What follows belongs to an exercise in optimizing a design on an open flow for small area and a short achievable clock period; a production flow would make more cautious choices. The RTL was checked by simulation tests, not by an equivalence proof against the original design. Not every run is shown, and edits may drop behaviour that the tests do not exercise.

Figure 1. Port wiring (run 1).
(1.5 px per µm)
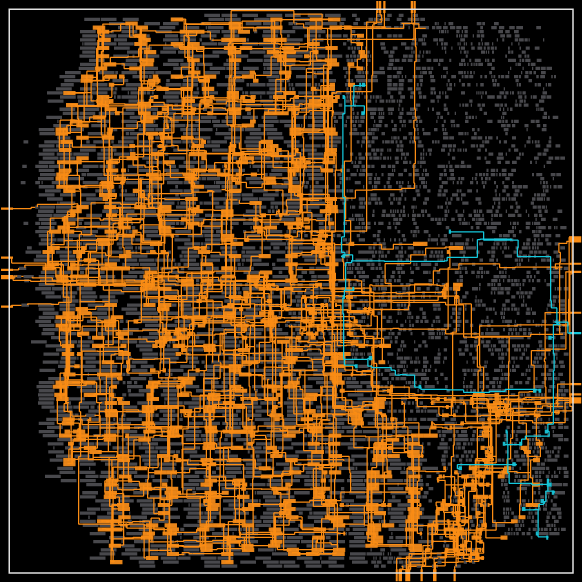
Figure 2. Signal wires on met2 (run 1).
(2 px per µm) Cells faint in the background.
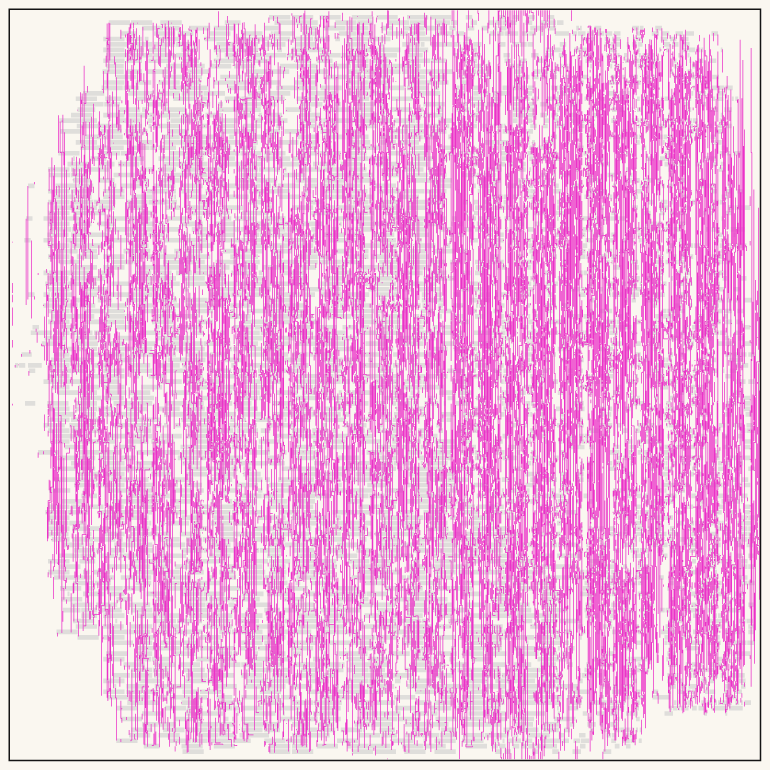
Figure 3. Routed clock nets over the placement (run 1).
(1 px per µm)
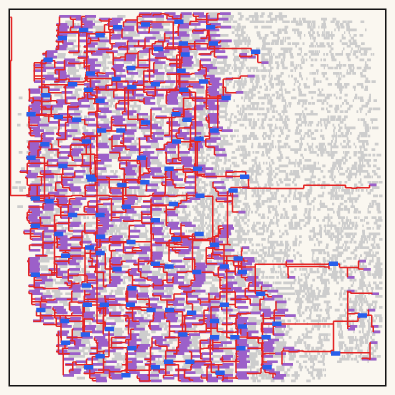
`run.sh`:
```
#!/bin/bash
# synth_recipe.tcl (not shown) runs the flow's synth.tcl, then flattens the netlist and writes it again
# the make line also repeats each setting of config.mk as NAME=value (left out here)
make -C /OpenROAD-flow-scripts/flow DESIGN_CONFIG=/design/flow/config.mk WORK_HOME=/design/flow/orfs CLKGATE_MAP_FILE= SYNTH_SCRIPT=/design/flow/synth_recipe.tcl finish
```
`config.mk`:
```
export PLATFORM = sky130hd
export DESIGN_NAME = Core
export DESIGN_NICKNAME = Core
export VERILOG_FILES = /design/flow/design.v
export SDC_FILE = /design/flow/constraint.sdc
export NUM_CORES = 4
export LEC_CHECK = 0
export CAP_MARGIN = 20
export CORE_MARGIN = 2
export CORE_UTILIZATION = 45
export SETUP_SLACK_MARGIN = 0.4
export SLEW_MARGIN = 20
```
`constraint.sdc`:
```
create_clock -name core_clock -period 11.0 [get_ports {clock}]
set_input_delay 2.2000 -clock core_clock [delete_from_list [all_inputs] [get_ports {clock}]]
set_output_delay 2.2000 -clock core_clock [all_outputs]
set_load 0.01 [all_outputs]
```
`design.v`:
```
module Core(
  input         clock,
  input         reset,
  output [31:0] io_imem_addr,
  input  [31:0] io_imem_inst,
  output [31:0] io_dmem_addr,
  input  [31:0] io_dmem_rdata,
  output        io_dmem_wen,
  output [31:0] io_dmem_wdata,
  output        io_exit
);
  reg [31:0] regfile [0:31];  
  wire  regfile_rs1_data_MPORT_en;  
  wire [4:0] regfile_rs1_data_MPORT_addr;  
  wire [31:0] regfile_rs1_data_MPORT_data;  
  wire  regfile_rs2_data_MPORT_en;  
  wire [4:0] regfile_rs2_data_MPORT_addr;  
  wire [31:0] regfile_rs2_data_MPORT_data;  
  wire [31:0] regfile_MPORT_data;  
  wire [4:0] regfile_MPORT_addr;  
  wire  regfile_MPORT_mask;  
  wire  regfile_MPORT_en;  
  reg [31:0] pc_reg;  
  wire [31:0] pc_plus4 = pc_reg + 32'h4;  
  wire [31:0] _jmp_flg_T = io_imem_inst & 32'h7f;  
  wire  _jmp_flg_T_1 = 32'h6f == _jmp_flg_T;  
  wire [31:0] _jmp_flg_T_2 = io_imem_inst & 32'h707f;  
  wire  _jmp_flg_T_3 = 32'h67 == _jmp_flg_T_2;  
  wire  jmp_flg = 32'h6f == _jmp_flg_T | 32'h67 == _jmp_flg_T_2;  
  wire  _csignals_T_1 = 32'h2003 == _jmp_flg_T_2;  
  wire  _csignals_T_3 = 32'h2023 == _jmp_flg_T_2;  
  wire [31:0] _csignals_T_4 = io_imem_inst & 32'hfe00707f;  
  wire  _csignals_T_5 = 32'h33 == _csignals_T_4;  
  wire  _csignals_T_7 = 32'h13 == _jmp_flg_T_2;  
  wire  _csignals_T_9 = 32'h40000033 == _csignals_T_4;  
  wire  _csignals_T_11 = 32'h7033 == _csignals_T_4;  
  wire  _csignals_T_13 = 32'h6033 == _csignals_T_4;  
  wire  _csignals_T_15 = 32'h4033 == _csignals_T_4;  
  wire  _csignals_T_17 = 32'h7013 == _jmp_flg_T_2;  
  wire  _csignals_T_19 = 32'h6013 == _jmp_flg_T_2;  
  wire  _csignals_T_21 = 32'h4013 == _jmp_flg_T_2;  
  wire  _csignals_T_23 = 32'h1033 == _csignals_T_4;  
  wire  _csignals_T_25 = 32'h5033 == _csignals_T_4;  
  wire  _csignals_T_27 = 32'h40005033 == _csignals_T_4;  
  wire  _csignals_T_29 = 32'h1013 == _csignals_T_4;  
  wire  _csignals_T_31 = 32'h5013 == _csignals_T_4;  
  wire  _csignals_T_33 = 32'h40005013 == _csignals_T_4;  
  wire  _csignals_T_35 = 32'h2033 == _csignals_T_4;  
  wire  _csignals_T_37 = 32'h3033 == _csignals_T_4;  
  wire  _csignals_T_39 = 32'h2013 == _jmp_flg_T_2;  
  wire  _csignals_T_41 = 32'h3013 == _jmp_flg_T_2;  
  wire  _csignals_T_43 = 32'h63 == _jmp_flg_T_2;  
  wire  _csignals_T_45 = 32'h1063 == _jmp_flg_T_2;  
  wire  _csignals_T_47 = 32'h5063 == _jmp_flg_T_2;  
  wire  _csignals_T_49 = 32'h7063 == _jmp_flg_T_2;  
  wire  _csignals_T_51 = 32'h4063 == _jmp_flg_T_2;  
  wire  _csignals_T_53 = 32'h6063 == _jmp_flg_T_2;  
  wire  _csignals_T_59 = 32'h37 == _jmp_flg_T;  
  wire  _csignals_T_61 = 32'h17 == _jmp_flg_T;  
  wire  _csignals_T_63 = 32'h73 == io_imem_inst;  
  wire [4:0] _csignals_T_65 = _csignals_T_61 ? 5'h1 : 5'h0;  
  wire [4:0] _csignals_T_66 = _csignals_T_59 ? 5'h1 : _csignals_T_65;  
  wire [4:0] _csignals_T_67 = _jmp_flg_T_3 ? 5'h11 : _csignals_T_66;  
  wire [4:0] _csignals_T_68 = _jmp_flg_T_1 ? 5'h1 : _csignals_T_67;  
  wire [4:0] _csignals_T_69 = _csignals_T_53 ? 5'hf : _csignals_T_68;  
  wire [4:0] _csignals_T_70 = _csignals_T_51 ? 5'hd : _csignals_T_69;  
  wire [4:0] _csignals_T_71 = _csignals_T_49 ? 5'h10 : _csignals_T_70;  
  wire [4:0] _csignals_T_72 = _csignals_T_47 ? 5'he : _csignals_T_71;  
  wire [4:0] _csignals_T_73 = _csignals_T_45 ? 5'hc : _csignals_T_72;  
  wire [4:0] _csignals_T_74 = _csignals_T_43 ? 5'hb : _csignals_T_73;  
  wire [4:0] _csignals_T_75 = _csignals_T_41 ? 5'ha : _csignals_T_74;  
  wire [4:0] _csignals_T_76 = _csignals_T_39 ? 5'h9 : _csignals_T_75;  
  wire [4:0] _csignals_T_77 = _csignals_T_37 ? 5'ha : _csignals_T_76;  
  wire [4:0] _csignals_T_78 = _csignals_T_35 ? 5'h9 : _csignals_T_77;  
  wire [4:0] _csignals_T_79 = _csignals_T_33 ? 5'h8 : _csignals_T_78;  
  wire [4:0] _csignals_T_80 = _csignals_T_31 ? 5'h7 : _csignals_T_79;  
  wire [4:0] _csignals_T_81 = _csignals_T_29 ? 5'h6 : _csignals_T_80;  
  wire [4:0] _csignals_T_82 = _csignals_T_27 ? 5'h8 : _csignals_T_81;  
  wire [4:0] _csignals_T_83 = _csignals_T_25 ? 5'h7 : _csignals_T_82;  
  wire [4:0] _csignals_T_84 = _csignals_T_23 ? 5'h6 : _csignals_T_83;  
  wire [4:0] _csignals_T_85 = _csignals_T_21 ? 5'h5 : _csignals_T_84;  
  wire [4:0] _csignals_T_86 = _csignals_T_19 ? 5'h4 : _csignals_T_85;  
  wire [4:0] _csignals_T_87 = _csignals_T_17 ? 5'h3 : _csignals_T_86;  
  wire [4:0] _csignals_T_88 = _csignals_T_15 ? 5'h5 : _csignals_T_87;  
  wire [4:0] _csignals_T_89 = _csignals_T_13 ? 5'h4 : _csignals_T_88;  
  wire [4:0] _csignals_T_90 = _csignals_T_11 ? 5'h3 : _csignals_T_89;  
  wire [4:0] _csignals_T_91 = _csignals_T_9 ? 5'h2 : _csignals_T_90;  
  wire [4:0] _csignals_T_92 = _csignals_T_7 ? 5'h1 : _csignals_T_91;  
  wire [4:0] _csignals_T_93 = _csignals_T_5 ? 5'h1 : _csignals_T_92;  
  wire [4:0] _csignals_T_94 = _csignals_T_3 ? 5'h1 : _csignals_T_93;  
  wire [4:0] csignals_0 = _csignals_T_1 ? 5'h1 : _csignals_T_94;  
  wire  _alu_out_T = csignals_0 == 5'h1;  
  wire [1:0] _csignals_T_95 = _csignals_T_63 ? 2'h2 : 2'h0;  
  wire [1:0] _csignals_T_96 = _csignals_T_61 ? 2'h1 : _csignals_T_95;  
  wire [1:0] _csignals_T_97 = _csignals_T_59 ? 2'h2 : _csignals_T_96;  
  wire [1:0] _csignals_T_98 = _jmp_flg_T_3 ? 2'h0 : _csignals_T_97;  
  wire [1:0] _csignals_T_99 = _jmp_flg_T_1 ? 2'h1 : _csignals_T_98;  
  wire [1:0] _csignals_T_100 = _csignals_T_53 ? 2'h0 : _csignals_T_99;  
  wire [1:0] _csignals_T_101 = _csignals_T_51 ? 2'h0 : _csignals_T_100;  
  wire [1:0] _csignals_T_102 = _csignals_T_49 ? 2'h0 : _csignals_T_101;  
  wire [1:0] _csignals_T_103 = _csignals_T_47 ? 2'h0 : _csignals_T_102;  
  wire [1:0] _csignals_T_104 = _csignals_T_45 ? 2'h0 : _csignals_T_103;  
  wire [1:0] _csignals_T_105 = _csignals_T_43 ? 2'h0 : _csignals_T_104;  
  wire [1:0] _csignals_T_106 = _csignals_T_41 ? 2'h0 : _csignals_T_105;  
  wire [1:0] _csignals_T_107 = _csignals_T_39 ? 2'h0 : _csignals_T_106;  
  wire [1:0] _csignals_T_108 = _csignals_T_37 ? 2'h0 : _csignals_T_107;  
  wire [1:0] _csignals_T_109 = _csignals_T_35 ? 2'h0 : _csignals_T_108;  
  wire [1:0] _csignals_T_110 = _csignals_T_33 ? 2'h0 : _csignals_T_109;  
  wire [1:0] _csignals_T_111 = _csignals_T_31 ? 2'h0 : _csignals_T_110;  
  wire [1:0] _csignals_T_112 = _csignals_T_29 ? 2'h0 : _csignals_T_111;  
  wire [1:0] _csignals_T_113 = _csignals_T_27 ? 2'h0 : _csignals_T_112;  
  wire [1:0] _csignals_T_114 = _csignals_T_25 ? 2'h0 : _csignals_T_113;  
  wire [1:0] _csignals_T_115 = _csignals_T_23 ? 2'h0 : _csignals_T_114;  
  wire [1:0] _csignals_T_116 = _csignals_T_21 ? 2'h0 : _csignals_T_115;  
  wire [1:0] _csignals_T_117 = _csignals_T_19 ? 2'h0 : _csignals_T_116;  
  wire [1:0] _csignals_T_118 = _csignals_T_17 ? 2'h0 : _csignals_T_117;  
  wire [1:0] _csignals_T_119 = _csignals_T_15 ? 2'h0 : _csignals_T_118;  
  wire [1:0] _csignals_T_120 = _csignals_T_13 ? 2'h0 : _csignals_T_119;  
  wire [1:0] _csignals_T_121 = _csignals_T_11 ? 2'h0 : _csignals_T_120;  
  wire [1:0] _csignals_T_122 = _csignals_T_9 ? 2'h0 : _csignals_T_121;  
  wire [1:0] _csignals_T_123 = _csignals_T_7 ? 2'h0 : _csignals_T_122;  
  wire [1:0] _csignals_T_124 = _csignals_T_5 ? 2'h0 : _csignals_T_123;  
  wire [1:0] _csignals_T_125 = _csignals_T_3 ? 2'h0 : _csignals_T_124;  
  wire [1:0] csignals_1 = _csignals_T_1 ? 2'h0 : _csignals_T_125;  
  wire  _op1_data_T = csignals_1 == 2'h0;  
  wire [4:0] rs1_addr = io_imem_inst[19:15];  
  wire [31:0] _GEN_5 = {{27'd0}, rs1_addr};  
  wire [31:0] rs1_data = _GEN_5 == 32'h0 ? 32'h0 : regfile_rs1_data_MPORT_data;  
  wire  _op1_data_T_1 = csignals_1 == 2'h1;  
  wire  _op1_data_T_2 = csignals_1 == 2'h3;  
  wire [31:0] imm_z_uext = {27'h0,rs1_addr};  
  wire [31:0] _op1_data_T_3 = _op1_data_T_2 ? imm_z_uext : 32'h0;  
  wire [31:0] _op1_data_T_4 = _op1_data_T_1 ? pc_reg : _op1_data_T_3;  
  wire [31:0] op1_data = _op1_data_T ? rs1_data : _op1_data_T_4;  
  wire [2:0] _csignals_T_126 = _csignals_T_63 ? 3'h0 : 3'h1;  
  wire [2:0] _csignals_T_127 = _csignals_T_61 ? 3'h5 : _csignals_T_126;  
  wire [2:0] _csignals_T_128 = _csignals_T_59 ? 3'h5 : _csignals_T_127;  
  wire [2:0] _csignals_T_129 = _jmp_flg_T_3 ? 3'h2 : _csignals_T_128;  
  wire [2:0] _csignals_T_130 = _jmp_flg_T_1 ? 3'h4 : _csignals_T_129;  
  wire [2:0] _csignals_T_131 = _csignals_T_53 ? 3'h1 : _csignals_T_130;  
  wire [2:0] _csignals_T_132 = _csignals_T_51 ? 3'h1 : _csignals_T_131;  
  wire [2:0] _csignals_T_133 = _csignals_T_49 ? 3'h1 : _csignals_T_132;  
  wire [2:0] _csignals_T_134 = _csignals_T_47 ? 3'h1 : _csignals_T_133;  
  wire [2:0] _csignals_T_135 = _csignals_T_45 ? 3'h1 : _csignals_T_134;  
  wire [2:0] _csignals_T_136 = _csignals_T_43 ? 3'h1 : _csignals_T_135;  
  wire [2:0] _csignals_T_137 = _csignals_T_41 ? 3'h2 : _csignals_T_136;  
  wire [2:0] _csignals_T_138 = _csignals_T_39 ? 3'h2 : _csignals_T_137;  
  wire [2:0] _csignals_T_139 = _csignals_T_37 ? 3'h1 : _csignals_T_138;  
  wire [2:0] _csignals_T_140 = _csignals_T_35 ? 3'h1 : _csignals_T_139;  
  wire [2:0] _csignals_T_141 = _csignals_T_33 ? 3'h2 : _csignals_T_140;  
  wire [2:0] _csignals_T_142 = _csignals_T_31 ? 3'h2 : _csignals_T_141;  
  wire [2:0] _csignals_T_143 = _csignals_T_29 ? 3'h2 : _csignals_T_142;  
  wire [2:0] _csignals_T_144 = _csignals_T_27 ? 3'h1 : _csignals_T_143;  
  wire [2:0] _csignals_T_145 = _csignals_T_25 ? 3'h1 : _csignals_T_144;  
  wire [2:0] _csignals_T_146 = _csignals_T_23 ? 3'h1 : _csignals_T_145;  
  wire [2:0] _csignals_T_147 = _csignals_T_21 ? 3'h2 : _csignals_T_146;  
  wire [2:0] _csignals_T_148 = _csignals_T_19 ? 3'h2 : _csignals_T_147;  
  wire [2:0] _csignals_T_149 = _csignals_T_17 ? 3'h2 : _csignals_T_148;  
  wire [2:0] _csignals_T_150 = _csignals_T_15 ? 3'h1 : _csignals_T_149;  
  wire [2:0] _csignals_T_151 = _csignals_T_13 ? 3'h1 : _csignals_T_150;  
  wire [2:0] _csignals_T_152 = _csignals_T_11 ? 3'h1 : _csignals_T_151;  
  wire [2:0] _csignals_T_153 = _csignals_T_9 ? 3'h1 : _csignals_T_152;  
  wire [2:0] _csignals_T_154 = _csignals_T_7 ? 3'h2 : _csignals_T_153;  
  wire [2:0] _csignals_T_155 = _csignals_T_5 ? 3'h1 : _csignals_T_154;  
  wire [2:0] _csignals_T_156 = _csignals_T_3 ? 3'h3 : _csignals_T_155;  
  wire [2:0] csignals_2 = _csignals_T_1 ? 3'h2 : _csignals_T_156;  
  wire  _op2_data_T = csignals_2 == 3'h1;  
  wire [4:0] rs2_addr = io_imem_inst[24:20];  
  wire [31:0] rs2_data = rs2_addr == 5'h0 ? 32'h0 : regfile_rs2_data_MPORT_data;  
  wire  _op2_data_T_1 = csignals_2 == 3'h2;  
  wire [11:0] imm_i = io_imem_inst[31:20];  
  wire [19:0] _imm_i_sext_T_2 = imm_i[11] ? 20'hfffff : 20'h0;  
  wire [31:0] imm_i_sext = {_imm_i_sext_T_2,imm_i};  
  wire  _op2_data_T_2 = csignals_2 == 3'h3;  
  wire [11:0] imm_s = {io_imem_inst[31:25],io_imem_inst[11:7]};  
  wire [19:0] _imm_s_sext_T_2 = imm_s[11] ? 20'hfffff : 20'h0;  
  wire [31:0] imm_s_sext = {_imm_s_sext_T_2,io_imem_inst[31:25],io_imem_inst[11:7]};  
  wire  _op2_data_T_3 = csignals_2 == 3'h4;  
  wire [19:0] imm_j = {io_imem_inst[31],io_imem_inst[19:12],io_imem_inst[20],io_imem_inst[30:21]};  
  wire [10:0] _imm_j_sext_T_2 = imm_j[19] ? 11'h7ff : 11'h0;  
  wire [31:0] imm_j_sext = {_imm_j_sext_T_2,io_imem_inst[31],io_imem_inst[19:12],io_imem_inst[20],io_imem_inst[30:21],1'h0
    };  
  wire  _op2_data_T_4 = csignals_2 == 3'h5;  
  wire [19:0] imm_u = io_imem_inst[31:12];  
  wire [31:0] imm_u_shifted = {imm_u,12'h0};  
  wire [31:0] _op2_data_T_5 = _op2_data_T_4 ? imm_u_shifted : 32'h0;  
  wire [31:0] _op2_data_T_6 = _op2_data_T_3 ? imm_j_sext : _op2_data_T_5;  
  wire [31:0] _op2_data_T_7 = _op2_data_T_2 ? imm_s_sext : _op2_data_T_6;  
  wire [31:0] _op2_data_T_8 = _op2_data_T_1 ? imm_i_sext : _op2_data_T_7;  
  wire [31:0] op2_data = _op2_data_T ? rs2_data : _op2_data_T_8;  
  wire [31:0] _alu_out_T_2 = op1_data + op2_data;  
  wire  _alu_out_T_3 = csignals_0 == 5'h2;  
  wire [31:0] _alu_out_T_5 = op1_data - op2_data;  
  wire  _alu_out_T_6 = csignals_0 == 5'h3;  
  wire [31:0] _alu_out_T_7 = op1_data & op2_data;  
  wire  _alu_out_T_8 = csignals_0 == 5'h4;  
  wire [31:0] _alu_out_T_9 = op1_data | op2_data;  
  wire  _alu_out_T_10 = csignals_0 == 5'h5;  
  wire [31:0] _alu_out_T_11 = op1_data ^ op2_data;  
  wire  _alu_out_T_12 = csignals_0 == 5'h6;  
  wire [62:0] _GEN_0 = {{31'd0}, op1_data};  
  wire [62:0] _alu_out_T_14 = _GEN_0 << op2_data[4:0];  
  wire  _alu_out_T_16 = csignals_0 == 5'h7;  
  wire [31:0] _alu_out_T_18 = op1_data >> op2_data[4:0];  
  wire  _alu_out_T_19 = csignals_0 == 5'h8;  
  wire [31:0] _alu_out_T_20 = _op1_data_T ? rs1_data : _op1_data_T_4;  
  wire [31:0] _alu_out_T_23 = $signed(_alu_out_T_20) >>> op2_data[4:0];  
  wire  _alu_out_T_24 = csignals_0 == 5'h9;  
  wire [31:0] _alu_out_T_26 = _op2_data_T ? rs2_data : _op2_data_T_8;  
  wire  _alu_out_T_27 = $signed(_alu_out_T_20) < $signed(_alu_out_T_26);  
  wire  _alu_out_T_28 = csignals_0 == 5'ha;  
  wire  _alu_out_T_29 = op1_data < op2_data;  
  wire  _alu_out_T_30 = csignals_0 == 5'h11;  
  wire [31:0] _alu_out_T_34 = _alu_out_T_2 & 32'hfffffffe;  
  wire  _alu_out_T_35 = csignals_0 == 5'h12;  
  wire [31:0] _alu_out_T_36 = _alu_out_T_35 ? op1_data : 32'h0;  
  wire [31:0] _alu_out_T_37 = _alu_out_T_30 ? _alu_out_T_34 : _alu_out_T_36;  
  wire [31:0] _alu_out_T_38 = _alu_out_T_28 ? {{31'd0}, _alu_out_T_29} : _alu_out_T_37;  
  wire [31:0] _alu_out_T_39 = _alu_out_T_24 ? {{31'd0}, _alu_out_T_27} : _alu_out_T_38;  
  wire [31:0] _alu_out_T_40 = _alu_out_T_19 ? _alu_out_T_23 : _alu_out_T_39;  
  wire [31:0] _alu_out_T_41 = _alu_out_T_16 ? _alu_out_T_18 : _alu_out_T_40;  
  wire [31:0] _alu_out_T_42 = _alu_out_T_12 ? _alu_out_T_14[31:0] : _alu_out_T_41;  
  wire [31:0] _alu_out_T_43 = _alu_out_T_10 ? _alu_out_T_11 : _alu_out_T_42;  
  wire [31:0] _alu_out_T_44 = _alu_out_T_8 ? _alu_out_T_9 : _alu_out_T_43;  
  wire [31:0] _alu_out_T_45 = _alu_out_T_6 ? _alu_out_T_7 : _alu_out_T_44;  
  wire [31:0] _alu_out_T_46 = _alu_out_T_3 ? _alu_out_T_5 : _alu_out_T_45;  
  wire [31:0] alu_out = _alu_out_T ? _alu_out_T_2 : _alu_out_T_46;  
  wire  _br_flg_T = csignals_0 == 5'hb;  
  wire  _br_flg_T_1 = op1_data == op2_data;  
  wire  _br_flg_T_2 = csignals_0 == 5'hc;  
  wire  _br_flg_T_4 = ~_br_flg_T_1;  
  wire  _br_flg_T_5 = csignals_0 == 5'hd;  
  wire  _br_flg_T_9 = csignals_0 == 5'he;  
  wire  _br_flg_T_13 = ~_alu_out_T_27;  
  wire  _br_flg_T_14 = csignals_0 == 5'hf;  
  wire  _br_flg_T_16 = csignals_0 == 5'h10;  
  wire  _br_flg_T_18 = ~_alu_out_T_29;  
  wire  _br_flg_T_20 = _br_flg_T_14 ? _alu_out_T_29 : _br_flg_T_16 & _br_flg_T_18;  
  wire  _br_flg_T_21 = _br_flg_T_9 ? _br_flg_T_13 : _br_flg_T_20;  
  wire  _br_flg_T_22 = _br_flg_T_5 ? _alu_out_T_27 : _br_flg_T_21;  
  wire  _br_flg_T_23 = _br_flg_T_2 ? _br_flg_T_4 : _br_flg_T_22;  
  wire  br_flg = _br_flg_T ? _br_flg_T_1 : _br_flg_T_23;  
  wire [11:0] imm_b = {io_imem_inst[31],io_imem_inst[7],io_imem_inst[30:25],io_imem_inst[11:8]};  
  wire [18:0] _imm_b_sext_T_2 = imm_b[11] ? 19'h7ffff : 19'h0;  
  wire [31:0] imm_b_sext = {_imm_b_sext_T_2,io_imem_inst[31],io_imem_inst[7],io_imem_inst[30:25],io_imem_inst[11:8],1'h0
    };  
  wire [31:0] br_target = pc_reg + imm_b_sext;  
  wire [31:0] _GEN_6 = {{27'd0}, rs2_addr};  
  wire [1:0] _csignals_T_187 = _csignals_T_3 ? 2'h1 : 2'h0;  
  wire [1:0] csignals_3 = _csignals_T_1 ? 2'h0 : _csignals_T_187;  
  wire [1:0] _csignals_T_188 = _csignals_T_63 ? 2'h1 : 2'h0;  
  wire [1:0] _csignals_T_189 = _csignals_T_61 ? 2'h1 : _csignals_T_188;  
  wire [1:0] _csignals_T_190 = _csignals_T_59 ? 2'h1 : _csignals_T_189;  
  wire [1:0] _csignals_T_191 = _jmp_flg_T_3 ? 2'h1 : _csignals_T_190;  
  wire [1:0] _csignals_T_192 = _jmp_flg_T_1 ? 2'h1 : _csignals_T_191;  
  wire [1:0] _csignals_T_193 = _csignals_T_53 ? 2'h0 : _csignals_T_192;  
  wire [1:0] _csignals_T_194 = _csignals_T_51 ? 2'h0 : _csignals_T_193;  
  wire [1:0] _csignals_T_195 = _csignals_T_49 ? 2'h0 : _csignals_T_194;  
  wire [1:0] _csignals_T_196 = _csignals_T_47 ? 2'h0 : _csignals_T_195;  
  wire [1:0] _csignals_T_197 = _csignals_T_45 ? 2'h0 : _csignals_T_196;  
  wire [1:0] _csignals_T_198 = _csignals_T_43 ? 2'h0 : _csignals_T_197;  
  wire [1:0] _csignals_T_199 = _csignals_T_41 ? 2'h1 : _csignals_T_198;  
  wire [1:0] _csignals_T_200 = _csignals_T_39 ? 2'h1 : _csignals_T_199;  
  wire [1:0] _csignals_T_201 = _csignals_T_37 ? 2'h1 : _csignals_T_200;  
  wire [1:0] _csignals_T_202 = _csignals_T_35 ? 2'h1 : _csignals_T_201;  
  wire [1:0] _csignals_T_203 = _csignals_T_33 ? 2'h1 : _csignals_T_202;  
  wire [1:0] _csignals_T_204 = _csignals_T_31 ? 2'h1 : _csignals_T_203;  
  wire [1:0] _csignals_T_205 = _csignals_T_29 ? 2'h1 : _csignals_T_204;  
  wire [1:0] _csignals_T_206 = _csignals_T_27 ? 2'h1 : _csignals_T_205;  
  wire [1:0] _csignals_T_207 = _csignals_T_25 ? 2'h1 : _csignals_T_206;  
  wire [1:0] _csignals_T_208 = _csignals_T_23 ? 2'h1 : _csignals_T_207;  
  wire [1:0] _csignals_T_209 = _csignals_T_21 ? 2'h1 : _csignals_T_208;  
  wire [1:0] _csignals_T_210 = _csignals_T_19 ? 2'h1 : _csignals_T_209;  
  wire [1:0] _csignals_T_211 = _csignals_T_17 ? 2'h1 : _csignals_T_210;  
  wire [1:0] _csignals_T_212 = _csignals_T_15 ? 2'h1 : _csignals_T_211;  
  wire [1:0] _csignals_T_213 = _csignals_T_13 ? 2'h1 : _csignals_T_212;  
  wire [1:0] _csignals_T_214 = _csignals_T_11 ? 2'h1 : _csignals_T_213;  
  wire [1:0] _csignals_T_215 = _csignals_T_9 ? 2'h1 : _csignals_T_214;  
  wire [1:0] _csignals_T_216 = _csignals_T_7 ? 2'h1 : _csignals_T_215;  
  wire [1:0] _csignals_T_217 = _csignals_T_5 ? 2'h1 : _csignals_T_216;  
  wire [1:0] _csignals_T_218 = _csignals_T_3 ? 2'h0 : _csignals_T_217;  
  wire [1:0] csignals_4 = _csignals_T_1 ? 2'h1 : _csignals_T_218;  
  wire [2:0] _csignals_T_222 = _jmp_flg_T_3 ? 3'h2 : 3'h0;  
  wire [2:0] _csignals_T_223 = _jmp_flg_T_1 ? 3'h2 : _csignals_T_222;  
  wire [2:0] _csignals_T_224 = _csignals_T_53 ? 3'h0 : _csignals_T_223;  
  wire [2:0] _csignals_T_225 = _csignals_T_51 ? 3'h0 : _csignals_T_224;  
  wire [2:0] _csignals_T_226 = _csignals_T_49 ? 3'h0 : _csignals_T_225;  
  wire [2:0] _csignals_T_227 = _csignals_T_47 ? 3'h0 : _csignals_T_226;  
  wire [2:0] _csignals_T_228 = _csignals_T_45 ? 3'h0 : _csignals_T_227;  
  wire [2:0] _csignals_T_229 = _csignals_T_43 ? 3'h0 : _csignals_T_228;  
  wire [2:0] _csignals_T_230 = _csignals_T_41 ? 3'h0 : _csignals_T_229;  
  wire [2:0] _csignals_T_231 = _csignals_T_39 ? 3'h0 : _csignals_T_230;  
  wire [2:0] _csignals_T_232 = _csignals_T_37 ? 3'h0 : _csignals_T_231;  
  wire [2:0] _csignals_T_233 = _csignals_T_35 ? 3'h0 : _csignals_T_232;  
  wire [2:0] _csignals_T_234 = _csignals_T_33 ? 3'h0 : _csignals_T_233;  
  wire [2:0] _csignals_T_235 = _csignals_T_31 ? 3'h0 : _csignals_T_234;  
  wire [2:0] _csignals_T_236 = _csignals_T_29 ? 3'h0 : _csignals_T_235;  
  wire [2:0] _csignals_T_237 = _csignals_T_27 ? 3'h0 : _csignals_T_236;  
  wire [2:0] _csignals_T_238 = _csignals_T_25 ? 3'h0 : _csignals_T_237;  
  wire [2:0] _csignals_T_239 = _csignals_T_23 ? 3'h0 : _csignals_T_238;  
  wire [2:0] _csignals_T_240 = _csignals_T_21 ? 3'h0 : _csignals_T_239;  
  wire [2:0] _csignals_T_241 = _csignals_T_19 ? 3'h0 : _csignals_T_240;  
  wire [2:0] _csignals_T_242 = _csignals_T_17 ? 3'h0 : _csignals_T_241;  
  wire [2:0] _csignals_T_243 = _csignals_T_15 ? 3'h0 : _csignals_T_242;  
  wire [2:0] _csignals_T_244 = _csignals_T_13 ? 3'h0 : _csignals_T_243;  
  wire [2:0] _csignals_T_245 = _csignals_T_11 ? 3'h0 : _csignals_T_244;  
  wire [2:0] _csignals_T_246 = _csignals_T_9 ? 3'h0 : _csignals_T_245;  
  wire [2:0] _csignals_T_247 = _csignals_T_7 ? 3'h0 : _csignals_T_246;  
  wire [2:0] _csignals_T_248 = _csignals_T_5 ? 3'h0 : _csignals_T_247;  
  wire [2:0] _csignals_T_249 = _csignals_T_3 ? 3'h0 : _csignals_T_248;  
  wire [2:0] csignals_5 = _csignals_T_1 ? 3'h1 : _csignals_T_249;  
  wire  _wb_data_T = csignals_5 == 3'h1;  
  wire  _wb_data_T_1 = csignals_5 == 3'h2;  
  wire [31:0] _wb_data_T_2 = _wb_data_T_1 ? pc_plus4 : alu_out;  
  assign regfile_rs1_data_MPORT_en = 1'h1;
  assign regfile_rs1_data_MPORT_addr = io_imem_inst[19:15];
  assign regfile_rs1_data_MPORT_data = regfile[regfile_rs1_data_MPORT_addr];  
  assign regfile_rs2_data_MPORT_en = 1'h1;
  assign regfile_rs2_data_MPORT_addr = io_imem_inst[24:20];
  assign regfile_rs2_data_MPORT_data = regfile[regfile_rs2_data_MPORT_addr];  
  assign regfile_MPORT_data = _wb_data_T ? io_dmem_rdata : _wb_data_T_2;
  assign regfile_MPORT_addr = io_imem_inst[11:7];
  assign regfile_MPORT_mask = 1'h1;
  assign regfile_MPORT_en = csignals_4 == 2'h1;
  assign io_imem_addr = pc_reg;  
  assign io_dmem_addr = _alu_out_T ? _alu_out_T_2 : _alu_out_T_46;  
  assign io_dmem_wen = csignals_3[0];  
  assign io_dmem_wdata = _GEN_6 == 32'h0 ? 32'h0 : regfile_rs2_data_MPORT_data;  
  assign io_exit = io_imem_inst == 32'h34333231 | 32'h100073 == io_imem_inst;  
  always @(posedge clock) begin
    if (regfile_MPORT_en & regfile_MPORT_mask) begin
      regfile[regfile_MPORT_addr] <= regfile_MPORT_data;  
    end
    if (reset) begin  
      pc_reg <= 32'h0;  
    end else if (br_flg) begin  
      pc_reg <= br_target;
    end else if (jmp_flg) begin  
      if (_alu_out_T) begin  
        pc_reg <= _alu_out_T_2;
      end else begin
        pc_reg <= _alu_out_T_46;
      end
    end else begin
      pc_reg <= pc_plus4;
    end
  end
endmodule
```
==> results.tsv, run 1 <==
metric	value	unit
outcome	finished clean	
core_area	137000	µm²
clkLatencyLatePin	0.76	ns
cp_common_cell	buf_4	
worst_pin_slew	1.29	ns
r2r_setup_slack	3.97	ns
die-area	141000	µm²
grt_usage	39.4	%
synth_flop_cell	edfxtp_1	
clock.fmax	0.0940	GHz
synth_area_leaders	edfxtp_1 50%, mux4_2 18%, mux2i_1 4.3%	
worstReg2RegStart	regfile[27][0]	
hpwl	198	mm
grt_setup_unrepaired	yes	
nMultiInputCombCells	2955	
grt_pass1_vias	46920	
synth_edf_count	1024	
rows	136	
yosysWarnings	1	
die_h	375	µm
setup_viol	0	
crit_end	io_dmem_addr[31]	
clock_buffers	140	
num-nonclk-inverters	143	
largest_class	flip-flops and latches	
syn_inst	4487	
start_kind	input port	
nonClockBufferCount	738	
multi_input_area_share	39.7	%
seq_area_frac_synth	50.7	%
synthesis.area	61900	µm²
slew_headroom	13.4	%
critPathLaunch	io_imem_inst[19]	
worst-setup-path-type	input port to output port	
nonClkBufAreaFrac	9.05	%
synth_compound_area_share	11.7	%
met1_usage	50.5	%
cts_made_buffers	111	
crit_family	buffers and inverters	
synthXorXnorAreaFrac	1.13	%
worstPathMaxFanout	13	
reg2reg_depth	25	
max_stage_delay	0.80	ns
cts_resized	48	
synth.distinct_cells	111	
critPathBufInv	8	
synthSimpleGateAreaFrac	7.26	%
cpMaxStageDelayCell	a32oi_1	
synth_top_cell_area_share	49.7	%
end_kind	output port	
ys_seq_elements	1056	
ctsLongestPathBuffers	3	
placed_cell_area	69200	µm²
drtIter0Drc	7976	
overflow	0	
synth_top_family_by_area	multiplexers	
fin_crit	10.64	ns
worstPathCellList	buf_2 -> buf_4 -> buf_4 -> nor2b_4 -> buf_4 -> a32oi_1 -> a32o_1 -> ha_1 -> or2_2 -> or3_1 -> nor4_1 -> nand2b_1 -> a31oi_1 -> buf_4 -> a31o_2 -> a21oi_1 -> o21ba_2 -> a21oi_1 -> xnor2_1 -> o22ai_1 -> buf_4 -> nor2_1 -> buf_4 -> clkdlybuf4s50_1	
whs_path_depth	1	
grt_first_pass_wirelength	382	mm
top_layer	met5	
sh_seq_area	42.5	%
grt.busiest_layer	met2	
finalHoldViolCount	0	
hold_end	pc_reg[0]	
wl_met1	100	mm
async_flop_share	0	%
cp.depth	24	
post-cts-setup-buffers	8	
drive_above_1_share	28.8	%
ys_top_cells_by_count	1024 x edfxtp_1, 499 x mux4_2, 264 x mux2i_1, 249 x nand2_1, 242 x nor2_1	
gp_congestion	1.13	
die-width	375	µm
cts-root-buf	clkbuf_16	
synth_top_area_cell	edfxtp_1	
hp-start	pc_reg[0]	
wl_per_cell	40.8	µm
finish.utilization	53.9	%
clkCellAreaFrac	4.96	%
final_cell_count_no_fill	6905	
fin_crit_sh	96.7	%
diodes	14	
avgSynthCellArea	13.8	µm²
seq_cells	1056	
antenna_found_initial	23	
cp.arrival	8.44	ns
nFillCells	11310	
rr_endpoint	regfile[20][24]	
hp-class	flip-flop to flip-flop	
yosysMostFrequentCell	edfxtp_1	
grt_max_degree	63	
clkSlewWorstSetupHoldPaths	0.05	ns
ant_nets	0	
wl_met2	125	mm
wl_met3	33.7	mm
cts_tree	built	
synth_mux_area_share	23.1	%
ctsHoldBuffers	0	
tapCellCount	1794	
multi_input_area	29300	µm²
Back to the opening pictures, Figure 1:
Key: orange = io_imem_inst [bits 32, direction input, end cells 957, wire 32.9 mm]; cyan = reset [bits 1, direction input, end cells 27, wire 989 µm]
Port Buf Inserts: 163
num ports: 164

Back to the opening pictures, Figure 2:
The wires run mostly vertical. The longest straight run is 144 µm. 4635 nets have wire on it.
wirelength, routed: 282 mm
met2 Use GR: 59.7%
routed via count: 49520

Back to the opening pictures, Figure 3:
Key: red = clock wires [length 13200 µm]; purple = flip-flops [count 1056]; blue = clock-net drivers [count 111]
There are 112 routed clock nets.
Layout Skew: 0.0654 ns

-- run 1: placed cells by master (no fill, tap or decap), drive strengths merged, types with 25 or more instances in the layout --
cell,count
buf,577
clkinv,43
a21o,35
nand3,80
a221oi,37
o21a,33
mux2,36
ha,128
xnor2,56
o22ai,59
mux4,499
o211ai,30
a211o,25
clkdlybuf4s50,142
nand2b,26
edfxtp,1024
a21oi,206
nor3,98
mux2i,266
o21ai,141
a31oi,30
nor2b,31
a22oi,85
o221ai,51
nand2,249
a211oi,48
dfxtp,32
a22o,45
and3,29
clkbuf,145
inv,149
nor4,44
nor2,244
-- run 1: per-stage QoR --
step / TNS, ns / hold WS [ns] / worst slack (ns)
global placement: -1.71 / 0.701 / -0.532
finish: 0 / 0.737 / 0.362
global route: 0 / 0.721 / 0.265
detailed placement: -1.00 / 0.700 / -0.466
floorplan: 0 / 0.574 / 0.486
CTS: 0 / 0.711 / 0.396
## Run 2: files that changed since run 1, shown whole
removed: run.sh
==> design.v <==
module Core(
  input         clock,
  input         reset,
  output [31:0] io_imem_addr,
  input  [31:0] io_imem_inst,
  output [31:0] io_dmem_addr,
  input  [31:0] io_dmem_rdata,
  output        io_dmem_wen,
  output [31:0] io_dmem_wdata,
  output        io_exit
);
  wire [31:0] inst = io_imem_inst;
  wire [6:0]  opc  = inst[6:0];
  wire [2:0]  f3   = inst[14:12];
  wire [4:0]  rd   = inst[11:7];
  wire [4:0]  rs1  = inst[19:15];
  wire [4:0]  rs2  = inst[24:20];
  reg  [31:0] pc;
  wire is_lui   = opc == 7'b0110111;
  wire is_auipc = opc == 7'b0010111;
  wire is_jal   = opc == 7'b1101111;
  wire is_jalr  = opc == 7'b1100111;
  wire is_br    = opc == 7'b1100011;
  wire is_lw    = opc == 7'b0000011;
  wire is_sw    = opc == 7'b0100011;
  wire is_opi   = opc == 7'b0010011;
  wire is_op    = opc == 7'b0110011;
  wire is_alu   = is_op | is_opi;
  wire [31:0] wd;
  wire        we = is_lui | is_auipc | is_jal | is_jalr | is_lw | is_alu;
  wire [31:0] sel1, sel2, wsel;
  genvar gi, gb;
  generate
    for (gi = 0; gi < 32; gi = gi + 1) begin : g_dec
      assign sel1[gi] = rs1 == gi;
      assign sel2[gi] = rs2 == gi;
      assign wsel[gi] = we & (rd == gi);
    end
  endgenerate
  wire [31:0] rf_q [0:31];
  assign rf_q[0] = 32'h0;
  generate
    for (gi = 1; gi < 32; gi = gi + 1) begin : g_rf
      reg  [31:0] r;
      wire [31:0] d;
      wire        wen  = wsel[gi];
      wire        wenb = ~wsel[gi];
      for (gb = 0; gb < 32; gb = gb + 1) begin : g_bit
        c_a22o u_h (.a1(wen), .a2(wd[gb]), .b1(wenb), .b2(r[gb]), .x(d[gb]));
      end
      always @(posedge clock) r <= d;
      assign rf_q[gi] = r;
    end
  endgenerate
  wire [31:0] rs1_v, rs2_v;
  generate
    for (gb = 0; gb < 32; gb = gb + 1) begin : g_rd
      wire [10:0] t1, t2;
      for (gi = 0; gi < 11; gi = gi + 1) begin : g_grp
        if (gi < 10) begin : g3
          c_aoi222 u1 (.a1(sel1[3*gi+1]), .a2(rf_q[3*gi+1][gb]), .b1(sel1[3*gi+2]), .b2(rf_q[3*gi+2][gb]),
                       .c1(sel1[3*gi+3]), .c2(rf_q[3*gi+3][gb]), .y(t1[gi]));
          c_aoi222 u2 (.a1(sel2[3*gi+1]), .a2(rf_q[3*gi+1][gb]), .b1(sel2[3*gi+2]), .b2(rf_q[3*gi+2][gb]),
                       .c1(sel2[3*gi+3]), .c2(rf_q[3*gi+3][gb]), .y(t2[gi]));
        end else begin : g1
          assign t1[gi] = ~(sel1[31] & rf_q[31][gb]);
          assign t2[gi] = ~(sel2[31] & rf_q[31][gb]);
        end
      end
      wire [2:0] u1, u2;
      wire       v1n, v2n;
      c_nand4 n10 (.a(t1[0]), .b(t1[1]), .c(t1[2]), .d(t1[3]), .y(u1[0]));
      c_nand4 n11 (.a(t1[4]), .b(t1[5]), .c(t1[6]), .d(t1[7]), .y(u1[1]));
      c_nand3 n12 (.a(t1[8]), .b(t1[9]), .c(t1[10]), .y(u1[2]));
      assign v1n = ~(u1[0] | u1[1] | u1[2]);
      c_nand4 n20 (.a(t2[0]), .b(t2[1]), .c(t2[2]), .d(t2[3]), .y(u2[0]));
      c_nand4 n21 (.a(t2[4]), .b(t2[5]), .c(t2[6]), .d(t2[7]), .y(u2[1]));
      c_nand3 n22 (.a(t2[8]), .b(t2[9]), .c(t2[10]), .y(u2[2]));
      assign v2n = ~(u2[0] | u2[1] | u2[2]);
      assign rs1_v[gb] = ~v1n;
      assign rs2_v[gb] = ~v2n;
    end
  endgenerate
  wire        s_imm  = ~opc[6] & opc[5] & ~opc[4];   
  wire [31:0] imm_is = {{21{inst[31]}}, inst[30:25], s_imm ? inst[11:7] : inst[24:20]};
  wire [31:0] agen   = rs1_v + imm_is;
  wire [31:0] imm_i  = {{21{inst[31]}}, inst[30:20]};
  wire [31:0] op2    = opc[5] ? rs2_v : imm_i;
  wire        f3_slt = f3[2:1] == 2'b01;
  wire        sub    = is_br | (is_alu & f3_slt) | (is_op & (f3 == 3'b000) & inst[30]);
  wire [31:0] opb    = op2 ^ {32{sub}};
  wire [32:0] sum    = {1'b0, rs1_v} + {1'b0, opb} + {32'h0, sub};
  wire [31:0] p      = rs1_v ^ opb;
  wire [31:0] g      = rs1_v & opb;
  wire        ltu    = ~sum[32];
  wire        lt     = (rs1_v[31] ^ op2[31]) ? rs1_v[31] : sum[31];
  wire        eq     = &p;    
  wire        shl    = ~f3[2];
  wire [4:0]  shamt  = op2[4:0];
  wire        fill_n = ~(inst[30] & rs1_v[31] & ~shl);
  wire [31:0] s0n, s1, s2n, s3, s4n, shr;
  generate
    for (gb = 0; gb < 32; gb = gb + 1) begin : g_sh
      c_mux2i m0 (.a0(rs1_v[gb]), .a1(rs1_v[31-gb]), .s(shl), .y(s0n[gb]));
      c_mux2i m1 (.a0(s0n[gb]), .a1(gb + 1  < 32 ? s0n[(gb+1)  % 32] : fill_n),  .s(shamt[0]), .y(s1[gb]));
      c_mux2i m2 (.a0(s1[gb]),  .a1(gb + 2  < 32 ? s1[(gb+2)   % 32] : ~fill_n), .s(shamt[1]), .y(s2n[gb]));
      c_mux2i m3 (.a0(s2n[gb]), .a1(gb + 4  < 32 ? s2n[(gb+4)  % 32] : fill_n),  .s(shamt[2]), .y(s3[gb]));
      c_mux2i m4 (.a0(s3[gb]),  .a1(gb + 8  < 32 ? s3[(gb+8)   % 32] : ~fill_n), .s(shamt[3]), .y(s4n[gb]));
      c_mux2i m5 (.a0(s4n[gb]), .a1(gb + 16 < 32 ? s4n[(gb+16) % 32] : fill_n),  .s(shamt[4]), .y(shr[gb]));
    end
  endgenerate
  wire [31:0] pc4    = pc + 32'd4;
  wire [31:0] imm_b  = {{20{inst[31]}}, inst[7], inst[30:25], inst[11:8], 1'b0};
  wire [31:0] imm_j  = {{12{inst[31]}}, inst[19:12], inst[20], inst[30:21], 1'b0};
  wire [31:0] imm_u  = {inst[31:12], 12'h0};
  wire [31:0] pcimm  = pc + (opc[2] ? (opc[3] ? imm_j : imm_u) : imm_b);
  reg brt;
  always @(*) begin
    case (f3)
      3'b000: brt = eq;
      3'b001: brt = ~eq;
      3'b100: brt = lt;
      3'b101: brt = ~lt;
      3'b110: brt = ltu;
      3'b111: brt = ~ltu;
      default: brt = 1'b0;
    endcase
  end
  wire w_lw   = ~opc[4] & ~opc[2];            
  wire w_lui  = is_lui;
  wire w_aui  = is_auipc;
  wire w_jmp  = opc[6] & opc[2];
  wire w_sum  = is_alu & (f3 == 3'b000);
  wire w_shr  = is_alu & (f3 == 3'b101);
  wire w_shl  = is_alu & (f3 == 3'b001);
  wire w_p    = is_alu & f3[2] & ~f3[0];      
  wire w_g    = is_alu & f3[2] & f3[1];       
  wire w_slt  = is_alu & (f3 == 3'b010);
  wire w_sltu = is_alu & (f3 == 3'b011);
  wire slt_v  = (w_slt & lt) | (w_sltu & ltu);
  generate
    for (gb = 0; gb < 32; gb = gb + 1) begin : g_wb
      wire ta, tb, tc;
      c_aoi222 ua (.a1(w_lw), .a2(io_dmem_rdata[gb]), .b1(w_aui), .b2(pcimm[gb]), .c1(w_jmp), .c2(pc4[gb]), .y(ta));
      c_aoi222 ub (.a1(w_sum), .a2(sum[gb]), .b1(w_p), .b2(p[gb]), .c1(w_g), .c2(g[gb]), .y(tb));
      if (gb >= 12) begin : g_hi
        c_aoi222 uc (.a1(w_shr), .a2(shr[gb]), .b1(w_shl), .b2(shr[31-gb]), .c1(w_lui), .c2(imm_u[gb]), .y(tc));
      end else if (gb == 0) begin : g_lo0
        c_aoi222 uc (.a1(w_shr), .a2(shr[gb]), .b1(w_shl), .b2(shr[31-gb]), .c1(1'b1), .c2(slt_v), .y(tc));
      end else begin : g_lo
        c_aoi22 uc (.a1(w_shr), .a2(shr[gb]), .b1(w_shl), .b2(shr[31-gb]), .y(tc));
      end
      assign wd[gb] = ~(ta & tb & tc);
    end
  endgenerate
  wire n_jalr = is_jalr;
  wire n_tk   = is_jal | (is_br & brt);
  wire n_seq  = ~(is_jalr | n_tk);
  wire [31:0] pc_d;
  generate
    for (gb = 0; gb < 32; gb = gb + 1) begin : g_pc
      wire t;
      c_aoi222 u (.a1(n_jalr), .a2(gb == 0 ? 1'b0 : agen[gb]), .b1(n_tk), .b2(pcimm[gb]), .c1(n_seq), .c2(pc4[gb]), .y(t));
      assign pc_d[gb] = ~(t | reset);
    end
  endgenerate
  always @(posedge clock) pc <= pc_d;
  assign io_imem_addr  = pc;
  assign io_dmem_addr  = agen;
  assign io_dmem_wen   = is_sw;
  assign io_dmem_wdata = rs2_v;
  assign io_exit       = inst == 32'h34333231 | inst == 32'h00100073;
endmodule
module c_a22o(input a1, input a2, input b1, input b2, output x);
  assign x = (a1 & a2) | (b1 & b2);
endmodule
module c_aoi22(input a1, input a2, input b1, input b2, output y);
  assign y = ~((a1 & a2) | (b1 & b2));
endmodule
module c_aoi222(input a1, input a2, input b1, input b2, input c1, input c2, output y);
  assign y = ~((a1 & a2) | (b1 & b2) | (c1 & c2));
endmodule
module c_mux2i(input a0, input a1, input s, output y);
  assign y = ~(s ? a1 : a0);
endmodule
module c_nand4(input a, input b, input c, input d, output y);
  assign y = ~(a & b & c & d);
endmodule
module c_nand3(input a, input b, input c, output y);
  assign y = ~(a & b & c);
endmodule
==> flow/run.sh <==
#!/bin/bash
# Own layout flow: the standard synthesis unchanged, then the standard ORFS
# layout with two changes: ports are buffered with buf_4 instead of the
# buffer_ports default, and timing repair may resize across cell footprints.
set -euo pipefail
bash standard.sh synth > synth.log 2>&1
bash standard.sh MATCH_CELL_FOOTPRINT=0 "BUFFER_PORTS_ARGS=-buffer_cell sky130_fd_sc_hd__buf_4" finish > layout.log 2>&1
==> standard.sh <==
#!/bin/bash
# synth_recipe.tcl (not shown) runs the flow's synth.tcl, then flattens the netlist and writes it again
# the make line also repeats each setting of config.mk as NAME=value (left out here)
make -C /OpenROAD-flow-scripts/flow DESIGN_CONFIG=/design/flow/config.mk WORK_HOME=/design/flow/orfs CLKGATE_MAP_FILE= SYNTH_SCRIPT=/design/flow/synth_recipe.tcl "${@:-finish}"
==> config.mk <==
export PLATFORM = sky130hd
export DESIGN_NAME = Core
export DESIGN_NICKNAME = Core
export VERILOG_FILES = /design/flow/design.v
export SDC_FILE = /design/flow/constraint.sdc
export NUM_CORES = 4
export LEC_CHECK = 0
export CAP_MARGIN = 20
export CELL_PAD_IN_SITES_DETAIL_PLACEMENT = 1
export CELL_PAD_IN_SITES_GLOBAL_PLACEMENT = 2
export CORE_MARGIN = 2
export CORE_UTILIZATION = 40
export PLACE_DENSITY = 0.5
export SETUP_SLACK_MARGIN = 2.0
export SLEW_MARGIN = 20
export SYNTH_HIERARCHICAL = 1
==> run 2 against run 1 <==
Effect of this change: still clean; cell count is 1.4% lower; register-to-register slack better by 0.33 ns.
==> results.tsv, run 2 <==
metric	value	unit	change
wl_met3	35.4	mm	+4.9%
crit_family	compound AO/OA/AOI/OAI gates		
seq_cells	1024		-3.0%
crit_end	io_dmem_addr[24]		
met1_usage	58.5	%	+8.0 points
clock.fmax	0.109	GHz	+16%
synth-adder-area-share	2.58	%	
wl_met2	114	mm	-8.7%
gp_congestion	1.03		-8.5%
ys_top_cells_by_count	1024 x dfxtp_1, 992 x a22o_1, 757 x a222oi_1, 200 x mux2i_1, 180 x nand2_1		
core_area	120000	µm²	-13%
worst_slack	1.83	ns	+1.46 ns
finalHoldViolCount	0		unchanged
clkSlewWorstSetupHoldPaths	0.05	ns	about the same
overflow	0		unchanged
hpwl	187	mm	-5.7%
dpl_worst_slack	0.479	ns	+0.945 ns
nFillCells	12921		+14%
ant_nets	0		unchanged
async_flop_share	0	%	unchanged
grt_pass1_vias	48900		+4.2%
synth_mux_area_share	4.34	%	-19 points
hold-worst-slack	0.498	ns	-0.239 ns
setup-tns-final	0	ns	unchanged
hp-start	g_rf[20].r[24]		
yosysMostFrequentCell	dfxtp_1		
synthesis.area	48300	µm²	-22%
ctsLongestPathBuffers	3		unchanged
top_layer	met5		
whs_path_depth	1		unchanged
critPathLaunch	io_imem_inst[16]		
seq_area	20500	µm²	
hp-class	flip-flop to flip-flop		
diodes	9		-5
avgSynthCellArea	10.7	µm²	-23%
placed_cell_area	53700	µm²	-22%
synth_edf_count	0		-100%
multi_input_area_share	47.9	%	+8.3 points
ys_seq_elements	1024		-3.0%
syn_inst	4522		+0.78%
antenna_found_initial	12		-48%
num-nonclk-inverters	90		-37%
synthXorXnorAreaFrac	2.72	%	+1.6 points
cpMaxStageDelayCell	or3_4		
synth.distinct_cells	81		-27%
drtIter0Drc	10306		+29%
cap_violations	0		
clkCellAreaFrac	6.42	%	+1.5 points
grt_first_pass_wirelength	387	mm	+1.2%
synth_area_leaders	dfxtp_1 42%, a22o_1 18%, a222oi_1 16%		
die_h	351	µm	-6.3%
synth_top_cell_area_share	42.5	%	-7.2 points
cts_tree	built		
final_common_cell	dfxtp_1		
reg2reg_depth	19		-24%
synth_flop_cell	dfxtp_1		
synth_top_area_cell	dfxtp_1		
slew_headroom	18.0	%	+4.7 points
hold_end	g_rf[20].r[24]		
tapCellCount	1612		-10%
setup_viol	0		unchanged
fin_crit_sh	83.4	%	-13 points
worst_pin_slew	1.22	ns	-0.0685 ns
outcome	finished clean		
clock_buffers	167		+19%
end_kind	output port		
yosysWarnings	7		+6
synthSimpleGateAreaFrac	8.67	%	+1.4 points
grt_setup_unrepaired	yes		
multi_input_area	28600	µm²	-2.3%
start_kind	input port		
grt_max_degree	40		-37%
largest_class	multi-input combinational cells		
fin_crit	9.17	ns	-1.46 ns
cp.depth	20		-17%
worstReg2RegStart	g_rf[10].r[3]		
grt.busiest_layer	met2		
final_cell_count_no_fill	6809		-1.4%
io_pins	164		unchanged
wl_per_cell	41.2	µm	+0.98%
nMultiInputCombCells	3359		+14%
layout_common_cells	1024 x dfxtp_1, 992 x a22o_1, 757 x a222oi_1, 455 x buf_4, 200 x mux2i_1		
grt_usage	43.4	%	+4.0 points
worst-setup-path-type	input port to output port		
cts-root-buf	clkbuf_16		
critPathBufInv	6		-2
rr_endpoint	g_rf[8].r[29]		
max_stage_delay	0.59	ns	-0.21 ns
seq_area_frac_synth	42.5	%	-8.2 points
ctsHoldBuffers	0		unchanged
die-area	123000	µm²	-12%
rows	127		-6.6%
worstPathCellList	buf_12 -> or3b_4 -> buf_12 -> nor2_4 -> a222oi_1 -> nand4_1 -> or3_4 -> ha_1 -> o21ai_1 -> a21oi_2 -> a2111oi_4 -> nor4b_4 -> o41ai_4 -> buf_4 -> buf_4 -> buf_6 -> o21bai_4 -> a21oi_4 -> xnor2_2 -> buf_4		
r2r_setup_slack	4.30	ns	+0.33 ns
wl_met1	111	mm	+11%
synth_top_family_by_area	compound AO/OA/AOI/OAI gates		
nonClockBufferCount	509		-31%
## run 2: cell count changes in the layout (fill, tap and decap cells not counted), sizes merged, moves of 66 or more
| cell | before | now |
|---|---|---|
| dfxtp | 32 | 1024 |
| nand2 | 249 | 180 |
| nand4 | 21 | 151 |
| o21ai | 141 | 49 |
| clkdlybuf4s50 | 142 | 0 |
| mux2i | 266 | 200 |
| a22o | 45 | 993 |
| a22oi | 85 | 12 |
| mux4 | 499 | 0 |
| edfxtp | 1024 | 0 |
| buf | 577 | 504 |
| a222oi | 0 | 757 |
| a21oi | 206 | 102 |
## run 2: kinds of logic (layout without fill, tap and decap cells)
logic type      Yosys count  after routing
other cells               2             11
xor+xnor                150            150
fa+ha+maj                98             98
flops                  1024           1024
buf+inv                 147            805
compound gates         2053           2053
simple gates            840            848
mux                     208            208
## run 2: per-stage QoR
step                      utilization, %
after floorplan                        -
after global placement              44.8
after detailed placement            44.8
after CTS                           49.1
after global routing                49.8
final                               49.8
## run 2: timing repair
action	4_1_cts	5_1_grt
gates resized for setup	108	67
hold endpoints to repair	0	0
setup buffers	81	42
setup endpoints to repair	27	203
cloned	5	7
pin swaps	82	94
Figure 4. Routed clock nets over the placement (run 2).
(1.5 px per µm)
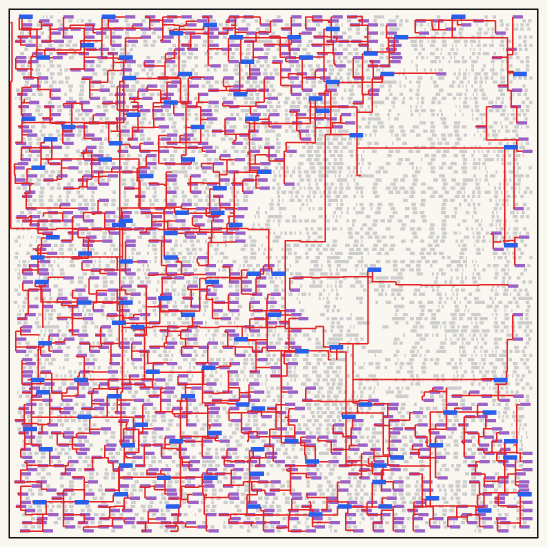
Key: red = clock wires [length 14100 µm]; purple = flip-flops [count 1024]; blue = clock-net drivers [count 112]
There are 113 routed clock nets. Position of the flops: widely spread.
worst-skew pair later-pin latency: 0.78 ns
Layout Skew: 0.0617 ns

Figure 5. Signal wires on met2 (run 2).
(2 px per µm) Cells faint in the background.
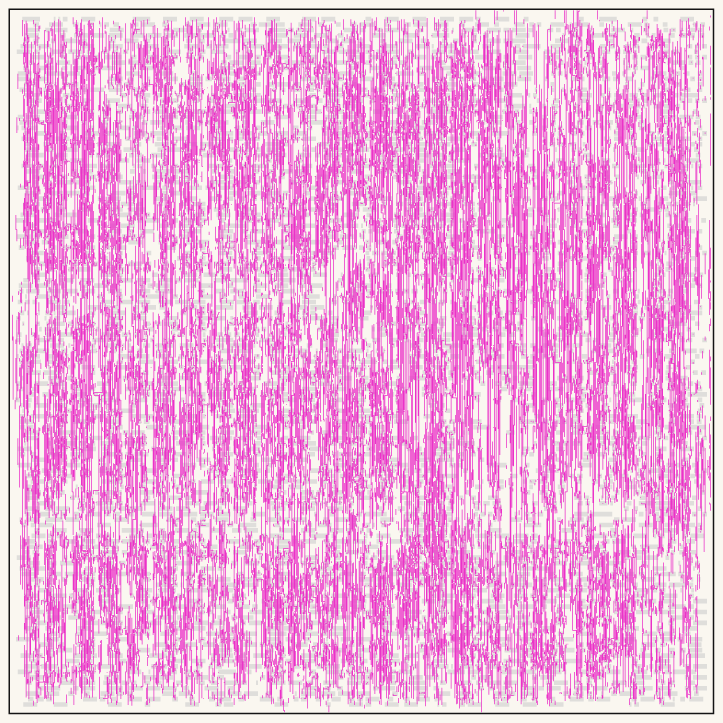
The wires run mostly vertical. The layer holds 41% of the routed length. The longest straight run is 145 µm. The layer carries 114 mm of wire. 4815 nets have wire on it.
routed via count: 52121
met2 Use GR: 62.9%
wirelength, routed: 281 mm

Figure 6. Port wiring (run 2).
(1.5 px per µm)
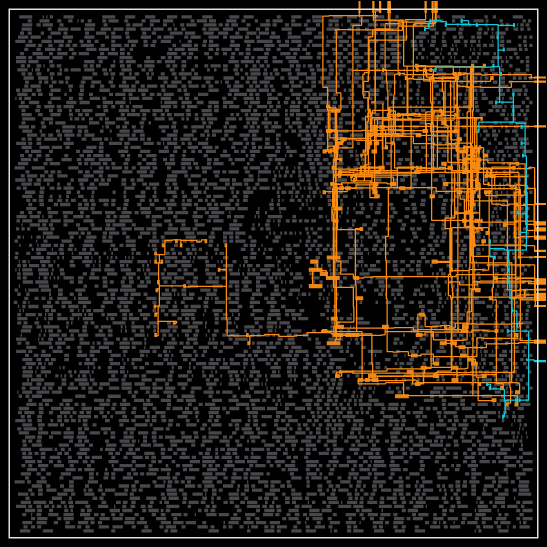
Key: cyan = reset [bits 1, direction input, end cells 32, wire 568 µm]; orange = io_imem_inst [bits 32, direction input, end cells 216, wire 10600 µm]

==> run 2 -> run 3 <==
--- a/config.mk
+++ b/config.mk
@@ -7,9 +7,7 @@
 export LEC_CHECK = 0
 export CAP_MARGIN = 20
-export CELL_PAD_IN_SITES_DETAIL_PLACEMENT = 1
-export CELL_PAD_IN_SITES_GLOBAL_PLACEMENT = 2
 export CORE_MARGIN = 2
-export CORE_UTILIZATION = 40
-export PLACE_DENSITY = 0.5
+export CORE_UTILIZATION = 35
+export PLACE_DENSITY = 0.4
 export SETUP_SLACK_MARGIN = 2.0
 export SLEW_MARGIN = 20
==> run 3 against run 2 <==
Effect of this change: cell count up 2.4%; still clean; non-clock buffer count is 28 lower; global-route usage fell by 5.5 points; design area rose by 0.18%.
==> results.tsv, run 3 <==
metric	value	unit	change
outcome	finished clean		
async_flop_share	0	%	unchanged
hpwl	189	mm	+0.98%
worst_pin_slew	1.29	ns	+0.0707 ns
antenna_found_initial	15		+3
nFillCells	13155		+1.8%
synthSimpleGateAreaFrac	8.67	%	unchanged
whs_path_depth	1		unchanged
diodes	6		-3
nonClockBufferCount	481		-5.5%
setup_viol	0		unchanged
grt_first_pass_wirelength	383	mm	-0.86%
start_kind	input port		
critPathLaunch	io_imem_inst[17]		
synth-adder-area-share	2.58	%	unchanged
crit_family	compound AO/OA/AOI/OAI gates		
crit_end	io_dmem_addr[28]		
ctsLongestPathBuffers	3		unchanged
dpl_worst_slack	0.680	ns	+0.201 ns
multi_input_area	28400	µm²	-0.52%
synth.distinct_cells	81		unchanged
end_kind	output port		
clock.fmax	0.109	GHz	about the same
worstPathCellList	buf_12 -> or3b_4 -> buf_12 -> nor2_4 -> a222oi_1 -> nand4_1 -> or3_4 -> ha_4 -> fa_2 -> a211oi_4 -> o21ai_4 -> a2111oi_4 -> nor4b_4 -> o41ai_4 -> o211ai_1 -> a31o_1 -> a21oi_2 -> xnor2_2 -> buf_4		
ant_nets	0		unchanged
yosysWarnings	7		unchanged
synthXorXnorAreaFrac	2.72	%	unchanged
cp.depth	19		-5.0%
multi_input_area_share	47.6	%	-0.34 points
seq_cells	1024		unchanged
avgSynthCellArea	10.7	µm²	unchanged
gp_congestion	1.02		-1.6%
die-area	141000	µm²	+14%
hold_end	g_rf[19].r[28]		
cpMaxStageDelayCell	or3_4		
clkCellAreaFrac	7.16	%	+0.74 points
cts_tree	built		
synth_area_leaders	dfxtp_1 42%, a22o_1 18%, a222oi_1 16%		
max_stage_delay	0.52	ns	-0.07 ns
worst-setup-path-type	input port to output port		
cap_violations	0		unchanged
grt_max_degree	40		unchanged
hold-worst-slack	0.496	ns	-0.00231 ns
die_h	375	µm	+6.8%
largest_class	multi-input combinational cells		
yosysMostFrequentCell	dfxtp_1		
reg2reg_depth	20		+1
layout_common_cells	1024 x dfxtp_1, 992 x a22o_1, 757 x a222oi_1, 441 x buf_4, 200 x mux2i_1		
grt_setup_unrepaired	yes		
synth_mux_area_share	4.34	%	unchanged
critPathBufInv	3		-3
tapCellCount	1794		+11%
synthesis.area	48300	µm²	unchanged
synth_top_area_cell	dfxtp_1		
seq_area_frac_synth	42.5	%	unchanged
ys_seq_elements	1024		unchanged
synth_top_cell_area_share	42.5	%	unchanged
grt_usage	37.9	%	-5.5 points
num-nonclk-inverters	90		unchanged
fin_crit	9.18	ns	+0.00512 ns
seq_area	20500	µm²	unchanged
worst_slack	1.82	ns	-0.00512 ns
setup-tns-final	0	ns	unchanged
skew	0.0550	ns	-0.00664 ns
r2r_setup_slack	4.51	ns	+0.21 ns
ys_top_cells_by_count	1024 x dfxtp_1, 992 x a22o_1, 757 x a222oi_1, 200 x mux2i_1, 180 x nand2_1		
finalHoldViolCount	0		unchanged
synth_flop_cell	dfxtp_1		
slew_headroom	13.9	%	-4.1 points
ctsHoldBuffers	0		unchanged
synth_top_family_by_area	compound AO/OA/AOI/OAI gates		
cts-root-buf	clkbuf_16		
## run 3: changes by cell type in the layout (fill, tap and decap cells not counted), moves of 6 or more
| cell | change |
|---|---|
| clkinvlp_4 | +6 |
| inv_1 | -13 |
| buf_12 | -11 |
| bufinv_16 | +9 |
| nand3_2 | -11 |
| nand3_1 | +12 |
| or3_1 | -6 |
| clkinv_1 | +14 |
| buf_4 | -14 |
| clkbuf_1 | -15 |
| clkinv_2 | +6 |
## run 3: layer usage
layer | vias to the layer above | track usage [%] | part of all wire (%)
li1 | 21139 | - | -
met1 | 25389 | 52.3 | 41
met2 | 3746 | 54.1 | 41
met3 | 661 | 8.50 | 12
met4 | 12 | 21.6 | 6.7
met5 | - | 0 | 0.028
## run 3: through the flow
step | cells | instance area [µm²]
finish | 6971 | 59800
global route | 6965 | 59800
CTS | 6911 | 58900
detailed placement | 6645 | 53900
global placement | 6642 | 53900
floorplan | 4522 | 48300
Figure 7. Track usage over the die (run 3).
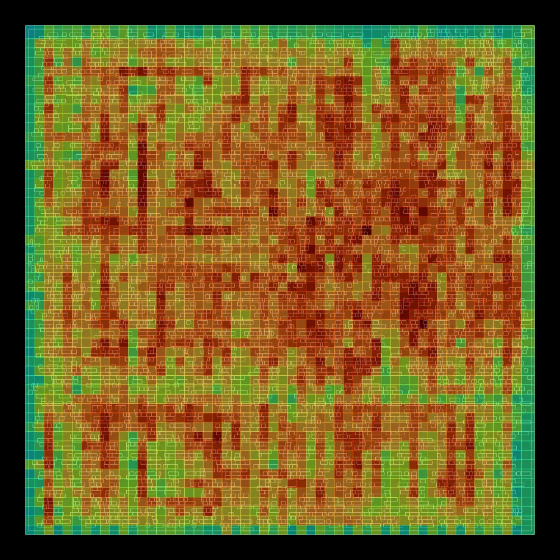
met2 Use GR: 54.1%
wire per inst: 40.4 µm
Finished Core Util: 43.6%
Global Route met1 Usage: 52.3%

Figure 8. Signal wires on met2 (run 3).
(2 px per µm) Cells faint in the background.
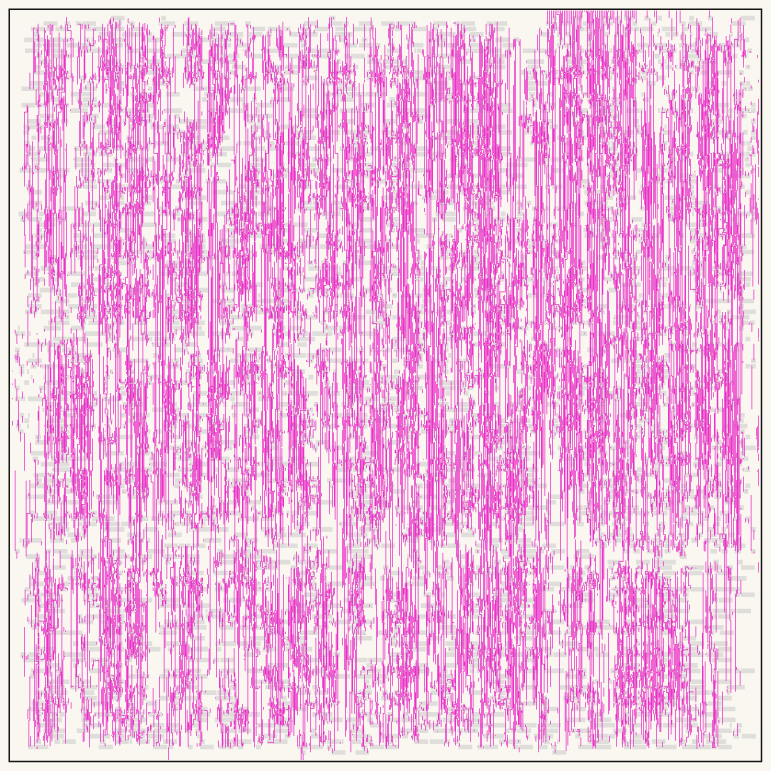
The layer carries 115 mm of wire. The wires run mostly vertical.
routed via count: 50947
wirelength, routed: 282 mm

Figure 9. Cell density map (run 3).
(1 px per µm) The die is cut into 38 by 38 equal tiles; white is low, dark blue is high, 0 to 100% covered.
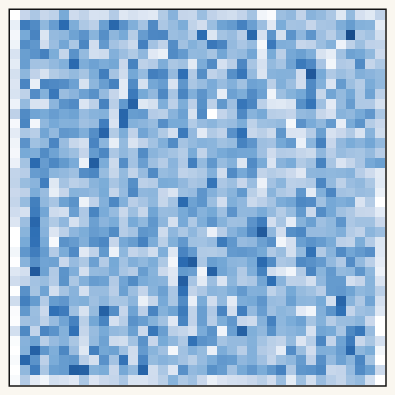
1.0% of the tiles are nearly empty. The mean over all tiles is 41%. The fullest tile reaches 89%. 2.1% of the tiles are over 75% full.
Initial Util: 35.2%
core footprint: 137000 µm²

==> run 3 -> run 4 <==
--- a/design.v
+++ b/design.v
@@ -84,5 +84,6 @@
   wire        s_imm  = ~opc[6] & opc[5] & ~opc[4];   
   wire [31:0] imm_is = {{21{inst[31]}}, inst[30:25], s_imm ? inst[11:7] : inst[24:20]};
-  wire [31:0] agen   = rs1_v + imm_is;
+  wire [31:0] agen;
+  add_ks32 u_agen (.a(rs1_v), .b(imm_is), .s(agen));
   wire [31:0] imm_i  = {{21{inst[31]}}, inst[30:20]};
   wire [31:0] op2    = opc[5] ? rs2_v : imm_i;
@@ -90,8 +91,7 @@
   wire        sub    = is_br | (is_alu & f3_slt) | (is_op & (f3 == 3'b000) & inst[30]);
   wire [31:0] opb    = op2 ^ {32{sub}};
-  wire [32:0] sum    = {1'b0, rs1_v} + {1'b0, opb} + {32'h0, sub};
-  wire [31:0] p      = rs1_v ^ opb;
-  wire [31:0] g      = rs1_v & opb;
-  wire        ltu    = ~sum[32];
+  wire [31:0] sum, p, g;
+  wire        ltu;
+  add_ks32c u_alu (.a(rs1_v), .b(opb), .cin(sub), .s(sum), .p(p), .g(g), .cout_n(ltu));
   wire        lt     = (rs1_v[31] ^ op2[31]) ? rs1_v[31] : sum[31];
   wire        eq     = &p;    
@@ -190,2 +190,128 @@
   assign y = ~(a & b & c);
 endmodule
+module add_ks32(input [31:0] a, input [31:0] b, output [31:0] s);
+  wire [31:0] p, g;
+  wire [31:0] g1n, p1n, g2, p2, g3n, p3n, g4, p4, g5n;
+  genvar i;
+  generate
+    for (i = 0; i < 32; i = i + 1) begin : l
+      c_ha h (.a(a[i]), .b(b[i]), .s(p[i]), .c(g[i]));
+      if (i >= 1) begin : l1
+        c_a21oi gg (.a1(p[i]), .a2(g[i-1]), .b1(g[i]), .y(g1n[i]));
+        c_nand2 pp (.a(p[i]), .b(p[i-1]), .y(p1n[i]));
+      end else begin : l1b
+        c_inv gg (.a(g[i]), .y(g1n[i]));
+        assign p1n[i] = 1'b1;
+      end
+      if (i >= 2) begin : l2
+        c_o21ai gg (.a1(p1n[i]), .a2(g1n[i-2]), .b1(g1n[i]), .y(g2[i]));
+        c_nor2 pp (.a(p1n[i]), .b(p1n[i-2]), .y(p2[i]));
+      end else begin : l2b
+        c_inv gg (.a(g1n[i]), .y(g2[i]));
+        assign p2[i] = 1'b0;
+      end
+      if (i >= 4) begin : l3
+        c_a21oi gg (.a1(p2[i]), .a2(g2[i-4]), .b1(g2[i]), .y(g3n[i]));
+        c_nand2 pp (.a(p2[i]), .b(p2[i-4]), .y(p3n[i]));
+      end else begin : l3b
+        c_inv gg (.a(g2[i]), .y(g3n[i]));
+        assign p3n[i] = 1'b1;
+      end
+      if (i >= 8) begin : l4
+        c_o21ai gg (.a1(p3n[i]), .a2(g3n[i-8]), .b1(g3n[i]), .y(g4[i]));
+        c_nor2 pp (.a(p3n[i]), .b(p3n[i-8]), .y(p4[i]));
+      end else begin : l4b
+        c_inv gg (.a(g3n[i]), .y(g4[i]));
+        assign p4[i] = 1'b0;
+      end
+      if (i >= 16) begin : l5
+        c_a21oi gg (.a1(p4[i]), .a2(g4[i-16]), .b1(g4[i]), .y(g5n[i]));
+      end else begin : l5b
+        c_inv gg (.a(g4[i]), .y(g5n[i]));
+      end
+      if (i == 0) begin : s0
+        assign s[i] = p[i];
+      end else begin : sx
+        c_xnor2 x (.a(p[i]), .b(g5n[i-1]), .y(s[i]));
+      end
+    end
+  endgenerate
+endmodule
+module add_ks32c(input [31:0] a, input [31:0] b, input cin, output [31:0] s, output [31:0] p, output [31:0] g, output cout_n);
+  wire g0c;   
+  c_a21o gc (.a1(p[0]), .a2(cin), .b1(g[0]), .x(g0c));
+  wire [31:0] g1n, p1n, g2, p2, g3n, p3n, g4, p4, g5n;
+  genvar i;
+  generate
+    for (i = 0; i < 32; i = i + 1) begin : l
+      c_ha h (.a(a[i]), .b(b[i]), .s(p[i]), .c(g[i]));
+      if (i >= 1) begin : l1
+        c_a21oi gg (.a1(p[i]), .a2(i == 1 ? g0c : g[i-1]), .b1(g[i]), .y(g1n[i]));
+        c_nand2 pp (.a(p[i]), .b(p[i-1]), .y(p1n[i]));
+      end else begin : l1b
+        c_inv gg (.a(g0c), .y(g1n[i]));
+        assign p1n[i] = 1'b1;
+      end
+      if (i >= 2) begin : l2
+        c_o21ai gg (.a1(p1n[i]), .a2(g1n[i-2]), .b1(g1n[i]), .y(g2[i]));
+        c_nor2 pp (.a(p1n[i]), .b(p1n[i-2]), .y(p2[i]));
+      end else begin : l2b
+        c_inv gg (.a(g1n[i]), .y(g2[i]));
+        assign p2[i] = 1'b0;
+      end
+      if (i >= 4) begin : l3
+        c_a21oi gg (.a1(p2[i]), .a2(g2[i-4]), .b1(g2[i]), .y(g3n[i]));
+        c_nand2 pp (.a(p2[i]), .b(p2[i-4]), .y(p3n[i]));
+      end else begin : l3b
+        c_inv gg (.a(g2[i]), .y(g3n[i]));
+        assign p3n[i] = 1'b1;
+      end
+      if (i >= 8) begin : l4
+        c_o21ai gg (.a1(p3n[i]), .a2(g3n[i-8]), .b1(g3n[i]), .y(g4[i]));
+        c_nor2 pp (.a(p3n[i]), .b(p3n[i-8]), .y(p4[i]));
+      end else begin : l4b
+        c_inv gg (.a(g3n[i]), .y(g4[i]));
+        assign p4[i] = 1'b0;
+      end
+      if (i >= 16) begin : l5
+        c_a21oi gg (.a1(p4[i]), .a2(g4[i-16]), .b1(g4[i]), .y(g5n[i]));
+      end else begin : l5b
+        c_inv gg (.a(g4[i]), .y(g5n[i]));
+      end
+      if (i == 0) begin : s0
+        c_xor2 x (.a(p[i]), .b(cin), .y(s[i]));
+      end else begin : sx
+        c_xnor2 x (.a(p[i]), .b(g5n[i-1]), .y(s[i]));
+      end
+    end
+  endgenerate
+  assign cout_n = g5n[31];
+endmodule
+module c_ha(input a, input b, output s, output c);
+  assign s = a ^ b;
+  assign c = a & b;
+endmodule
+module c_a21oi(input a1, input a2, input b1, output y);
+  assign y = ~((a1 & a2) | b1);
+endmodule
+module c_o21ai(input a1, input a2, input b1, output y);
+  assign y = ~((a1 | a2) & b1);
+endmodule
+module c_nand2(input a, input b, output y);
+  assign y = ~(a & b);
+endmodule
+module c_nor2(input a, input b, output y);
+  assign y = ~(a | b);
+endmodule
+module c_inv(input a, output y);
+  assign y = ~a;
+endmodule
+module c_xnor2(input a, input b, output y);
+  assign y = ~(a ^ b);
+endmodule
+module c_a21o(input a1, input a2, input b1, output x);
+  assign x = (a1 & a2) | b1;
+endmodule
+module c_xor2(input a, input b, output y);
+  assign y = a ^ b;
+endmodule
--- a/config.mk
+++ b/config.mk
@@ -7,8 +7,12 @@
 export LEC_CHECK = 0
 export CAP_MARGIN = 20
+export CELL_PAD_IN_SITES_DETAIL_PLACEMENT = 1
+export CELL_PAD_IN_SITES_GLOBAL_PLACEMENT = 2
 export CORE_MARGIN = 2
-export CORE_UTILIZATION = 35
-export PLACE_DENSITY = 0.4
-export SETUP_SLACK_MARGIN = 2.0
+export CORE_UTILIZATION = 40
+export CTS_BUF_LIST = sky130_fd_sc_hd__clkbuf_8
+export CTS_CLUSTER_SIZE = 20
+export PLACE_DENSITY = 0.5
+export SETUP_SLACK_MARGIN = 3.0
 export SLEW_MARGIN = 20
 export SYNTH_HIERARCHICAL = 1
==> run 4 against run 3 <==
Effect of this change: count of clock-buffer cells in the layout up 70; wire length up 7.5%; non-clock buffer count up 115; clock skew down 0.016 ns; via count up 8.2%; worst hold slack better by 0.0016 ns; utilization up 8.0 points; die area down 10%; critical path type unchanged; highest routed layer unchanged.
==> results.tsv, run 4 <==
metric	value	unit	change
nFillCells	13278		+0.94%
synthSimpleGateAreaFrac	8.97	%	+0.30 points
start_util	40.4	%	+5.2 points
seq_area_frac_synth	41.6	%	-0.90 points
grt_usage	45.6	%	+7.7 points
clkCellAreaFrac	6.11	%	-1.0 points
nMultiInputCombCells	3536		
crit_family	simple AND/OR/NAND/NOR gates		
multi_input_area_share	49.2	%	+1.6 points
drtIter0Drc	10937		
worstPathCellList	buf_12 -> or2_4 -> buf_8 -> nor2_4 -> buf_4 -> a222oi_1 -> nand4_1 -> or3_4 -> ha_4 -> a21oi_4 -> o21ai_4 -> a21oi_2 -> buf_4 -> o21ai_2 -> a21oi_2 -> xnor2_2 -> buf_4		
top_layer	met5		
die-area	126000	µm²	-10%
grt.busiest_layer	met2		
layout_common_cells	1024 x dfxtp_1, 992 x a22o_1, 757 x a222oi_1, 523 x buf_4, 231 x clkbuf_8		
clock.fmax	0.117	GHz	+7.1%
synth_mux_area_share	4.25	%	-0.087 points
cts_tree	built		
via_per_inst	7.61		
synth_compound_area_share	38.7	%	
cap_violations	0		unchanged
die_h	355	µm	-5.4%
synth_top_area_cell	dfxtp_1		
critPathLaunch	io_imem_inst[18]		
hold-worst-slack	0.497	ns	+0.00161 ns
tapCellCount	1625		-9.4%
wl_per_cell	41.8	µm	+3.4%
diodes	14		+8
async_flop_share	0	%	unchanged
ys_top_cells_by_count	1024 x dfxtp_1, 992 x a22o_1, 757 x a222oi_1, 256 x nand2_1, 236 x nor2_1		
ys_seq_elements	1024		unchanged
setup-tns-final	0	ns	unchanged
ctsLongestPathBuffers	3		unchanged
outcome	finished clean		
dp.cells	6694		+0.74%
worst-setup-path-type	input port to output port		
slew_headroom	15.4	%	+1.4 points
largest_class	multi-input combinational cells		
num-nonclk-inverters	133		+48%
avgSynthCellArea	10.4	µm²	-2.5%
grt_first_pass_wirelength	414	mm	+7.9%
ant_nets	0		unchanged
grt_setup_unrepaired	yes		
synth.distinct_cells	61		-25%
hpwl	199	mm	+5.4%
worst_pin_slew	1.27	ns	-0.0213 ns
synth_flop_cell	dfxtp_1		
cts-root-buf	clkbuf_8		
cp.depth	17		-2
final_cell_count_no_fill	7247		+4.0%
gp_congestion	1.02		+0.13%
multi_input_area	31000	µm²	+9.0%
seq_area	20500	µm²	unchanged
wl_met1	113	mm	-1.5%
synthesis.area	49300	µm²	+2.2%
crit_end	io_dmem_addr[31]		
final_common_cell	dfxtp_1		
nonClockBufferCount	596		+24%
antenna_found_initial	25		+10
wl_met3	42.3	mm	+27%
reg2reg_depth	22		+10%
max_stage_delay	0.78	ns	+0.26 ns
synth_top_cell_area_share	41.6	%	-0.90 points
critPathBufInv	5		+2
grt_max_degree	44		+10%
drv_slew	0		
yosysWarnings	7		unchanged
synth-adder-area-share	2.47	%	-0.11 points
start_kind	input port		
finalHoldViolCount	0		unchanged
fin_crit	8.57	ns	-0.611 ns
setup_viol	0		unchanged
whs_path_depth	1		unchanged
wl_met2	123	mm	+7.4%
synth_area_leaders	dfxtp_1 42%, a22o_1 18%, a222oi_1 15%		
yosysMostFrequentCell	dfxtp_1		
r2r_setup_slack	4.70	ns	+0.19 ns
seq_cells	1024		unchanged
end_kind	output port		
skew	0.0388	ns	-0.0163 ns
==> run 4: worst min-delay path by stage <==
stage | from | end | slack [ns]
final | g_rf[25].r[5] | g_rf[25].r[5] | 0.50
after global routing | g_rf[14].r[5] | g_rf[14].r[5] | 0.51
after CTS | g_rf[14].r[29] | g_rf[14].r[29] | 0.50
after detailed placement | g_rf[4].r[31] | g_rf[4].r[31] | 0.48
after global placement | g_rf[22].r[30] | g_rf[22].r[30] | 0.47
after floorplan | g_rf[10].r[0] | g_rf[10].r[0] | 0.46
==> run 4: metrics by stage <==
stage          worst slack, ns  instance area, µm²
3_3_place_gp              1.11               54800
2_1_floorplan             3.01               49400
5_1_grt                   2.50               63000
4_1_cts                   2.75               61700
3_5_place_dp              1.10               54800
6_report                  2.43               63000
==> run 4: repair_timing <==
item | CTS | global route
hold buffers | 0 | 0
endpoints found under the setup margin | 593 | 174
cloned | 8 | 2
pin swaps | 192 | 143
resized for setup | 348 | 140
setup buffers | 136 | 73
Figure 10. Track usage over the die (run 4).
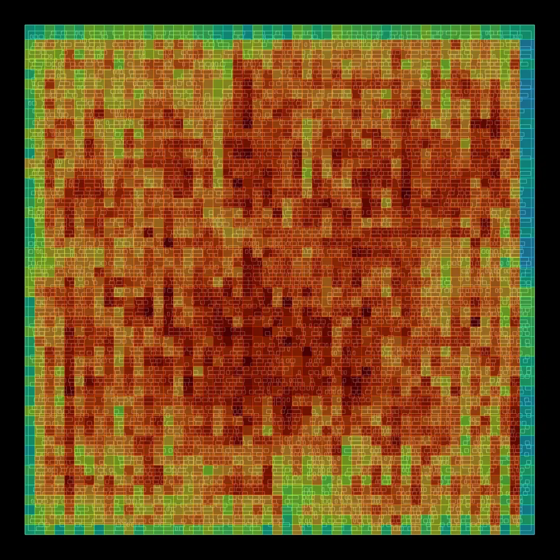
Global Route met1 Usage: 56.8%
met3 usage: 18.1%
met2 Use GR: 63.7%

Figure 11. Cell density map (run 4).
(1 px per µm) The die is cut into 36 by 36 equal tiles; white is low, dark blue is high, 0 to 100% covered.
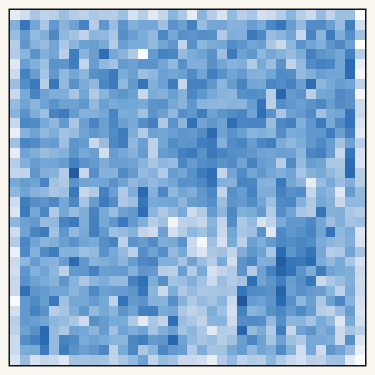
The fullest tile reaches 83%. 0.10% of the tiles are nearly empty. 1.6% of the tiles are over 75% full. The mean over all tiles is 48%.
Finished Core Util: 51.6%
core footprint: 122000 µm²

Figure 12. Signal wires on met2 (run 4).
(2 px per µm) Cells faint in the background.
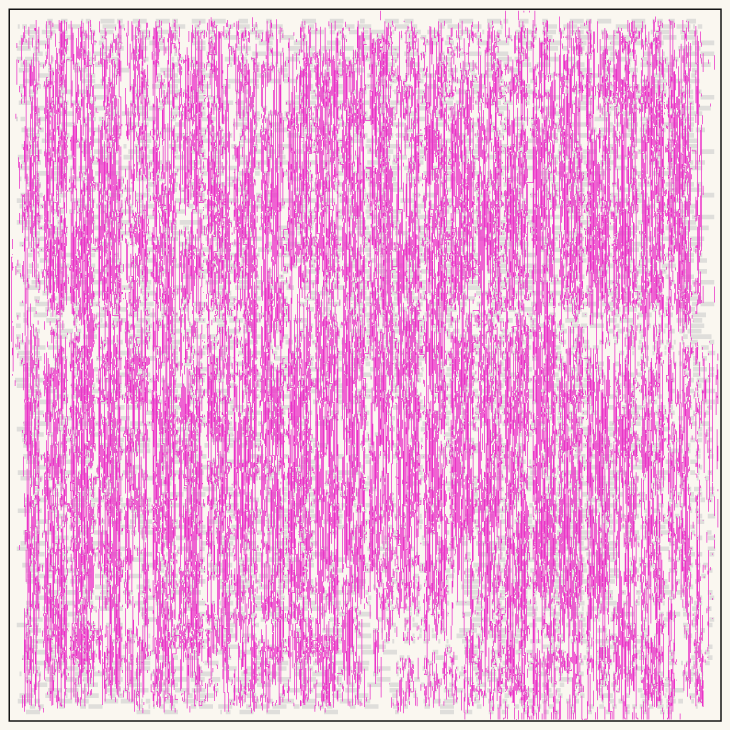
The longest straight run is 136 µm. The layer holds 41% of the routed length. The layer carries 123 mm of wire. The wires run mostly vertical. 5218 nets have wire on it.
routed via count: 55116
wirelength, routed: 303 mm

==> run 4 -> run 5 <==
--- a/design.v
+++ b/design.v
@@ -53,5 +53,5 @@
     end
   endgenerate
-  wire [31:0] rs1_v, rs2_v;
+  wire [31:0] rs1_v, rs2_v, rs1_n;
   generate
     for (gb = 0; gb < 32; gb = gb + 1) begin : g_rd
@@ -78,4 +78,5 @@
       c_nand3 n22 (.a(t2[8]), .b(t2[9]), .c(t2[10]), .y(u2[2]));
       assign v2n = ~(u2[0] | u2[1] | u2[2]);
+      assign rs1_n[gb] = v1n;
       assign rs1_v[gb] = ~v1n;
       assign rs2_v[gb] = ~v2n;
@@ -85,5 +86,5 @@
   wire [31:0] imm_is = {{21{inst[31]}}, inst[30:25], s_imm ? inst[11:7] : inst[24:20]};
   wire [31:0] agen;
-  add_ks32 u_agen (.a(rs1_v), .b(imm_is), .s(agen));
+  add_ks32 u_agen (.an(rs1_n), .b(imm_is), .s(agen));
   wire [31:0] imm_i  = {{21{inst[31]}}, inst[30:20]};
   wire [31:0] op2    = opc[5] ? rs2_v : imm_i;
@@ -165,5 +166,7 @@
     end
   endgenerate
-  always @(posedge clock) pc <= pc_d;
+  reg [31:1] pc_r;
+  always @(posedge clock) pc_r <= pc_d[31:1];
+  always @(*) pc = {pc_r, 1'b0};
   assign io_imem_addr  = pc;
   assign io_dmem_addr  = agen;
@@ -190,11 +193,12 @@
   assign y = ~(a & b & c);
 endmodule
-module add_ks32(input [31:0] a, input [31:0] b, output [31:0] s);
+module add_ks32(input [31:0] an, input [31:0] b, output [31:0] s);
   wire [31:0] p, g;
+  wire [31:0] bn = ~b;
   wire [31:0] g1n, p1n, g2, p2, g3n, p3n, g4, p4, g5n;
   genvar i;
   generate
     for (i = 0; i < 32; i = i + 1) begin : l
-      c_ha h (.a(a[i]), .b(b[i]), .s(p[i]), .c(g[i]));
+      c_han h (.an(an[i]), .b(b[i]), .bn(bn[i]), .s(p[i]), .c(g[i]));
       if (i >= 1) begin : l1
         c_a21oi gg (.a1(p[i]), .a2(g[i-1]), .b1(g[i]), .y(g1n[i]));
@@ -288,4 +292,8 @@
   assign cout_n = g5n[31];
 endmodule
+module c_han(input an, input b, input bn, output s, output c);
+  assign s = ~(an ^ b);
+  assign c = ~(an | bn);
+endmodule
 module c_ha(input a, input b, output s, output c);
   assign s = a ^ b;
==> flow/run.sh (replaced) <==
#!/bin/bash
# Own layout flow: the standard synthesis unchanged, then the standard ORFS
# layout with these changes: ports are buffered with buf_4 instead of the
# buffer_ports default, timing repair may resize across cell footprints, and
# clock tree synthesis inserts no dummy load cells.
set -euo pipefail
bash standard.sh synth > synth.log 2>&1
bash standard.sh MATCH_CELL_FOOTPRINT=0 \
  "BUFFER_PORTS_ARGS=-buffer_cell sky130_fd_sc_hd__buf_4" \
  "CTS_ARGS=-sink_clustering_enable -repair_clock_nets -dont_use_dummy_load -buf_list sky130_fd_sc_hd__clkbuf_8" \
  finish > layout.log 2>&1
--- a/config.mk
+++ b/config.mk
@@ -11,6 +11,4 @@
 export CORE_MARGIN = 2
 export CORE_UTILIZATION = 40
-export CTS_BUF_LIST = sky130_fd_sc_hd__clkbuf_8
-export CTS_CLUSTER_SIZE = 20
 export PLACE_DENSITY = 0.5
 export SETUP_SLACK_MARGIN = 3.0
==> run 5 against run 4 <==
Effect of this change: fmax fell by 3.1%; cell count is 0.99% higher; sequential share of layout area grew 0.10 points; die area up 0.68%; critical path depth grew 2; via count increased by 2.9%; utilization down 0.81 points; count of clock-buffer cells in the layout down 54; still clean; non-clock buffer count is 61 higher.
==> results.tsv, run 5 <==
metric	value	unit	change
grt_setup_unrepaired	yes		
fin_crit	8.84	ns	+0.273 ns
clock.fmax	0.113	GHz	-3.1%
drtIter0Drc	11736		+7.3%
via_per_inst	7.75		+1.9%
ctsHoldBuffers	0		unchanged
worst_pin_slew	1.25	ns	-0.0218 ns
cap_violations	0		unchanged
syn_inst	4848		
clkLatencyLatePin	0.95	ns	
cts_tree	built		
setup_viol	0		unchanged
final_common_cell	dfxtp_1		
slew_headroom	16.5	%	+1.2 points
dpl_worst_slack	0.804	ns	-0.298 ns
cpMaxStageDelayCell	xnor2_2		
ctsLongestPathBuffers	3		unchanged
hp-class	flip-flop to flip-flop		
reg2reg_depth	20		-9.1%
multi_input_area	31300	µm²	+0.91%
nFillCells	13491		+1.6%
end_kind	output port		
rows	129		
wl_per_cell	42.9	µm	+2.6%
yosysWarnings	7		unchanged
hold_end	g_rf[29].r[20]		
hp-start	g_rf[29].r[20]		
critPathRequiredTime	8.80	ns	
final_area	62700	µm²	-0.41%
grt_pass1_vias	52998		
clkSlewWorstSetupHoldPaths	0.05	ns	
finalHoldViolCount	0		unchanged
avgSynthCellArea	10.2	µm²	-1.6%
seq_area	20500	µm²	about the same
rr_endpoint	pc_r[15]		
final_cell_count_no_fill	7319		+0.99%
worstReg2RegStart	g_rf[4].r[12]		
wl	314	mm	+3.6%
die_h	356	µm	+0.34%
skew	0.142	ns	+0.103 ns
hold-worst-slack	0.495	ns	-0.00242 ns
nets	5799		
worst_slack	2.16	ns	-0.273 ns
gp_congestion	1.05		+3.0%
hpwl	196	mm	-1.1%
overflow	0		
syn_to_final_growth	26.4	%	
top_register	g_rf.r		
outcome	finished clean		
worstPathMaxFanout	11		
worst-setup-path-type	input port to output port		
crit_end	io_dmem_addr[26]		
ant_nets	0		unchanged
setup-tns-final	0	ns	unchanged
antenna_found_initial	25		unchanged
drv_slew	0		unchanged
io_pins	164		
grt_usage	47.0	%	+1.3 points
whs_path_depth	1		unchanged
max_stage_delay	0.45	ns	-0.33 ns
cp_common_cell	buf_4		
largest_reg_flops	992		
dp.cells	6797		+1.5%
drc	0		
fin_crit_sh	80.4	%	
start_util	40.2	%	-0.19 points
critPathLaunch	io_imem_inst[15]		
die-area	127000	µm²	+0.68%
worstPathCellList	buf_6 -> or3b_4 -> buf_12 -> buf_12 -> nor2_4 -> buf_4 -> a222oi_1 -> nand4_1 -> or3_4 -> inv_1 -> xnor2_2 -> nand2_1 -> nor2_4 -> nand2_1 -> nor2_1 -> a21oi_2 -> xnor2_2 -> buf_4 -> buf_4		
cp.arrival	6.64	ns	
drive_above_1_share	25.8	%	
placed_cell_area	55100	µm²	+0.58%
start_kind	input port		
grt_max_degree	48		+9.1%
layout_common_cells	1023 x dfxtp_1, 993 x a22o_1, 756 x a222oi_1, 568 x buf_4, 213 x nand2_1		
grt_first_pass_wirelength	426	mm	+2.9%
synthesis.area	49600	µm²	+0.69%
die-width	356	µm	
drt_first_pass_iters	14		
port_buffers	162		
r2r_setup_slack	4.74	ns	+0.04 ns
-- run 5: timing repair --
item                                    CTS  global route
gates cloned                             34             5
gates resized for setup                 293           165
buffers inserted                        208            80
endpoints found under the setup margin  895           148
pin swaps                               162           148
-- run 5: worst max-delay path, delay by kind of cell --
kind                   cells  cell delay (ns)
AND/OR/NAND/NOR            8             2.23
XOR/XNOR                   2             0.80
buffers and inverters      7             1.14
AO/OA/AOI/OAI              2             0.23
-- run 5: per-layer routing --
metal / global-route usage [%] / vias to the layer above / part of all wire, %
met3: 17.5 / 1039 / 14
met1: 58.9 / 28496 / 37
met2: 65.4 / 4673 / 40
met5: 0 / - / 0.037
met4: 34.7 / 16 / 8.6
li1: - / 22471 / -
-- run 5: layout make-up --
type	count	area share (%)
inverter	182	1.14
sequential	1023	32.6
timing repair buffer	657	9.14
clock buffer	177	3.88
tap	1637	3.26
multi-input combinational	3628	49.9
antenna	15	0.0598
Figure 13. Clock tree after CTS (run 5).
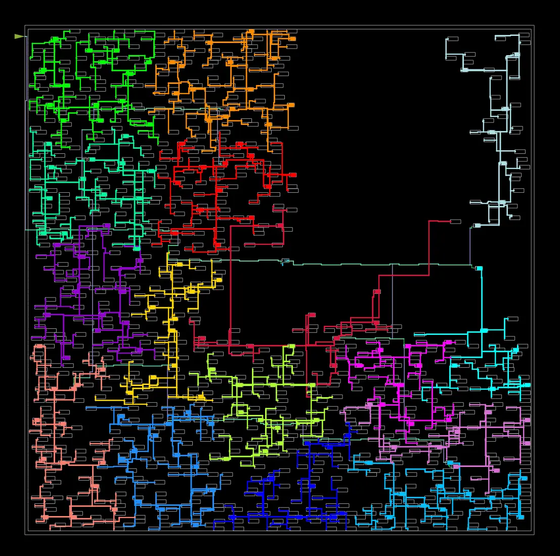
TritonCTS Buffers: 177
Clock Sinks: 1023
FF+latch count: 1023
H-tree levels: 4
Root Buffer: clkbuf_8

Figure 14. Cell density map (run 5).
(1 px per µm) The die is cut into 36 by 36 equal tiles; white is low, dark blue is high, 0 to 100% covered.
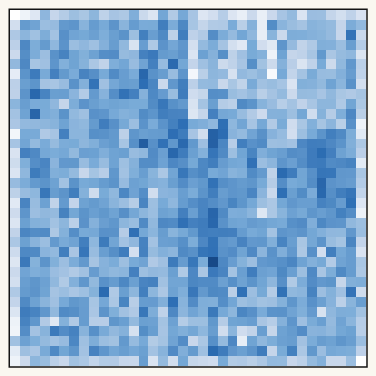
The emptiest ninth of the die: top right. 1.5% of the tiles are over 75% full. The mean over all tiles is 48%.
core footprint: 123000 µm²
Finished Core Util: 50.8%

Figure 15. Signal wires on met2 (run 5).
(2 px per µm) Cells faint in the background.
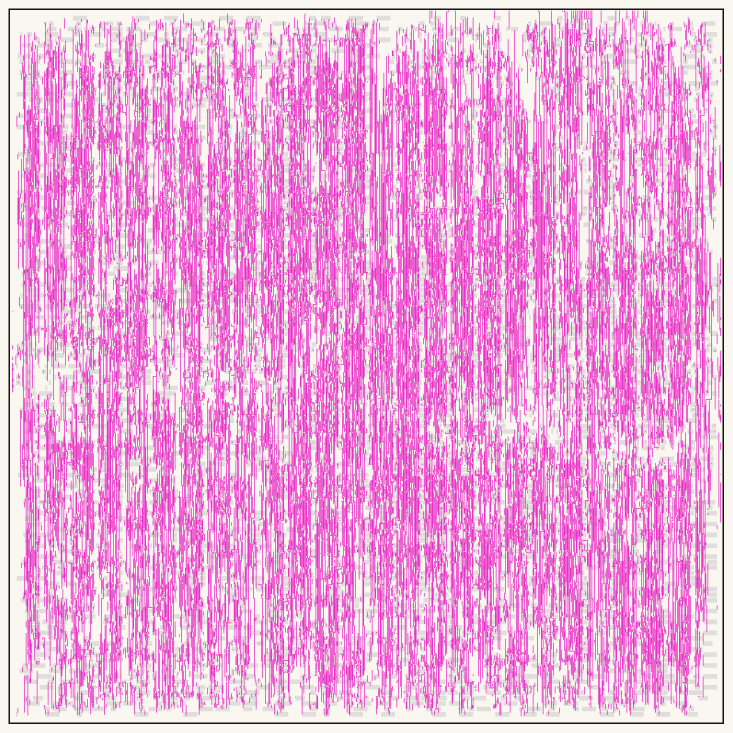
The layer holds 40% of the routed length. The longest straight run is 151 µm.
routed via count: 56695
met2 Use GR: 65.4%

==> run 5 -> run 6 <==
--- a/design.v
+++ b/design.v
@@ -73,5 +73,5 @@
       c_nand4 n11 (.a(t1[4]), .b(t1[5]), .c(t1[6]), .d(t1[7]), .y(u1[1]));
       c_nand3 n12 (.a(t1[8]), .b(t1[9]), .c(t1[10]), .y(u1[2]));
-      assign v1n = ~(u1[0] | u1[1] | u1[2]);
+      c_nor3  n13 (.a(u1[0]), .b(u1[1]), .c(u1[2]), .y(v1n));
       c_nand4 n20 (.a(t2[0]), .b(t2[1]), .c(t2[2]), .d(t2[3]), .y(u2[0]));
       c_nand4 n21 (.a(t2[4]), .b(t2[5]), .c(t2[6]), .d(t2[7]), .y(u2[1]));
@@ -324,2 +324,5 @@
   assign y = a ^ b;
 endmodule
+module c_nor3(input a, input b, input c, output y);
+  assign y = ~(a | b | c);
+endmodule
==> run 6 against run 5 <==
Effect of this change: via count decreased by 2.1%; worst setup slack improved by 0.33 ns; critical path depth decreased by 2; critical endpoint is now io_dmem_addr[29]; largest cell class unchanged.
==> results.tsv, run 6 <==
metric	value	unit	change
final_common_cell	dfxtp_1		
finalHoldViolCount	0		unchanged
start_util	40.2	%	about the same
clkSlewWorstSetupHoldPaths	0.05	ns	about the same
ant_nets	0		unchanged
worstPathCellList	buf_12 -> or3b_4 -> buf_6 -> nor2_4 -> buf_6 -> a222oi_1 -> nand4_1 -> nor3_4 -> buf_12 -> xnor2_4 -> nand2_2 -> o21ai_2 -> a21oi_2 -> o21ai_2 -> a21oi_2 -> xnor2_2 -> buf_4		
seq_cells	1023		unchanged
rows	129		unchanged
nets	5734		-1.1%
largest_class	multi-input combinational cells		
max_stage_delay	0.65	ns	+0.20 ns
grt_usage	46.0	%	-1.0 points
num-nonclk-inverters	193		+6.0%
overflow	0		unchanged
critPathRequiredTime	8.80	ns	about the same
r2r_setup_slack	4.91	ns	+0.17 ns
synthesis.area	49600	µm²	about the same
rr_endpoint	pc_r[25]		
nMultiInputCombCells	3563		-1.8%
yosysWarnings	7		unchanged
post-cts-setup-buffers	148		-29%
fin_crit_sh	77.4	%	-3.0 points
drt_first_pass_iters	13		-1
worst-setup-path-type	input port to output port		
ctsLongestPathBuffers	3		unchanged
crit_end	io_dmem_addr[29]		
layout_common_cells	1023 x dfxtp_1, 992 x a22o_1, 756 x a222oi_1, 521 x buf_4, 198 x mux2i_1		
io_pins	164		unchanged
cpMaxStageDelayCell	nand4_1		
worstReg2RegStart	g_rf[10].r[23]		
sh_seq_area	32.7	%	about the same
hp-class	flip-flop to flip-flop		
nFillCells	13382		-0.81%
start_kind	input port		
hp-start	g_rf[11].r[9]		
cp.arrival	6.31	ns	-0.33 ns
ctsHoldBuffers	0		unchanged
hpwl	198	mm	+0.93%
top_register	g_rf.r		
cts-root-buf	clkbuf_8		
tapCellCount	1637		unchanged
drive_above_1_share	25.1	%	-0.68 points
drtIter0Drc	10796		-8.0%
worst_pin_slew	1.23	ns	-0.0184 ns
setup-tns-final	0	ns	unchanged
grt_first_pass_wirelength	416	mm	-2.2%
wl_per_cell	42.4	µm	-1.2%
nonClockBufferCount	643		-2.1%
grt_setup_unrepaired	yes		
avgSynthCellArea	10.3	µm²	+0.57%
multi_input_area_share	49.6	%	-0.28 points
port_buffers	162		unchanged
clock_buffers	180		+1.7%
die_h	356	µm	about the same
end_kind	output port		
cp.depth	17		-2
die-area	127000	µm²	about the same
clock.fmax	0.118	GHz	+3.9%
grt_max_degree	48		unchanged
htreeDepth	4		unchanged
antenna_found_initial	17		-32%
drv_slew	0		unchanged
seq_area	20500	µm²	unchanged
outcome	finished clean		
wl	307	mm	-2.2%
grt_pass1_vias	51685		-2.5%
syn_to_final_growth	26.4	%	about the same
worstPathMaxFanout	18		+7
die-width	356	µm	about the same
multi_input_area	31100	µm²	-0.62%
vias	55480		-2.1%
run 6: how the worst min path moves through the flow:
stage	end	depth (start not counted)	slack, ns
6_report	g_rf[11].r[9]	1	0.49
5_1_grt	g_rf[11].r[31]	1	0.51
4_1_cts	g_rf[1].r[11]	1	0.50
3_5_place_dp	g_rf[13].r[8]	1	0.48
3_3_place_gp	g_rf[13].r[15]	1	0.47
2_1_floorplan	g_rf[10].r[0]	1	0.46
run 6: stage by stage:
stage | setup WS (ns) | std cells | area (µm²) | hold slack, ns
floorplan | 3.06 | 4820 | 49700 | 0.460
detailed placement | 1.26 | 6790 | 55100 | 0.481
global route | 2.57 | 7243 | 62700 | 0.509
CTS | 2.83 | 7133 | 60900 | 0.497
finish | 2.49 | 7244 | 62700 | 0.494
global placement | 1.01 | 6786 | 55000 | 0.473
run 6: layer usage:
layer,GRT usage (%),vias to the layer above,share of wire (%)
li1,-,22260,-
met1,58.8,28016,38
met2,65.0,4262,41
met3,15.6,928,14
met4,31.0,14,8.0
met5,0.222,-,0.041
Figure 16. Clock tree after CTS (run 6).
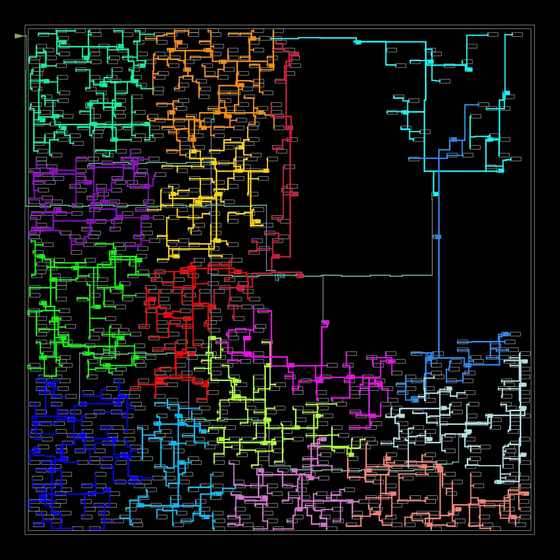
TritonCTS Buffers: 180

Figure 17. Routed clock nets over the placement (run 6).
(1.5 px per µm)
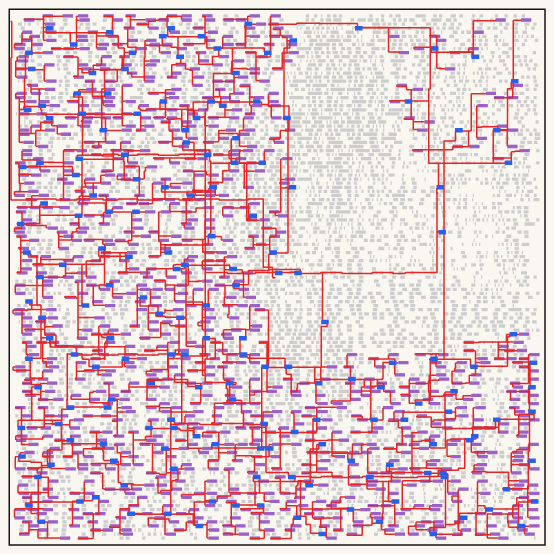
Key: blue = clock-net drivers [count 180]; purple = flip-flops [count 1023]; red = clock wires [length 15000 µm]
There are 181 routed clock nets.
Layout Skew: 0.112 ns
worst-skew pair later-pin latency: 0.96 ns

Figure 18. Cell density map (run 6).
(1 px per µm) The die is cut into 36 by 36 equal tiles; white is low, dark blue is high, 0 to 100% covered.
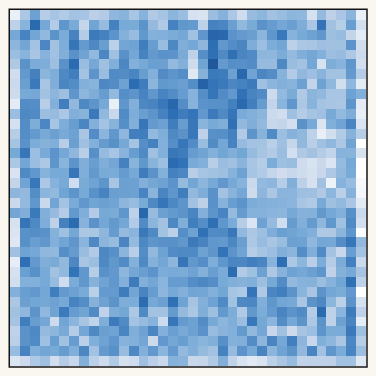
The emptiest ninth of the die: right middle. 0.30% of the tiles are nearly empty. 1.3% of the tiles are over 75% full.
Finished Core Util: 50.8%
core footprint: 123000 µm²

==> run 6 -> run 7 <==
--- a/design.v
+++ b/design.v
@@ -29,10 +29,28 @@
   wire [31:0] wd;
   wire        we = is_lui | is_auipc | is_jal | is_jalr | is_lw | is_alu;
-  wire [31:0] sel1, sel2, wsel;
+  wire [31:0] sel1, sel2, wsel;       
+  wire [31:0] sel1l, sel2l;            
+  wire [3:0] pa1n, pa2n;
+  wire [7:0] pb1n, pb2n;
+  genvar gj;
+  generate
+    for (gj = 0; gj < 4; gj = gj + 1) begin : g_pa
+      assign pa1n[gj] = ~(rs1[1:0] == gj);
+      assign pa2n[gj] = ~(rs2[1:0] == gj);
+    end
+    for (gj = 0; gj < 8; gj = gj + 1) begin : g_pb
+      assign pb1n[gj] = ~(rs1[4:2] == gj);
+      assign pb2n[gj] = ~(rs2[4:2] == gj);
+    end
+    for (gj = 0; gj < 32; gj = gj + 1) begin : g_sel
+      c_nor2 s1h (.a(pa1n[gj % 4]), .b(pb1n[gj / 4]), .y(sel1[gj]));
+      c_nor2 s1l (.a(pa1n[gj % 4]), .b(pb1n[gj / 4]), .y(sel1l[gj]));
+      c_nor2 s2h (.a(pa2n[gj % 4]), .b(pb2n[gj / 4]), .y(sel2[gj]));
+      c_nor2 s2l (.a(pa2n[gj % 4]), .b(pb2n[gj / 4]), .y(sel2l[gj]));
+    end
+  endgenerate
   genvar gi, gb;
   generate
     for (gi = 0; gi < 32; gi = gi + 1) begin : g_dec
-      assign sel1[gi] = rs1 == gi;
-      assign sel2[gi] = rs2 == gi;
       assign wsel[gi] = we & (rd == gi);
     end
@@ -56,14 +74,16 @@
   generate
     for (gb = 0; gb < 32; gb = gb + 1) begin : g_rd
+      wire [31:0] q1 = gb < 16 ? sel1l : sel1;
+      wire [31:0] q2 = gb < 16 ? sel2l : sel2;
       wire [10:0] t1, t2;
       for (gi = 0; gi < 11; gi = gi + 1) begin : g_grp
         if (gi < 10) begin : g3
-          c_aoi222 u1 (.a1(sel1[3*gi+1]), .a2(rf_q[3*gi+1][gb]), .b1(sel1[3*gi+2]), .b2(rf_q[3*gi+2][gb]),
-                       .c1(sel1[3*gi+3]), .c2(rf_q[3*gi+3][gb]), .y(t1[gi]));
-          c_aoi222 u2 (.a1(sel2[3*gi+1]), .a2(rf_q[3*gi+1][gb]), .b1(sel2[3*gi+2]), .b2(rf_q[3*gi+2][gb]),
-                       .c1(sel2[3*gi+3]), .c2(rf_q[3*gi+3][gb]), .y(t2[gi]));
+          c_aoi222 u1 (.a1(q1[3*gi+1]), .a2(rf_q[3*gi+1][gb]), .b1(q1[3*gi+2]), .b2(rf_q[3*gi+2][gb]),
+                       .c1(q1[3*gi+3]), .c2(rf_q[3*gi+3][gb]), .y(t1[gi]));
+          c_aoi222 u2 (.a1(q2[3*gi+1]), .a2(rf_q[3*gi+1][gb]), .b1(q2[3*gi+2]), .b2(rf_q[3*gi+2][gb]),
+                       .c1(q2[3*gi+3]), .c2(rf_q[3*gi+3][gb]), .y(t2[gi]));
         end else begin : g1
-          assign t1[gi] = ~(sel1[31] & rf_q[31][gb]);
-          assign t2[gi] = ~(sel2[31] & rf_q[31][gb]);
+          assign t1[gi] = ~(q1[31] & rf_q[31][gb]);
+          assign t2[gi] = ~(q2[31] & rf_q[31][gb]);
         end
       end
==> run 7 against run 6 <==
Effect of this change: still clean on timing, DRC and antenna; sequential cell count stayed put; area after synthesis is 0.86% higher; register-to-register slack worse by 0.31 ns; design area is 1.1% lower; die area is 0.85% higher; utilization is 0.81 points lower; largest cell class unchanged.
==> results.tsv, run 7 <==
metric	value	unit	change
outcome	finished clean		
die_h	358	µm	+0.42%
worst_pin_slew	1.14	ns	-0.0937 ns
start_kind	input port		
grt_pass1_vias	51625		-0.12%
wl_met1	113	mm	-2.2%
antenna_found_initial	12		-5
final_cell_count_no_fill	7228		-0.22%
cts_sinks	1023		
hpwl	194	mm	-2.2%
grt_setup_unrepaired	yes		
critPathRequiredTime	8.80	ns	about the same
hp-class	flip-flop to flip-flop		
cp.arrival	6.25	ns	-0.06 ns
drtIter0Drc	11029		+2.2%
synthesis.area	50000	µm²	+0.86%
grt_usage	43.5	%	-2.4 points
wl_met2	121	mm	-2.8%
cts-root-buf	clkbuf_8		
clock.fmax	0.118	GHz	+0.72%
drt_first_pass_iters	12		-1
start_util	40.4	%	+0.13 points
finish.utilization	50.0	%	-0.81 points
top_register	g_rf.r		
top_layer	met5		
worst_slack	2.55	ns	+0.0607 ns
core_area	124000	µm²	+0.52%
grt_max_degree	48		unchanged
drive_above_1_share	23.3	%	-1.9 points
grtUsageMet2	63.3	%	-1.7 points
io_pins	164		unchanged
port_buffers	162		unchanged
finalHoldViolCount	0		unchanged
worstPathMaxFanout	16		-2
yosysWarnings	7		unchanged
dpl_worst_slack	0.879	ns	-0.384 ns
ctsLongestPathBuffers	3		unchanged
syn_to_final_growth	23.9	%	
hp-start	g_rf[29].r[2]		
skew	0.138	ns	+0.0257 ns
final_area	62000	µm²	-1.1%
layout_common_cells	1023 x dfxtp_1, 993 x a22o_1, 756 x a222oi_1, 460 x buf_4, 223 x nand2_1		
fin_crit_sh	76.8	%	-0.55 points
clkLatencyLatePin	0.98	ns	+0.02 ns
via_per_inst	7.61		
clkSlewWorstSetupHoldPaths	0.06	ns	about the same
worstReg2RegStart	g_rf[19].r[8]		
wl_met3	35.9	mm	-15%
rows	129		unchanged
final_common_cell	dfxtp_1		
grt_first_pass_wirelength	402	mm	-3.4%
wl	292	mm	-4.9%
drv_slew	0		unchanged
vias	54985		-0.89%
wl_per_cell	40.4	µm	-4.7%
worst-setup-path-type	input port to output port		
die-area	128000	µm²	+0.85%
avgSynthCellArea	10.2	µm²	-1.0%
ant_nets	0		unchanged
die-width	358	µm	+0.42%
overflow	0		unchanged
placed_cell_area	55300	µm²	+0.32%
ctsHoldBuffers	0		unchanged
dp.cells	6882		+1.4%
setup-tns-final	0	ns	unchanged
[run 7: cell type report]
type / count / area [µm²]
Timing Repair Buffer: 551 / 4930
Clock buffer: 175 / 2410
Antenna cell: 4 / 10.0
Fill cell: 13432 / 61900
Inverter: 175 / 662
Tap cell: 1637 / 2050
Multi-Input combinational cell: 3663 / 31500
Sequential cell: 1023 / 20500
[run 7: critical path: stages]
cell	delay (ns)
buf_12	0.13
nand2b_4	0.24
buf_6	0.16
buf_12	0.13
buf_4	0.12
nor2_4	0.10
a222oi_1	0.54
nand4_1	0.64
nor3_4	0.29
buf_4	0.21
xnor2_2	0.19
nand2_2	0.15
nor2_2	0.20
nand2_1	0.11
o21ai_1	0.17
a21oi_2	0.08
xnor2_2	0.36
buf_4	0.20
[run 7: path summary, 6_finish.rpt]
path,endpoint,slack [ns],cells after the start
hold / removal,g_rf[29].r[2],0.50,1
setup / recovery,io_dmem_addr[29],2.55,18
setup reg to reg,pc_r[28],4.60,22
hold reg to reg,g_rf[29].r[2],0.50,1
[run 7: repair_timing]
item,CTS,global route
gates resized for setup,339,166
setup endpoints to repair,507,122
cloned,4,4
hold endpoints to repair,0,0
setup buffers,122,37
pin swaps,152,148
Figure 19. Routed clock nets over the placement (run 7).
(1.5 px per µm)
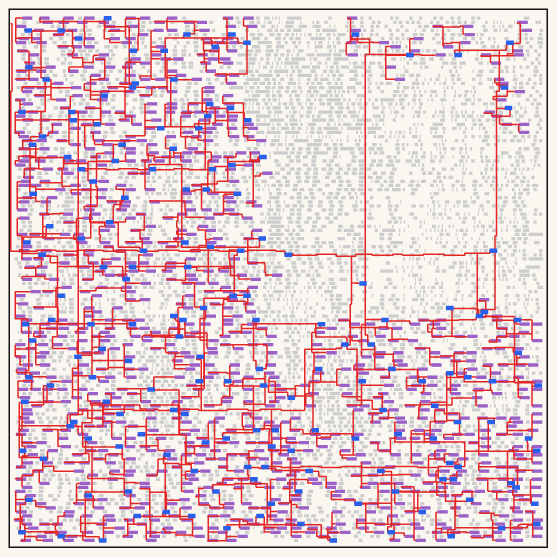
Key: blue = clock-net drivers [count 175]; purple = flip-flops [count 1023]; red = clock wires [length 14800 µm]
There are 176 routed clock nets.

Figure 20. Track usage over the die (run 7).
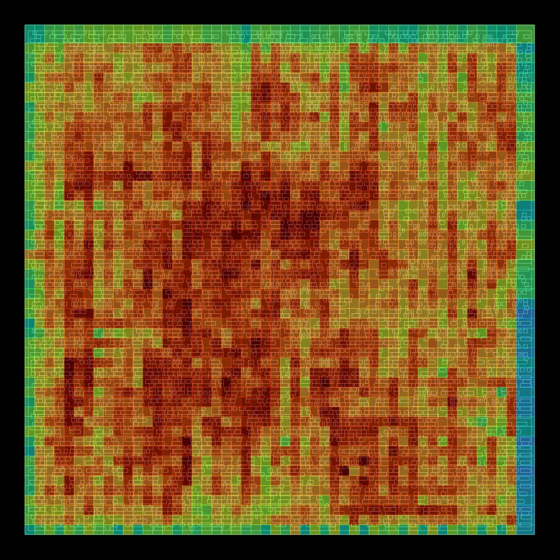
most used routing layer: met2
Global Route met1 Usage: 56.7%
met3 usage: 12.2%

Figure 21. Clock tree after CTS (run 7).
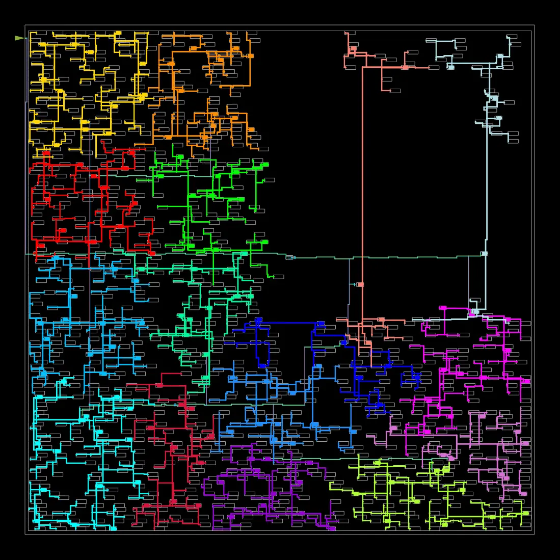
TritonCTS Buffers: 175

==> run 7 -> run 8 <==
--- a/design.v
+++ b/design.v
@@ -89,14 +89,15 @@
       end
       wire [2:0] u1, u2;
-      wire       v1n, v2n;
+      wire       v1n, v1a, v2n;
       c_nand4 n10 (.a(t1[0]), .b(t1[1]), .c(t1[2]), .d(t1[3]), .y(u1[0]));
       c_nand4 n11 (.a(t1[4]), .b(t1[5]), .c(t1[6]), .d(t1[7]), .y(u1[1]));
       c_nand3 n12 (.a(t1[8]), .b(t1[9]), .c(t1[10]), .y(u1[2]));
       c_nor3  n13 (.a(u1[0]), .b(u1[1]), .c(u1[2]), .y(v1n));
+      c_nor3  n14 (.a(u1[0]), .b(u1[1]), .c(u1[2]), .y(v1a));   
       c_nand4 n20 (.a(t2[0]), .b(t2[1]), .c(t2[2]), .d(t2[3]), .y(u2[0]));
       c_nand4 n21 (.a(t2[4]), .b(t2[5]), .c(t2[6]), .d(t2[7]), .y(u2[1]));
       c_nand3 n22 (.a(t2[8]), .b(t2[9]), .c(t2[10]), .y(u2[2]));
       assign v2n = ~(u2[0] | u2[1] | u2[2]);
-      assign rs1_n[gb] = v1n;
+      assign rs1_n[gb] = v1a;
       assign rs1_v[gb] = ~v1n;
       assign rs2_v[gb] = ~v2n;
--- a/config.mk
+++ b/config.mk
@@ -15,2 +15,3 @@
 export SLEW_MARGIN = 20
 export SYNTH_HIERARCHICAL = 1
+export TNS_END_PERCENT = 10
==> run 8 against run 7 <==
Effect of this change: design area fell by 0.26%; die area is 0.63% higher; wire length down 0.25%; synthesized cell count up 0.65%; register-to-register slack better by 0.10 ns; fmax is 2.4% higher; clock skew decreased by 0.0055 ns; worst hold slack is essentially flat.
==> results.tsv, run 8 <==
metric	value	unit	change
layout_common_cells	1023 x dfxtp_1, 993 x a22o_1, 756 x a222oi_1, 511 x buf_4, 232 x nand2_1		
start_kind	input port		
antenna_found_initial	14		+2
setup-tns-final	0	ns	unchanged
cp.depth	18		unchanged
fin_crit_sh	75.0	%	-1.8 points
hpwl	197	mm	+1.7%
largest_class	multi-input combinational cells		
drv_slew	0		unchanged
seq_cells	1023		unchanged
hold-worst-slack	0.497	ns	
rows	130		+0.78%
nonClockBufferCount	578		+4.9%
cts-root-buf	clkbuf_8		
cts_tree	built		
crit_end	g_rf[19].r[21]		
port_buffers	162		unchanged
finalHoldViolCount	0		unchanged
clkSlewWorstSetupHoldPaths	0.05	ns	about the same
die-area	129000	µm²	+0.63%
worstReg2RegStart	g_rf[19].r[31]		
drtIter0Drc	10849		-1.6%
cts_sinks	1023		unchanged
clock_buffers	178		+1.7%
top_register	g_rf.r		
dpl_worst_slack	1.19	ns	+0.314 ns
wl	291	mm	-0.25%
finish.utilization	49.4	%	-0.64 points
drt_first_pass_iters	14		+2
hp-class	flip-flop to flip-flop		
max_stage_delay	1.04	ns	+0.40 ns
dp.cells	6928		+0.67%
yosysWarnings	7		unchanged
rr_endpoint	g_rf[19].r[21]		
clkCellAreaFrac	3.96	%	+0.077 points
grt_max_degree	48		unchanged
io_pins	164		unchanged
clock.fmax	0.121	GHz	+2.4%
final_cell_count_no_fill	7305		+1.1%
cp_common_cell	mux2i_1		
r2r_setup_slack	4.70	ns	+0.10 ns
multi_input_area	31300	µm²	-0.72%
seq_area	20500	µm²	unchanged
worstPathCellList	buf_6 -> or3b_4 -> nor2_1 -> buf_4 -> a222oi_1 -> nand4_1 -> nor3_2 -> inv_1 -> nand3_1 -> inv_1 -> mux2i_1 -> mux2i_1 -> mux2i_1 -> mux2i_1 -> a222oi_1 -> nand3_2 -> buf_4 -> a22o_1		
critPathRequiredTime	11.74	ns	+2.94 ns
clkLatencyLatePin	0.95	ns	-0.03 ns
multi_input_area_share	50.5	%	-0.23 points
sh_seq_area	33.1	%	+0.087 points
skew	0.132	ns	-0.00550 ns
nFillCells	13794		+2.7%
grt_setup_unrepaired	yes		
final_common_cell	dfxtp_1		
overflow	0		unchanged
synthesis.area	50400	µm²	+0.64%
num-nonclk-inverters	175		unchanged
grt_first_pass_wirelength	404	mm	+0.54%
final_area	61900	µm²	-0.26%
syn_to_final_growth	22.8	%	
vias	55321		+0.61%
nonClkBufAreaFrac	7.99	%	+0.039 points
crit_family	simple AND/OR/NAND/NOR gates		
outcome	finished clean		
worstPathMaxFanout	19		+3
die-width	359	µm	+0.32%
drc	0		
tapCellCount	1650		+0.79%
grt_pass1_vias	51976		+0.68%
ctsLongestPathBuffers	3		unchanged
reg2reg_depth	14		-36%
cp.arrival	9.00	ns	+2.75 ns
die_h	359	µm	+0.32%
worst_pin_slew	1.25	ns	+0.116 ns
diodes	4		unchanged
cpMaxStageDelayCell	a222oi_1		
critPathBufInv	5		-1
worst-setup-path-type	input port to flip-flop		
worst_slack	2.75	ns	+0.196 ns
nMultiInputCombCells	3697		+0.93%
largest_reg_flops	992		
avgSynthCellArea	10.2	µm²	about the same
ant_nets	0		unchanged
drive_above_1_share	23.4	%	+0.13 points
placed_cell_area	55700	µm²	+0.82%
via_per_inst	7.57		-0.45%
==> run 8: what timing repair did <==
action,4_1_cts,5_1_grt
buffers inserted,148,35
hold buffers,0,0
gates cloned,2,3
pin swaps,146,115
resized for setup,200,137
setup endpoints to repair,229,296
==> run 8: how the worst min path moves through the flow <==
stage,startpoint,endpoint,slack (ns),depth (start not counted)
2_1_floorplan,g_rf[10].r[0],g_rf[10].r[0],0.46,1
3_3_place_gp,g_rf[10].r[14],g_rf[10].r[14],0.47,1
3_5_place_dp,g_rf[10].r[14],g_rf[10].r[14],0.48,1
4_1_cts,g_rf[14].r[9],g_rf[14].r[9],0.50,1
5_1_grt,g_rf[14].r[18],g_rf[14].r[18],0.51,1
6_report,g_rf[25].r[5],g_rf[25].r[5],0.50,1
==> run 8: layer usage <==
layer | up-vias | GRT usage (%) | routed length, µm
met5 | - | 0.629 | 198
li1 | 22552 | - | -
met4 | 16 | 23.4 | 18500
met2 | 4044 | 61.2 | 119000
met3 | 771 | 13.7 | 38900
met1 | 27938 | 57.4 | 115000
Figure 22. Cell density map (run 8).
(1 px per µm) The die is cut into 36 by 36 equal tiles; white is low, dark blue is high, 0 to 100% covered.
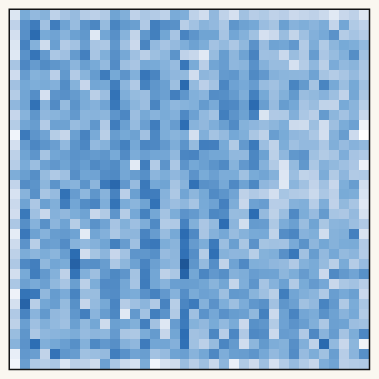
The mean over all tiles is 46%. 1.2% of the tiles are over 75% full. The fullest tile reaches 85%. 0.10% of the tiles are nearly empty.
Initial Util: 40.2%
core footprint: 125000 µm²

Figure 23. Clock tree after CTS (run 8).
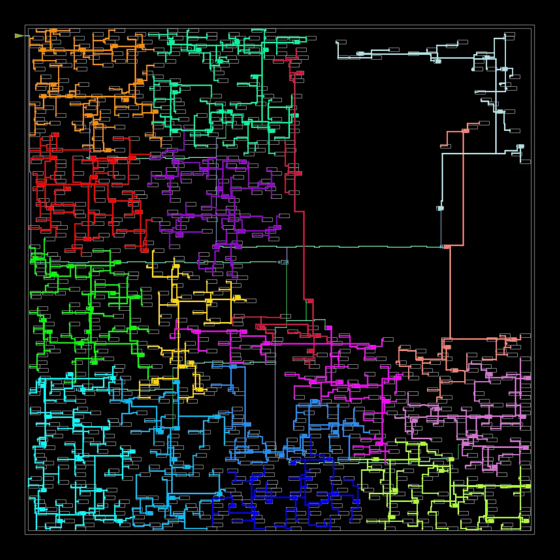
TritonCTS Buffers: 178

Figure 24. Track usage over the die (run 8).
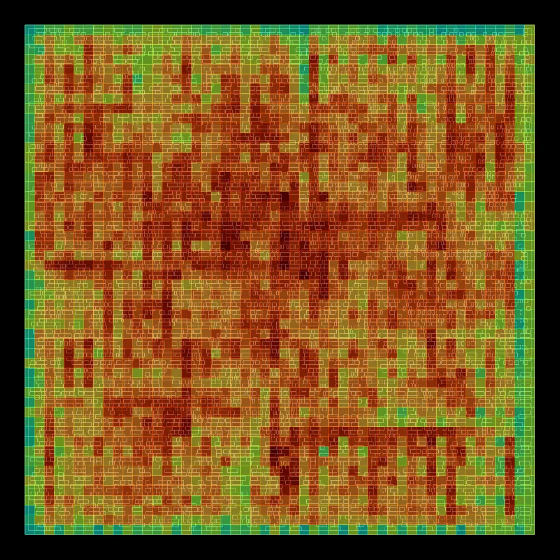
wire per inst: 39.9 µm
total track usage: 43.0%
met3 usage: 13.7%
Global Route met1 Usage: 57.4%

==> run 8 -> run 9 <==
--- a/config.mk
+++ b/config.mk
@@ -12,6 +12,5 @@
 export CORE_UTILIZATION = 40
 export PLACE_DENSITY = 0.5
-export SETUP_SLACK_MARGIN = 3.0
+export SETUP_SLACK_MARGIN = 2.5
 export SLEW_MARGIN = 20
 export SYNTH_HIERARCHICAL = 1
-export TNS_END_PERCENT = 10
==> run 9 against run 8 <==
Effect of this change: die area stayed put; fmax is 3.7% lower; largest cell class unchanged; wire length is 0.71% lower; sequential cell count stayed put.
==> results.tsv, run 9 <==
metric	value	unit	change
worstPathMaxFanout	16		-3
final_common_cell	dfxtp_1		
hold-worst-slack	0.494	ns	-0.00313 ns
hpwl	196	mm	-0.36%
nonClockBufferCount	478		-17%
grt.busiest_layer	met2		
grt_max_degree	48		unchanged
final_cell_count_no_fill	7202		-1.4%
core_area	125000	µm²	unchanged
grt_pass1_vias	51164		-1.6%
crit_family	buffers and inverters		
drv_slew	0		unchanged
top_register	g_rf.r		
num-nonclk-inverters	175		unchanged
hold_end	g_rf[29].r[3]		
worst_pin_slew	1.19	ns	-0.0574 ns
outcome	finished clean		
clock_buffers	178		unchanged
hp-start	g_rf[29].r[3]		
drtIter0Drc	10531		-2.9%
fin_crit_sh	77.9	%	+2.9 points
ctsLongestPathBuffers	3		unchanged
placed_cell_area	55600	µm²	-0.15%
skew	0.123	ns	-0.00947 ns
vias	54517		-1.5%
cp.arrival	6.37	ns	-2.63 ns
largest_reg_flops	992		unchanged
setup-tns-final	0	ns	unchanged
top_layer	met5		
rows	130		unchanged
die-area	129000	µm²	unchanged
overflow	0		unchanged
nonClkBufAreaFrac	6.42	%	-1.6 points
start_util	40.2	%	unchanged
cpMaxStageDelayCell	a222oi_1		
clkCellAreaFrac	4.09	%	+0.13 points
final_area	59800	µm²	-3.3%
multi_input_area	30300	µm²	-3.0%
finalHoldViolCount	0		unchanged
io_pins	164		unchanged
tapCellCount	1650		unchanged
wl_met3	35.9	mm	-7.7%
seq_area	20500	µm²	unchanged
sh_seq_area	34.2	%	+1.1 points
dp.cells	6924		-0.058%
diodes	5		+1
wl_met1	114	mm	-1.0%
via_per_inst	7.57		about the same
seq_cells	1023		unchanged
cap_violations	0		
clock.fmax	0.117	GHz	-3.7%
clkSlewWorstSetupHoldPaths	0.05	ns	about the same
max_stage_delay	0.83	ns	-0.21 ns
yosysWarnings	7		unchanged
antenna_found_initial	13		-1
drt_first_pass_iters	15		+1
worst_slack	2.43	ns	-0.316 ns
hp-class	flip-flop to flip-flop		
rr_endpoint	g_rf[21].r[29]		
grt_first_pass_wirelength	401	mm	-0.84%
worstPathCellList	buf_4 -> nand3b_1 -> buf_4 -> buf_4 -> nor2_2 -> buf_4 -> a222oi_1 -> nand4_1 -> buf_4 -> nor3_4 -> xnor2_2 -> nand2_1 -> nor2_1 -> nand2_1 -> o21ai_1 -> a21oi_2 -> xnor2_2 -> buf_4		
wl	289	mm	-0.71%
syn_to_final_growth	18.8	%	
dpl_worst_slack	1.33	ns	+0.132 ns
cts_made_buffers	178		unchanged
nFillCells	13915		+0.88%
avgSynthCellArea	10.2	µm²	unchanged
die-width	359	µm	unchanged
worstReg2RegStart	g_rf[16].r[3]		
worst-setup-path-type	input port to output port		
cts_sinks	1023		unchanged
nMultiInputCombCells	3693		-0.11%
wl_met2	120	mm	+1.0%
whs_path_depth	1		unchanged
critPathBufInv	6		+1
run 9: worst max path at each step:
stage	to	cells past startpoint	slack (ns)
after floorplan	pc_r[10]	23	2.69
after global placement	pc_r[14]	25	1.05
after detailed placement	pc_r[31]	25	1.33
after CTS	io_dmem_addr[17]	16	2.45
after global routing	io_dmem_addr[15]	18	2.38
final	io_dmem_addr[29]	18	2.43
run 9: worst register-to-register path, delay by kind of cell, from the launching register on:
kind	cells	cell delay, ns
buf+inv	1	0.44
simple gates	5	2.10
fa+ha+maj	1	0.47
compound gates	6	2.34
flops	1	0.33
xor+xnor	2	0.31
mux	1	0.33
run 9: timing repair:
item	CTS	global route
hold buffers	0	0
cloned	0	0
setup endpoints to repair	84	129
pin swaps	66	67
gates resized for setup	80	70
buffers inserted	69	25
Figure 25. Cell density map (run 9).
(1 px per µm) The die is cut into 36 by 36 equal tiles; white is low, dark blue is high, 0 to 100% covered.
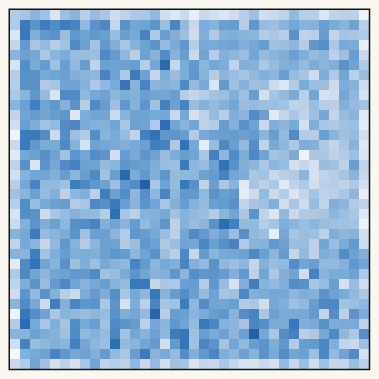
The fullest tile reaches 81%. 0.60% of the tiles are over 75% full. The mean over all tiles is 45%.
Finished Core Util: 47.8%

Figure 26. Port wiring (run 9).
(1.5 px per µm)
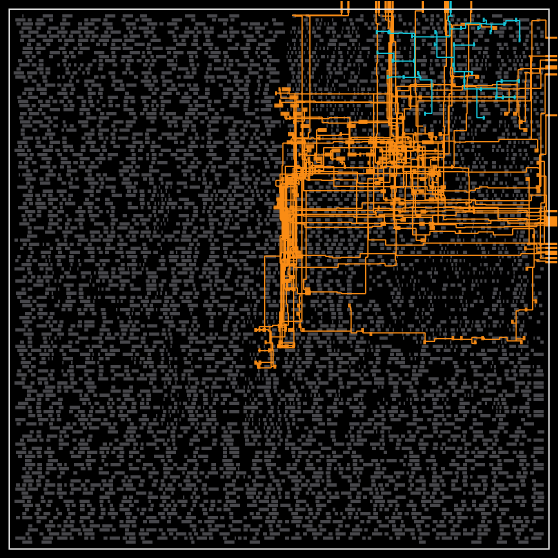
Key: cyan = reset [bits 1, direction input, end cells 31, wire 454 µm]; orange = io_imem_inst [bits 32, direction input, end cells 249, wire 10500 µm]
Port Buf Inserts: 162

Figure 27. Track usage over the die (run 9).
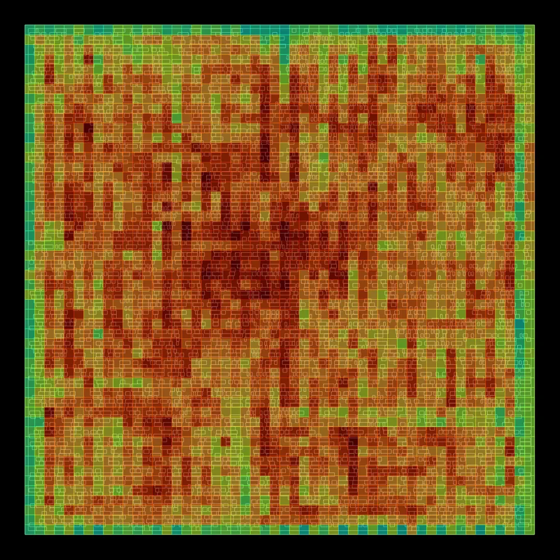
wire per inst: 40.1 µm
met2 Use GR: 62.3%
Global Route met1 Usage: 55.9%
total track usage: 42.7%
met3 usage: 12.7%

what the ideal ports hide:
The flow's constraints put no driver on any port. The routed layouts listed below were extracted and timed again, unchanged, in two steps.
Step 1 sets driving cells, clkbuf_16 on the clock port and buf_2 on the other inputs (assumed; they add their load-dependent delay and slew).
Step 2 moves the port delays by t, midway between the first and last clock arrival at a register: inputs arrive t later, outputs are due t later. That takes back most of the time a late clock gives input paths.
a / b / c = ideal / step 1 / step 2; a / b = the first two.
| run | shift t [ns] | setup slack, ns | worst setup path at the end |
|---|---|---|---|
| run 1 | 0.800 | 0.362 / 0.333 / 0.333 | input to output |
| run 2 | 0.827 | 1.826 / 1.716 / 1.204 | input to register |
| run 3 | 0.817 | 1.821 / 1.677 / 1.337 | input to register |
| run 4 | 1.027 | 2.433 / 2.289 / 1.936 | input to register |
| run 5 | 0.960 | 2.160 / 2.004 / 1.947 | input to register |
| run 6 | 0.974 | 2.490 / 2.361 / 2.023 | input to register |
| run 7 | 0.986 | 2.551 / 2.351 / 1.904 | input to register |
| run 8 | 0.966 | 2.746 / 2.762 / 1.817 | input to register |
| run 9 | 0.946 | 2.430 / 2.400 / 1.731 | input to register |
After both steps every run listed still meets setup and hold. For run 8, which loses most, drivers alone change the setup slack by +0.016 ns; drivers and shift together by -0.929 ns.
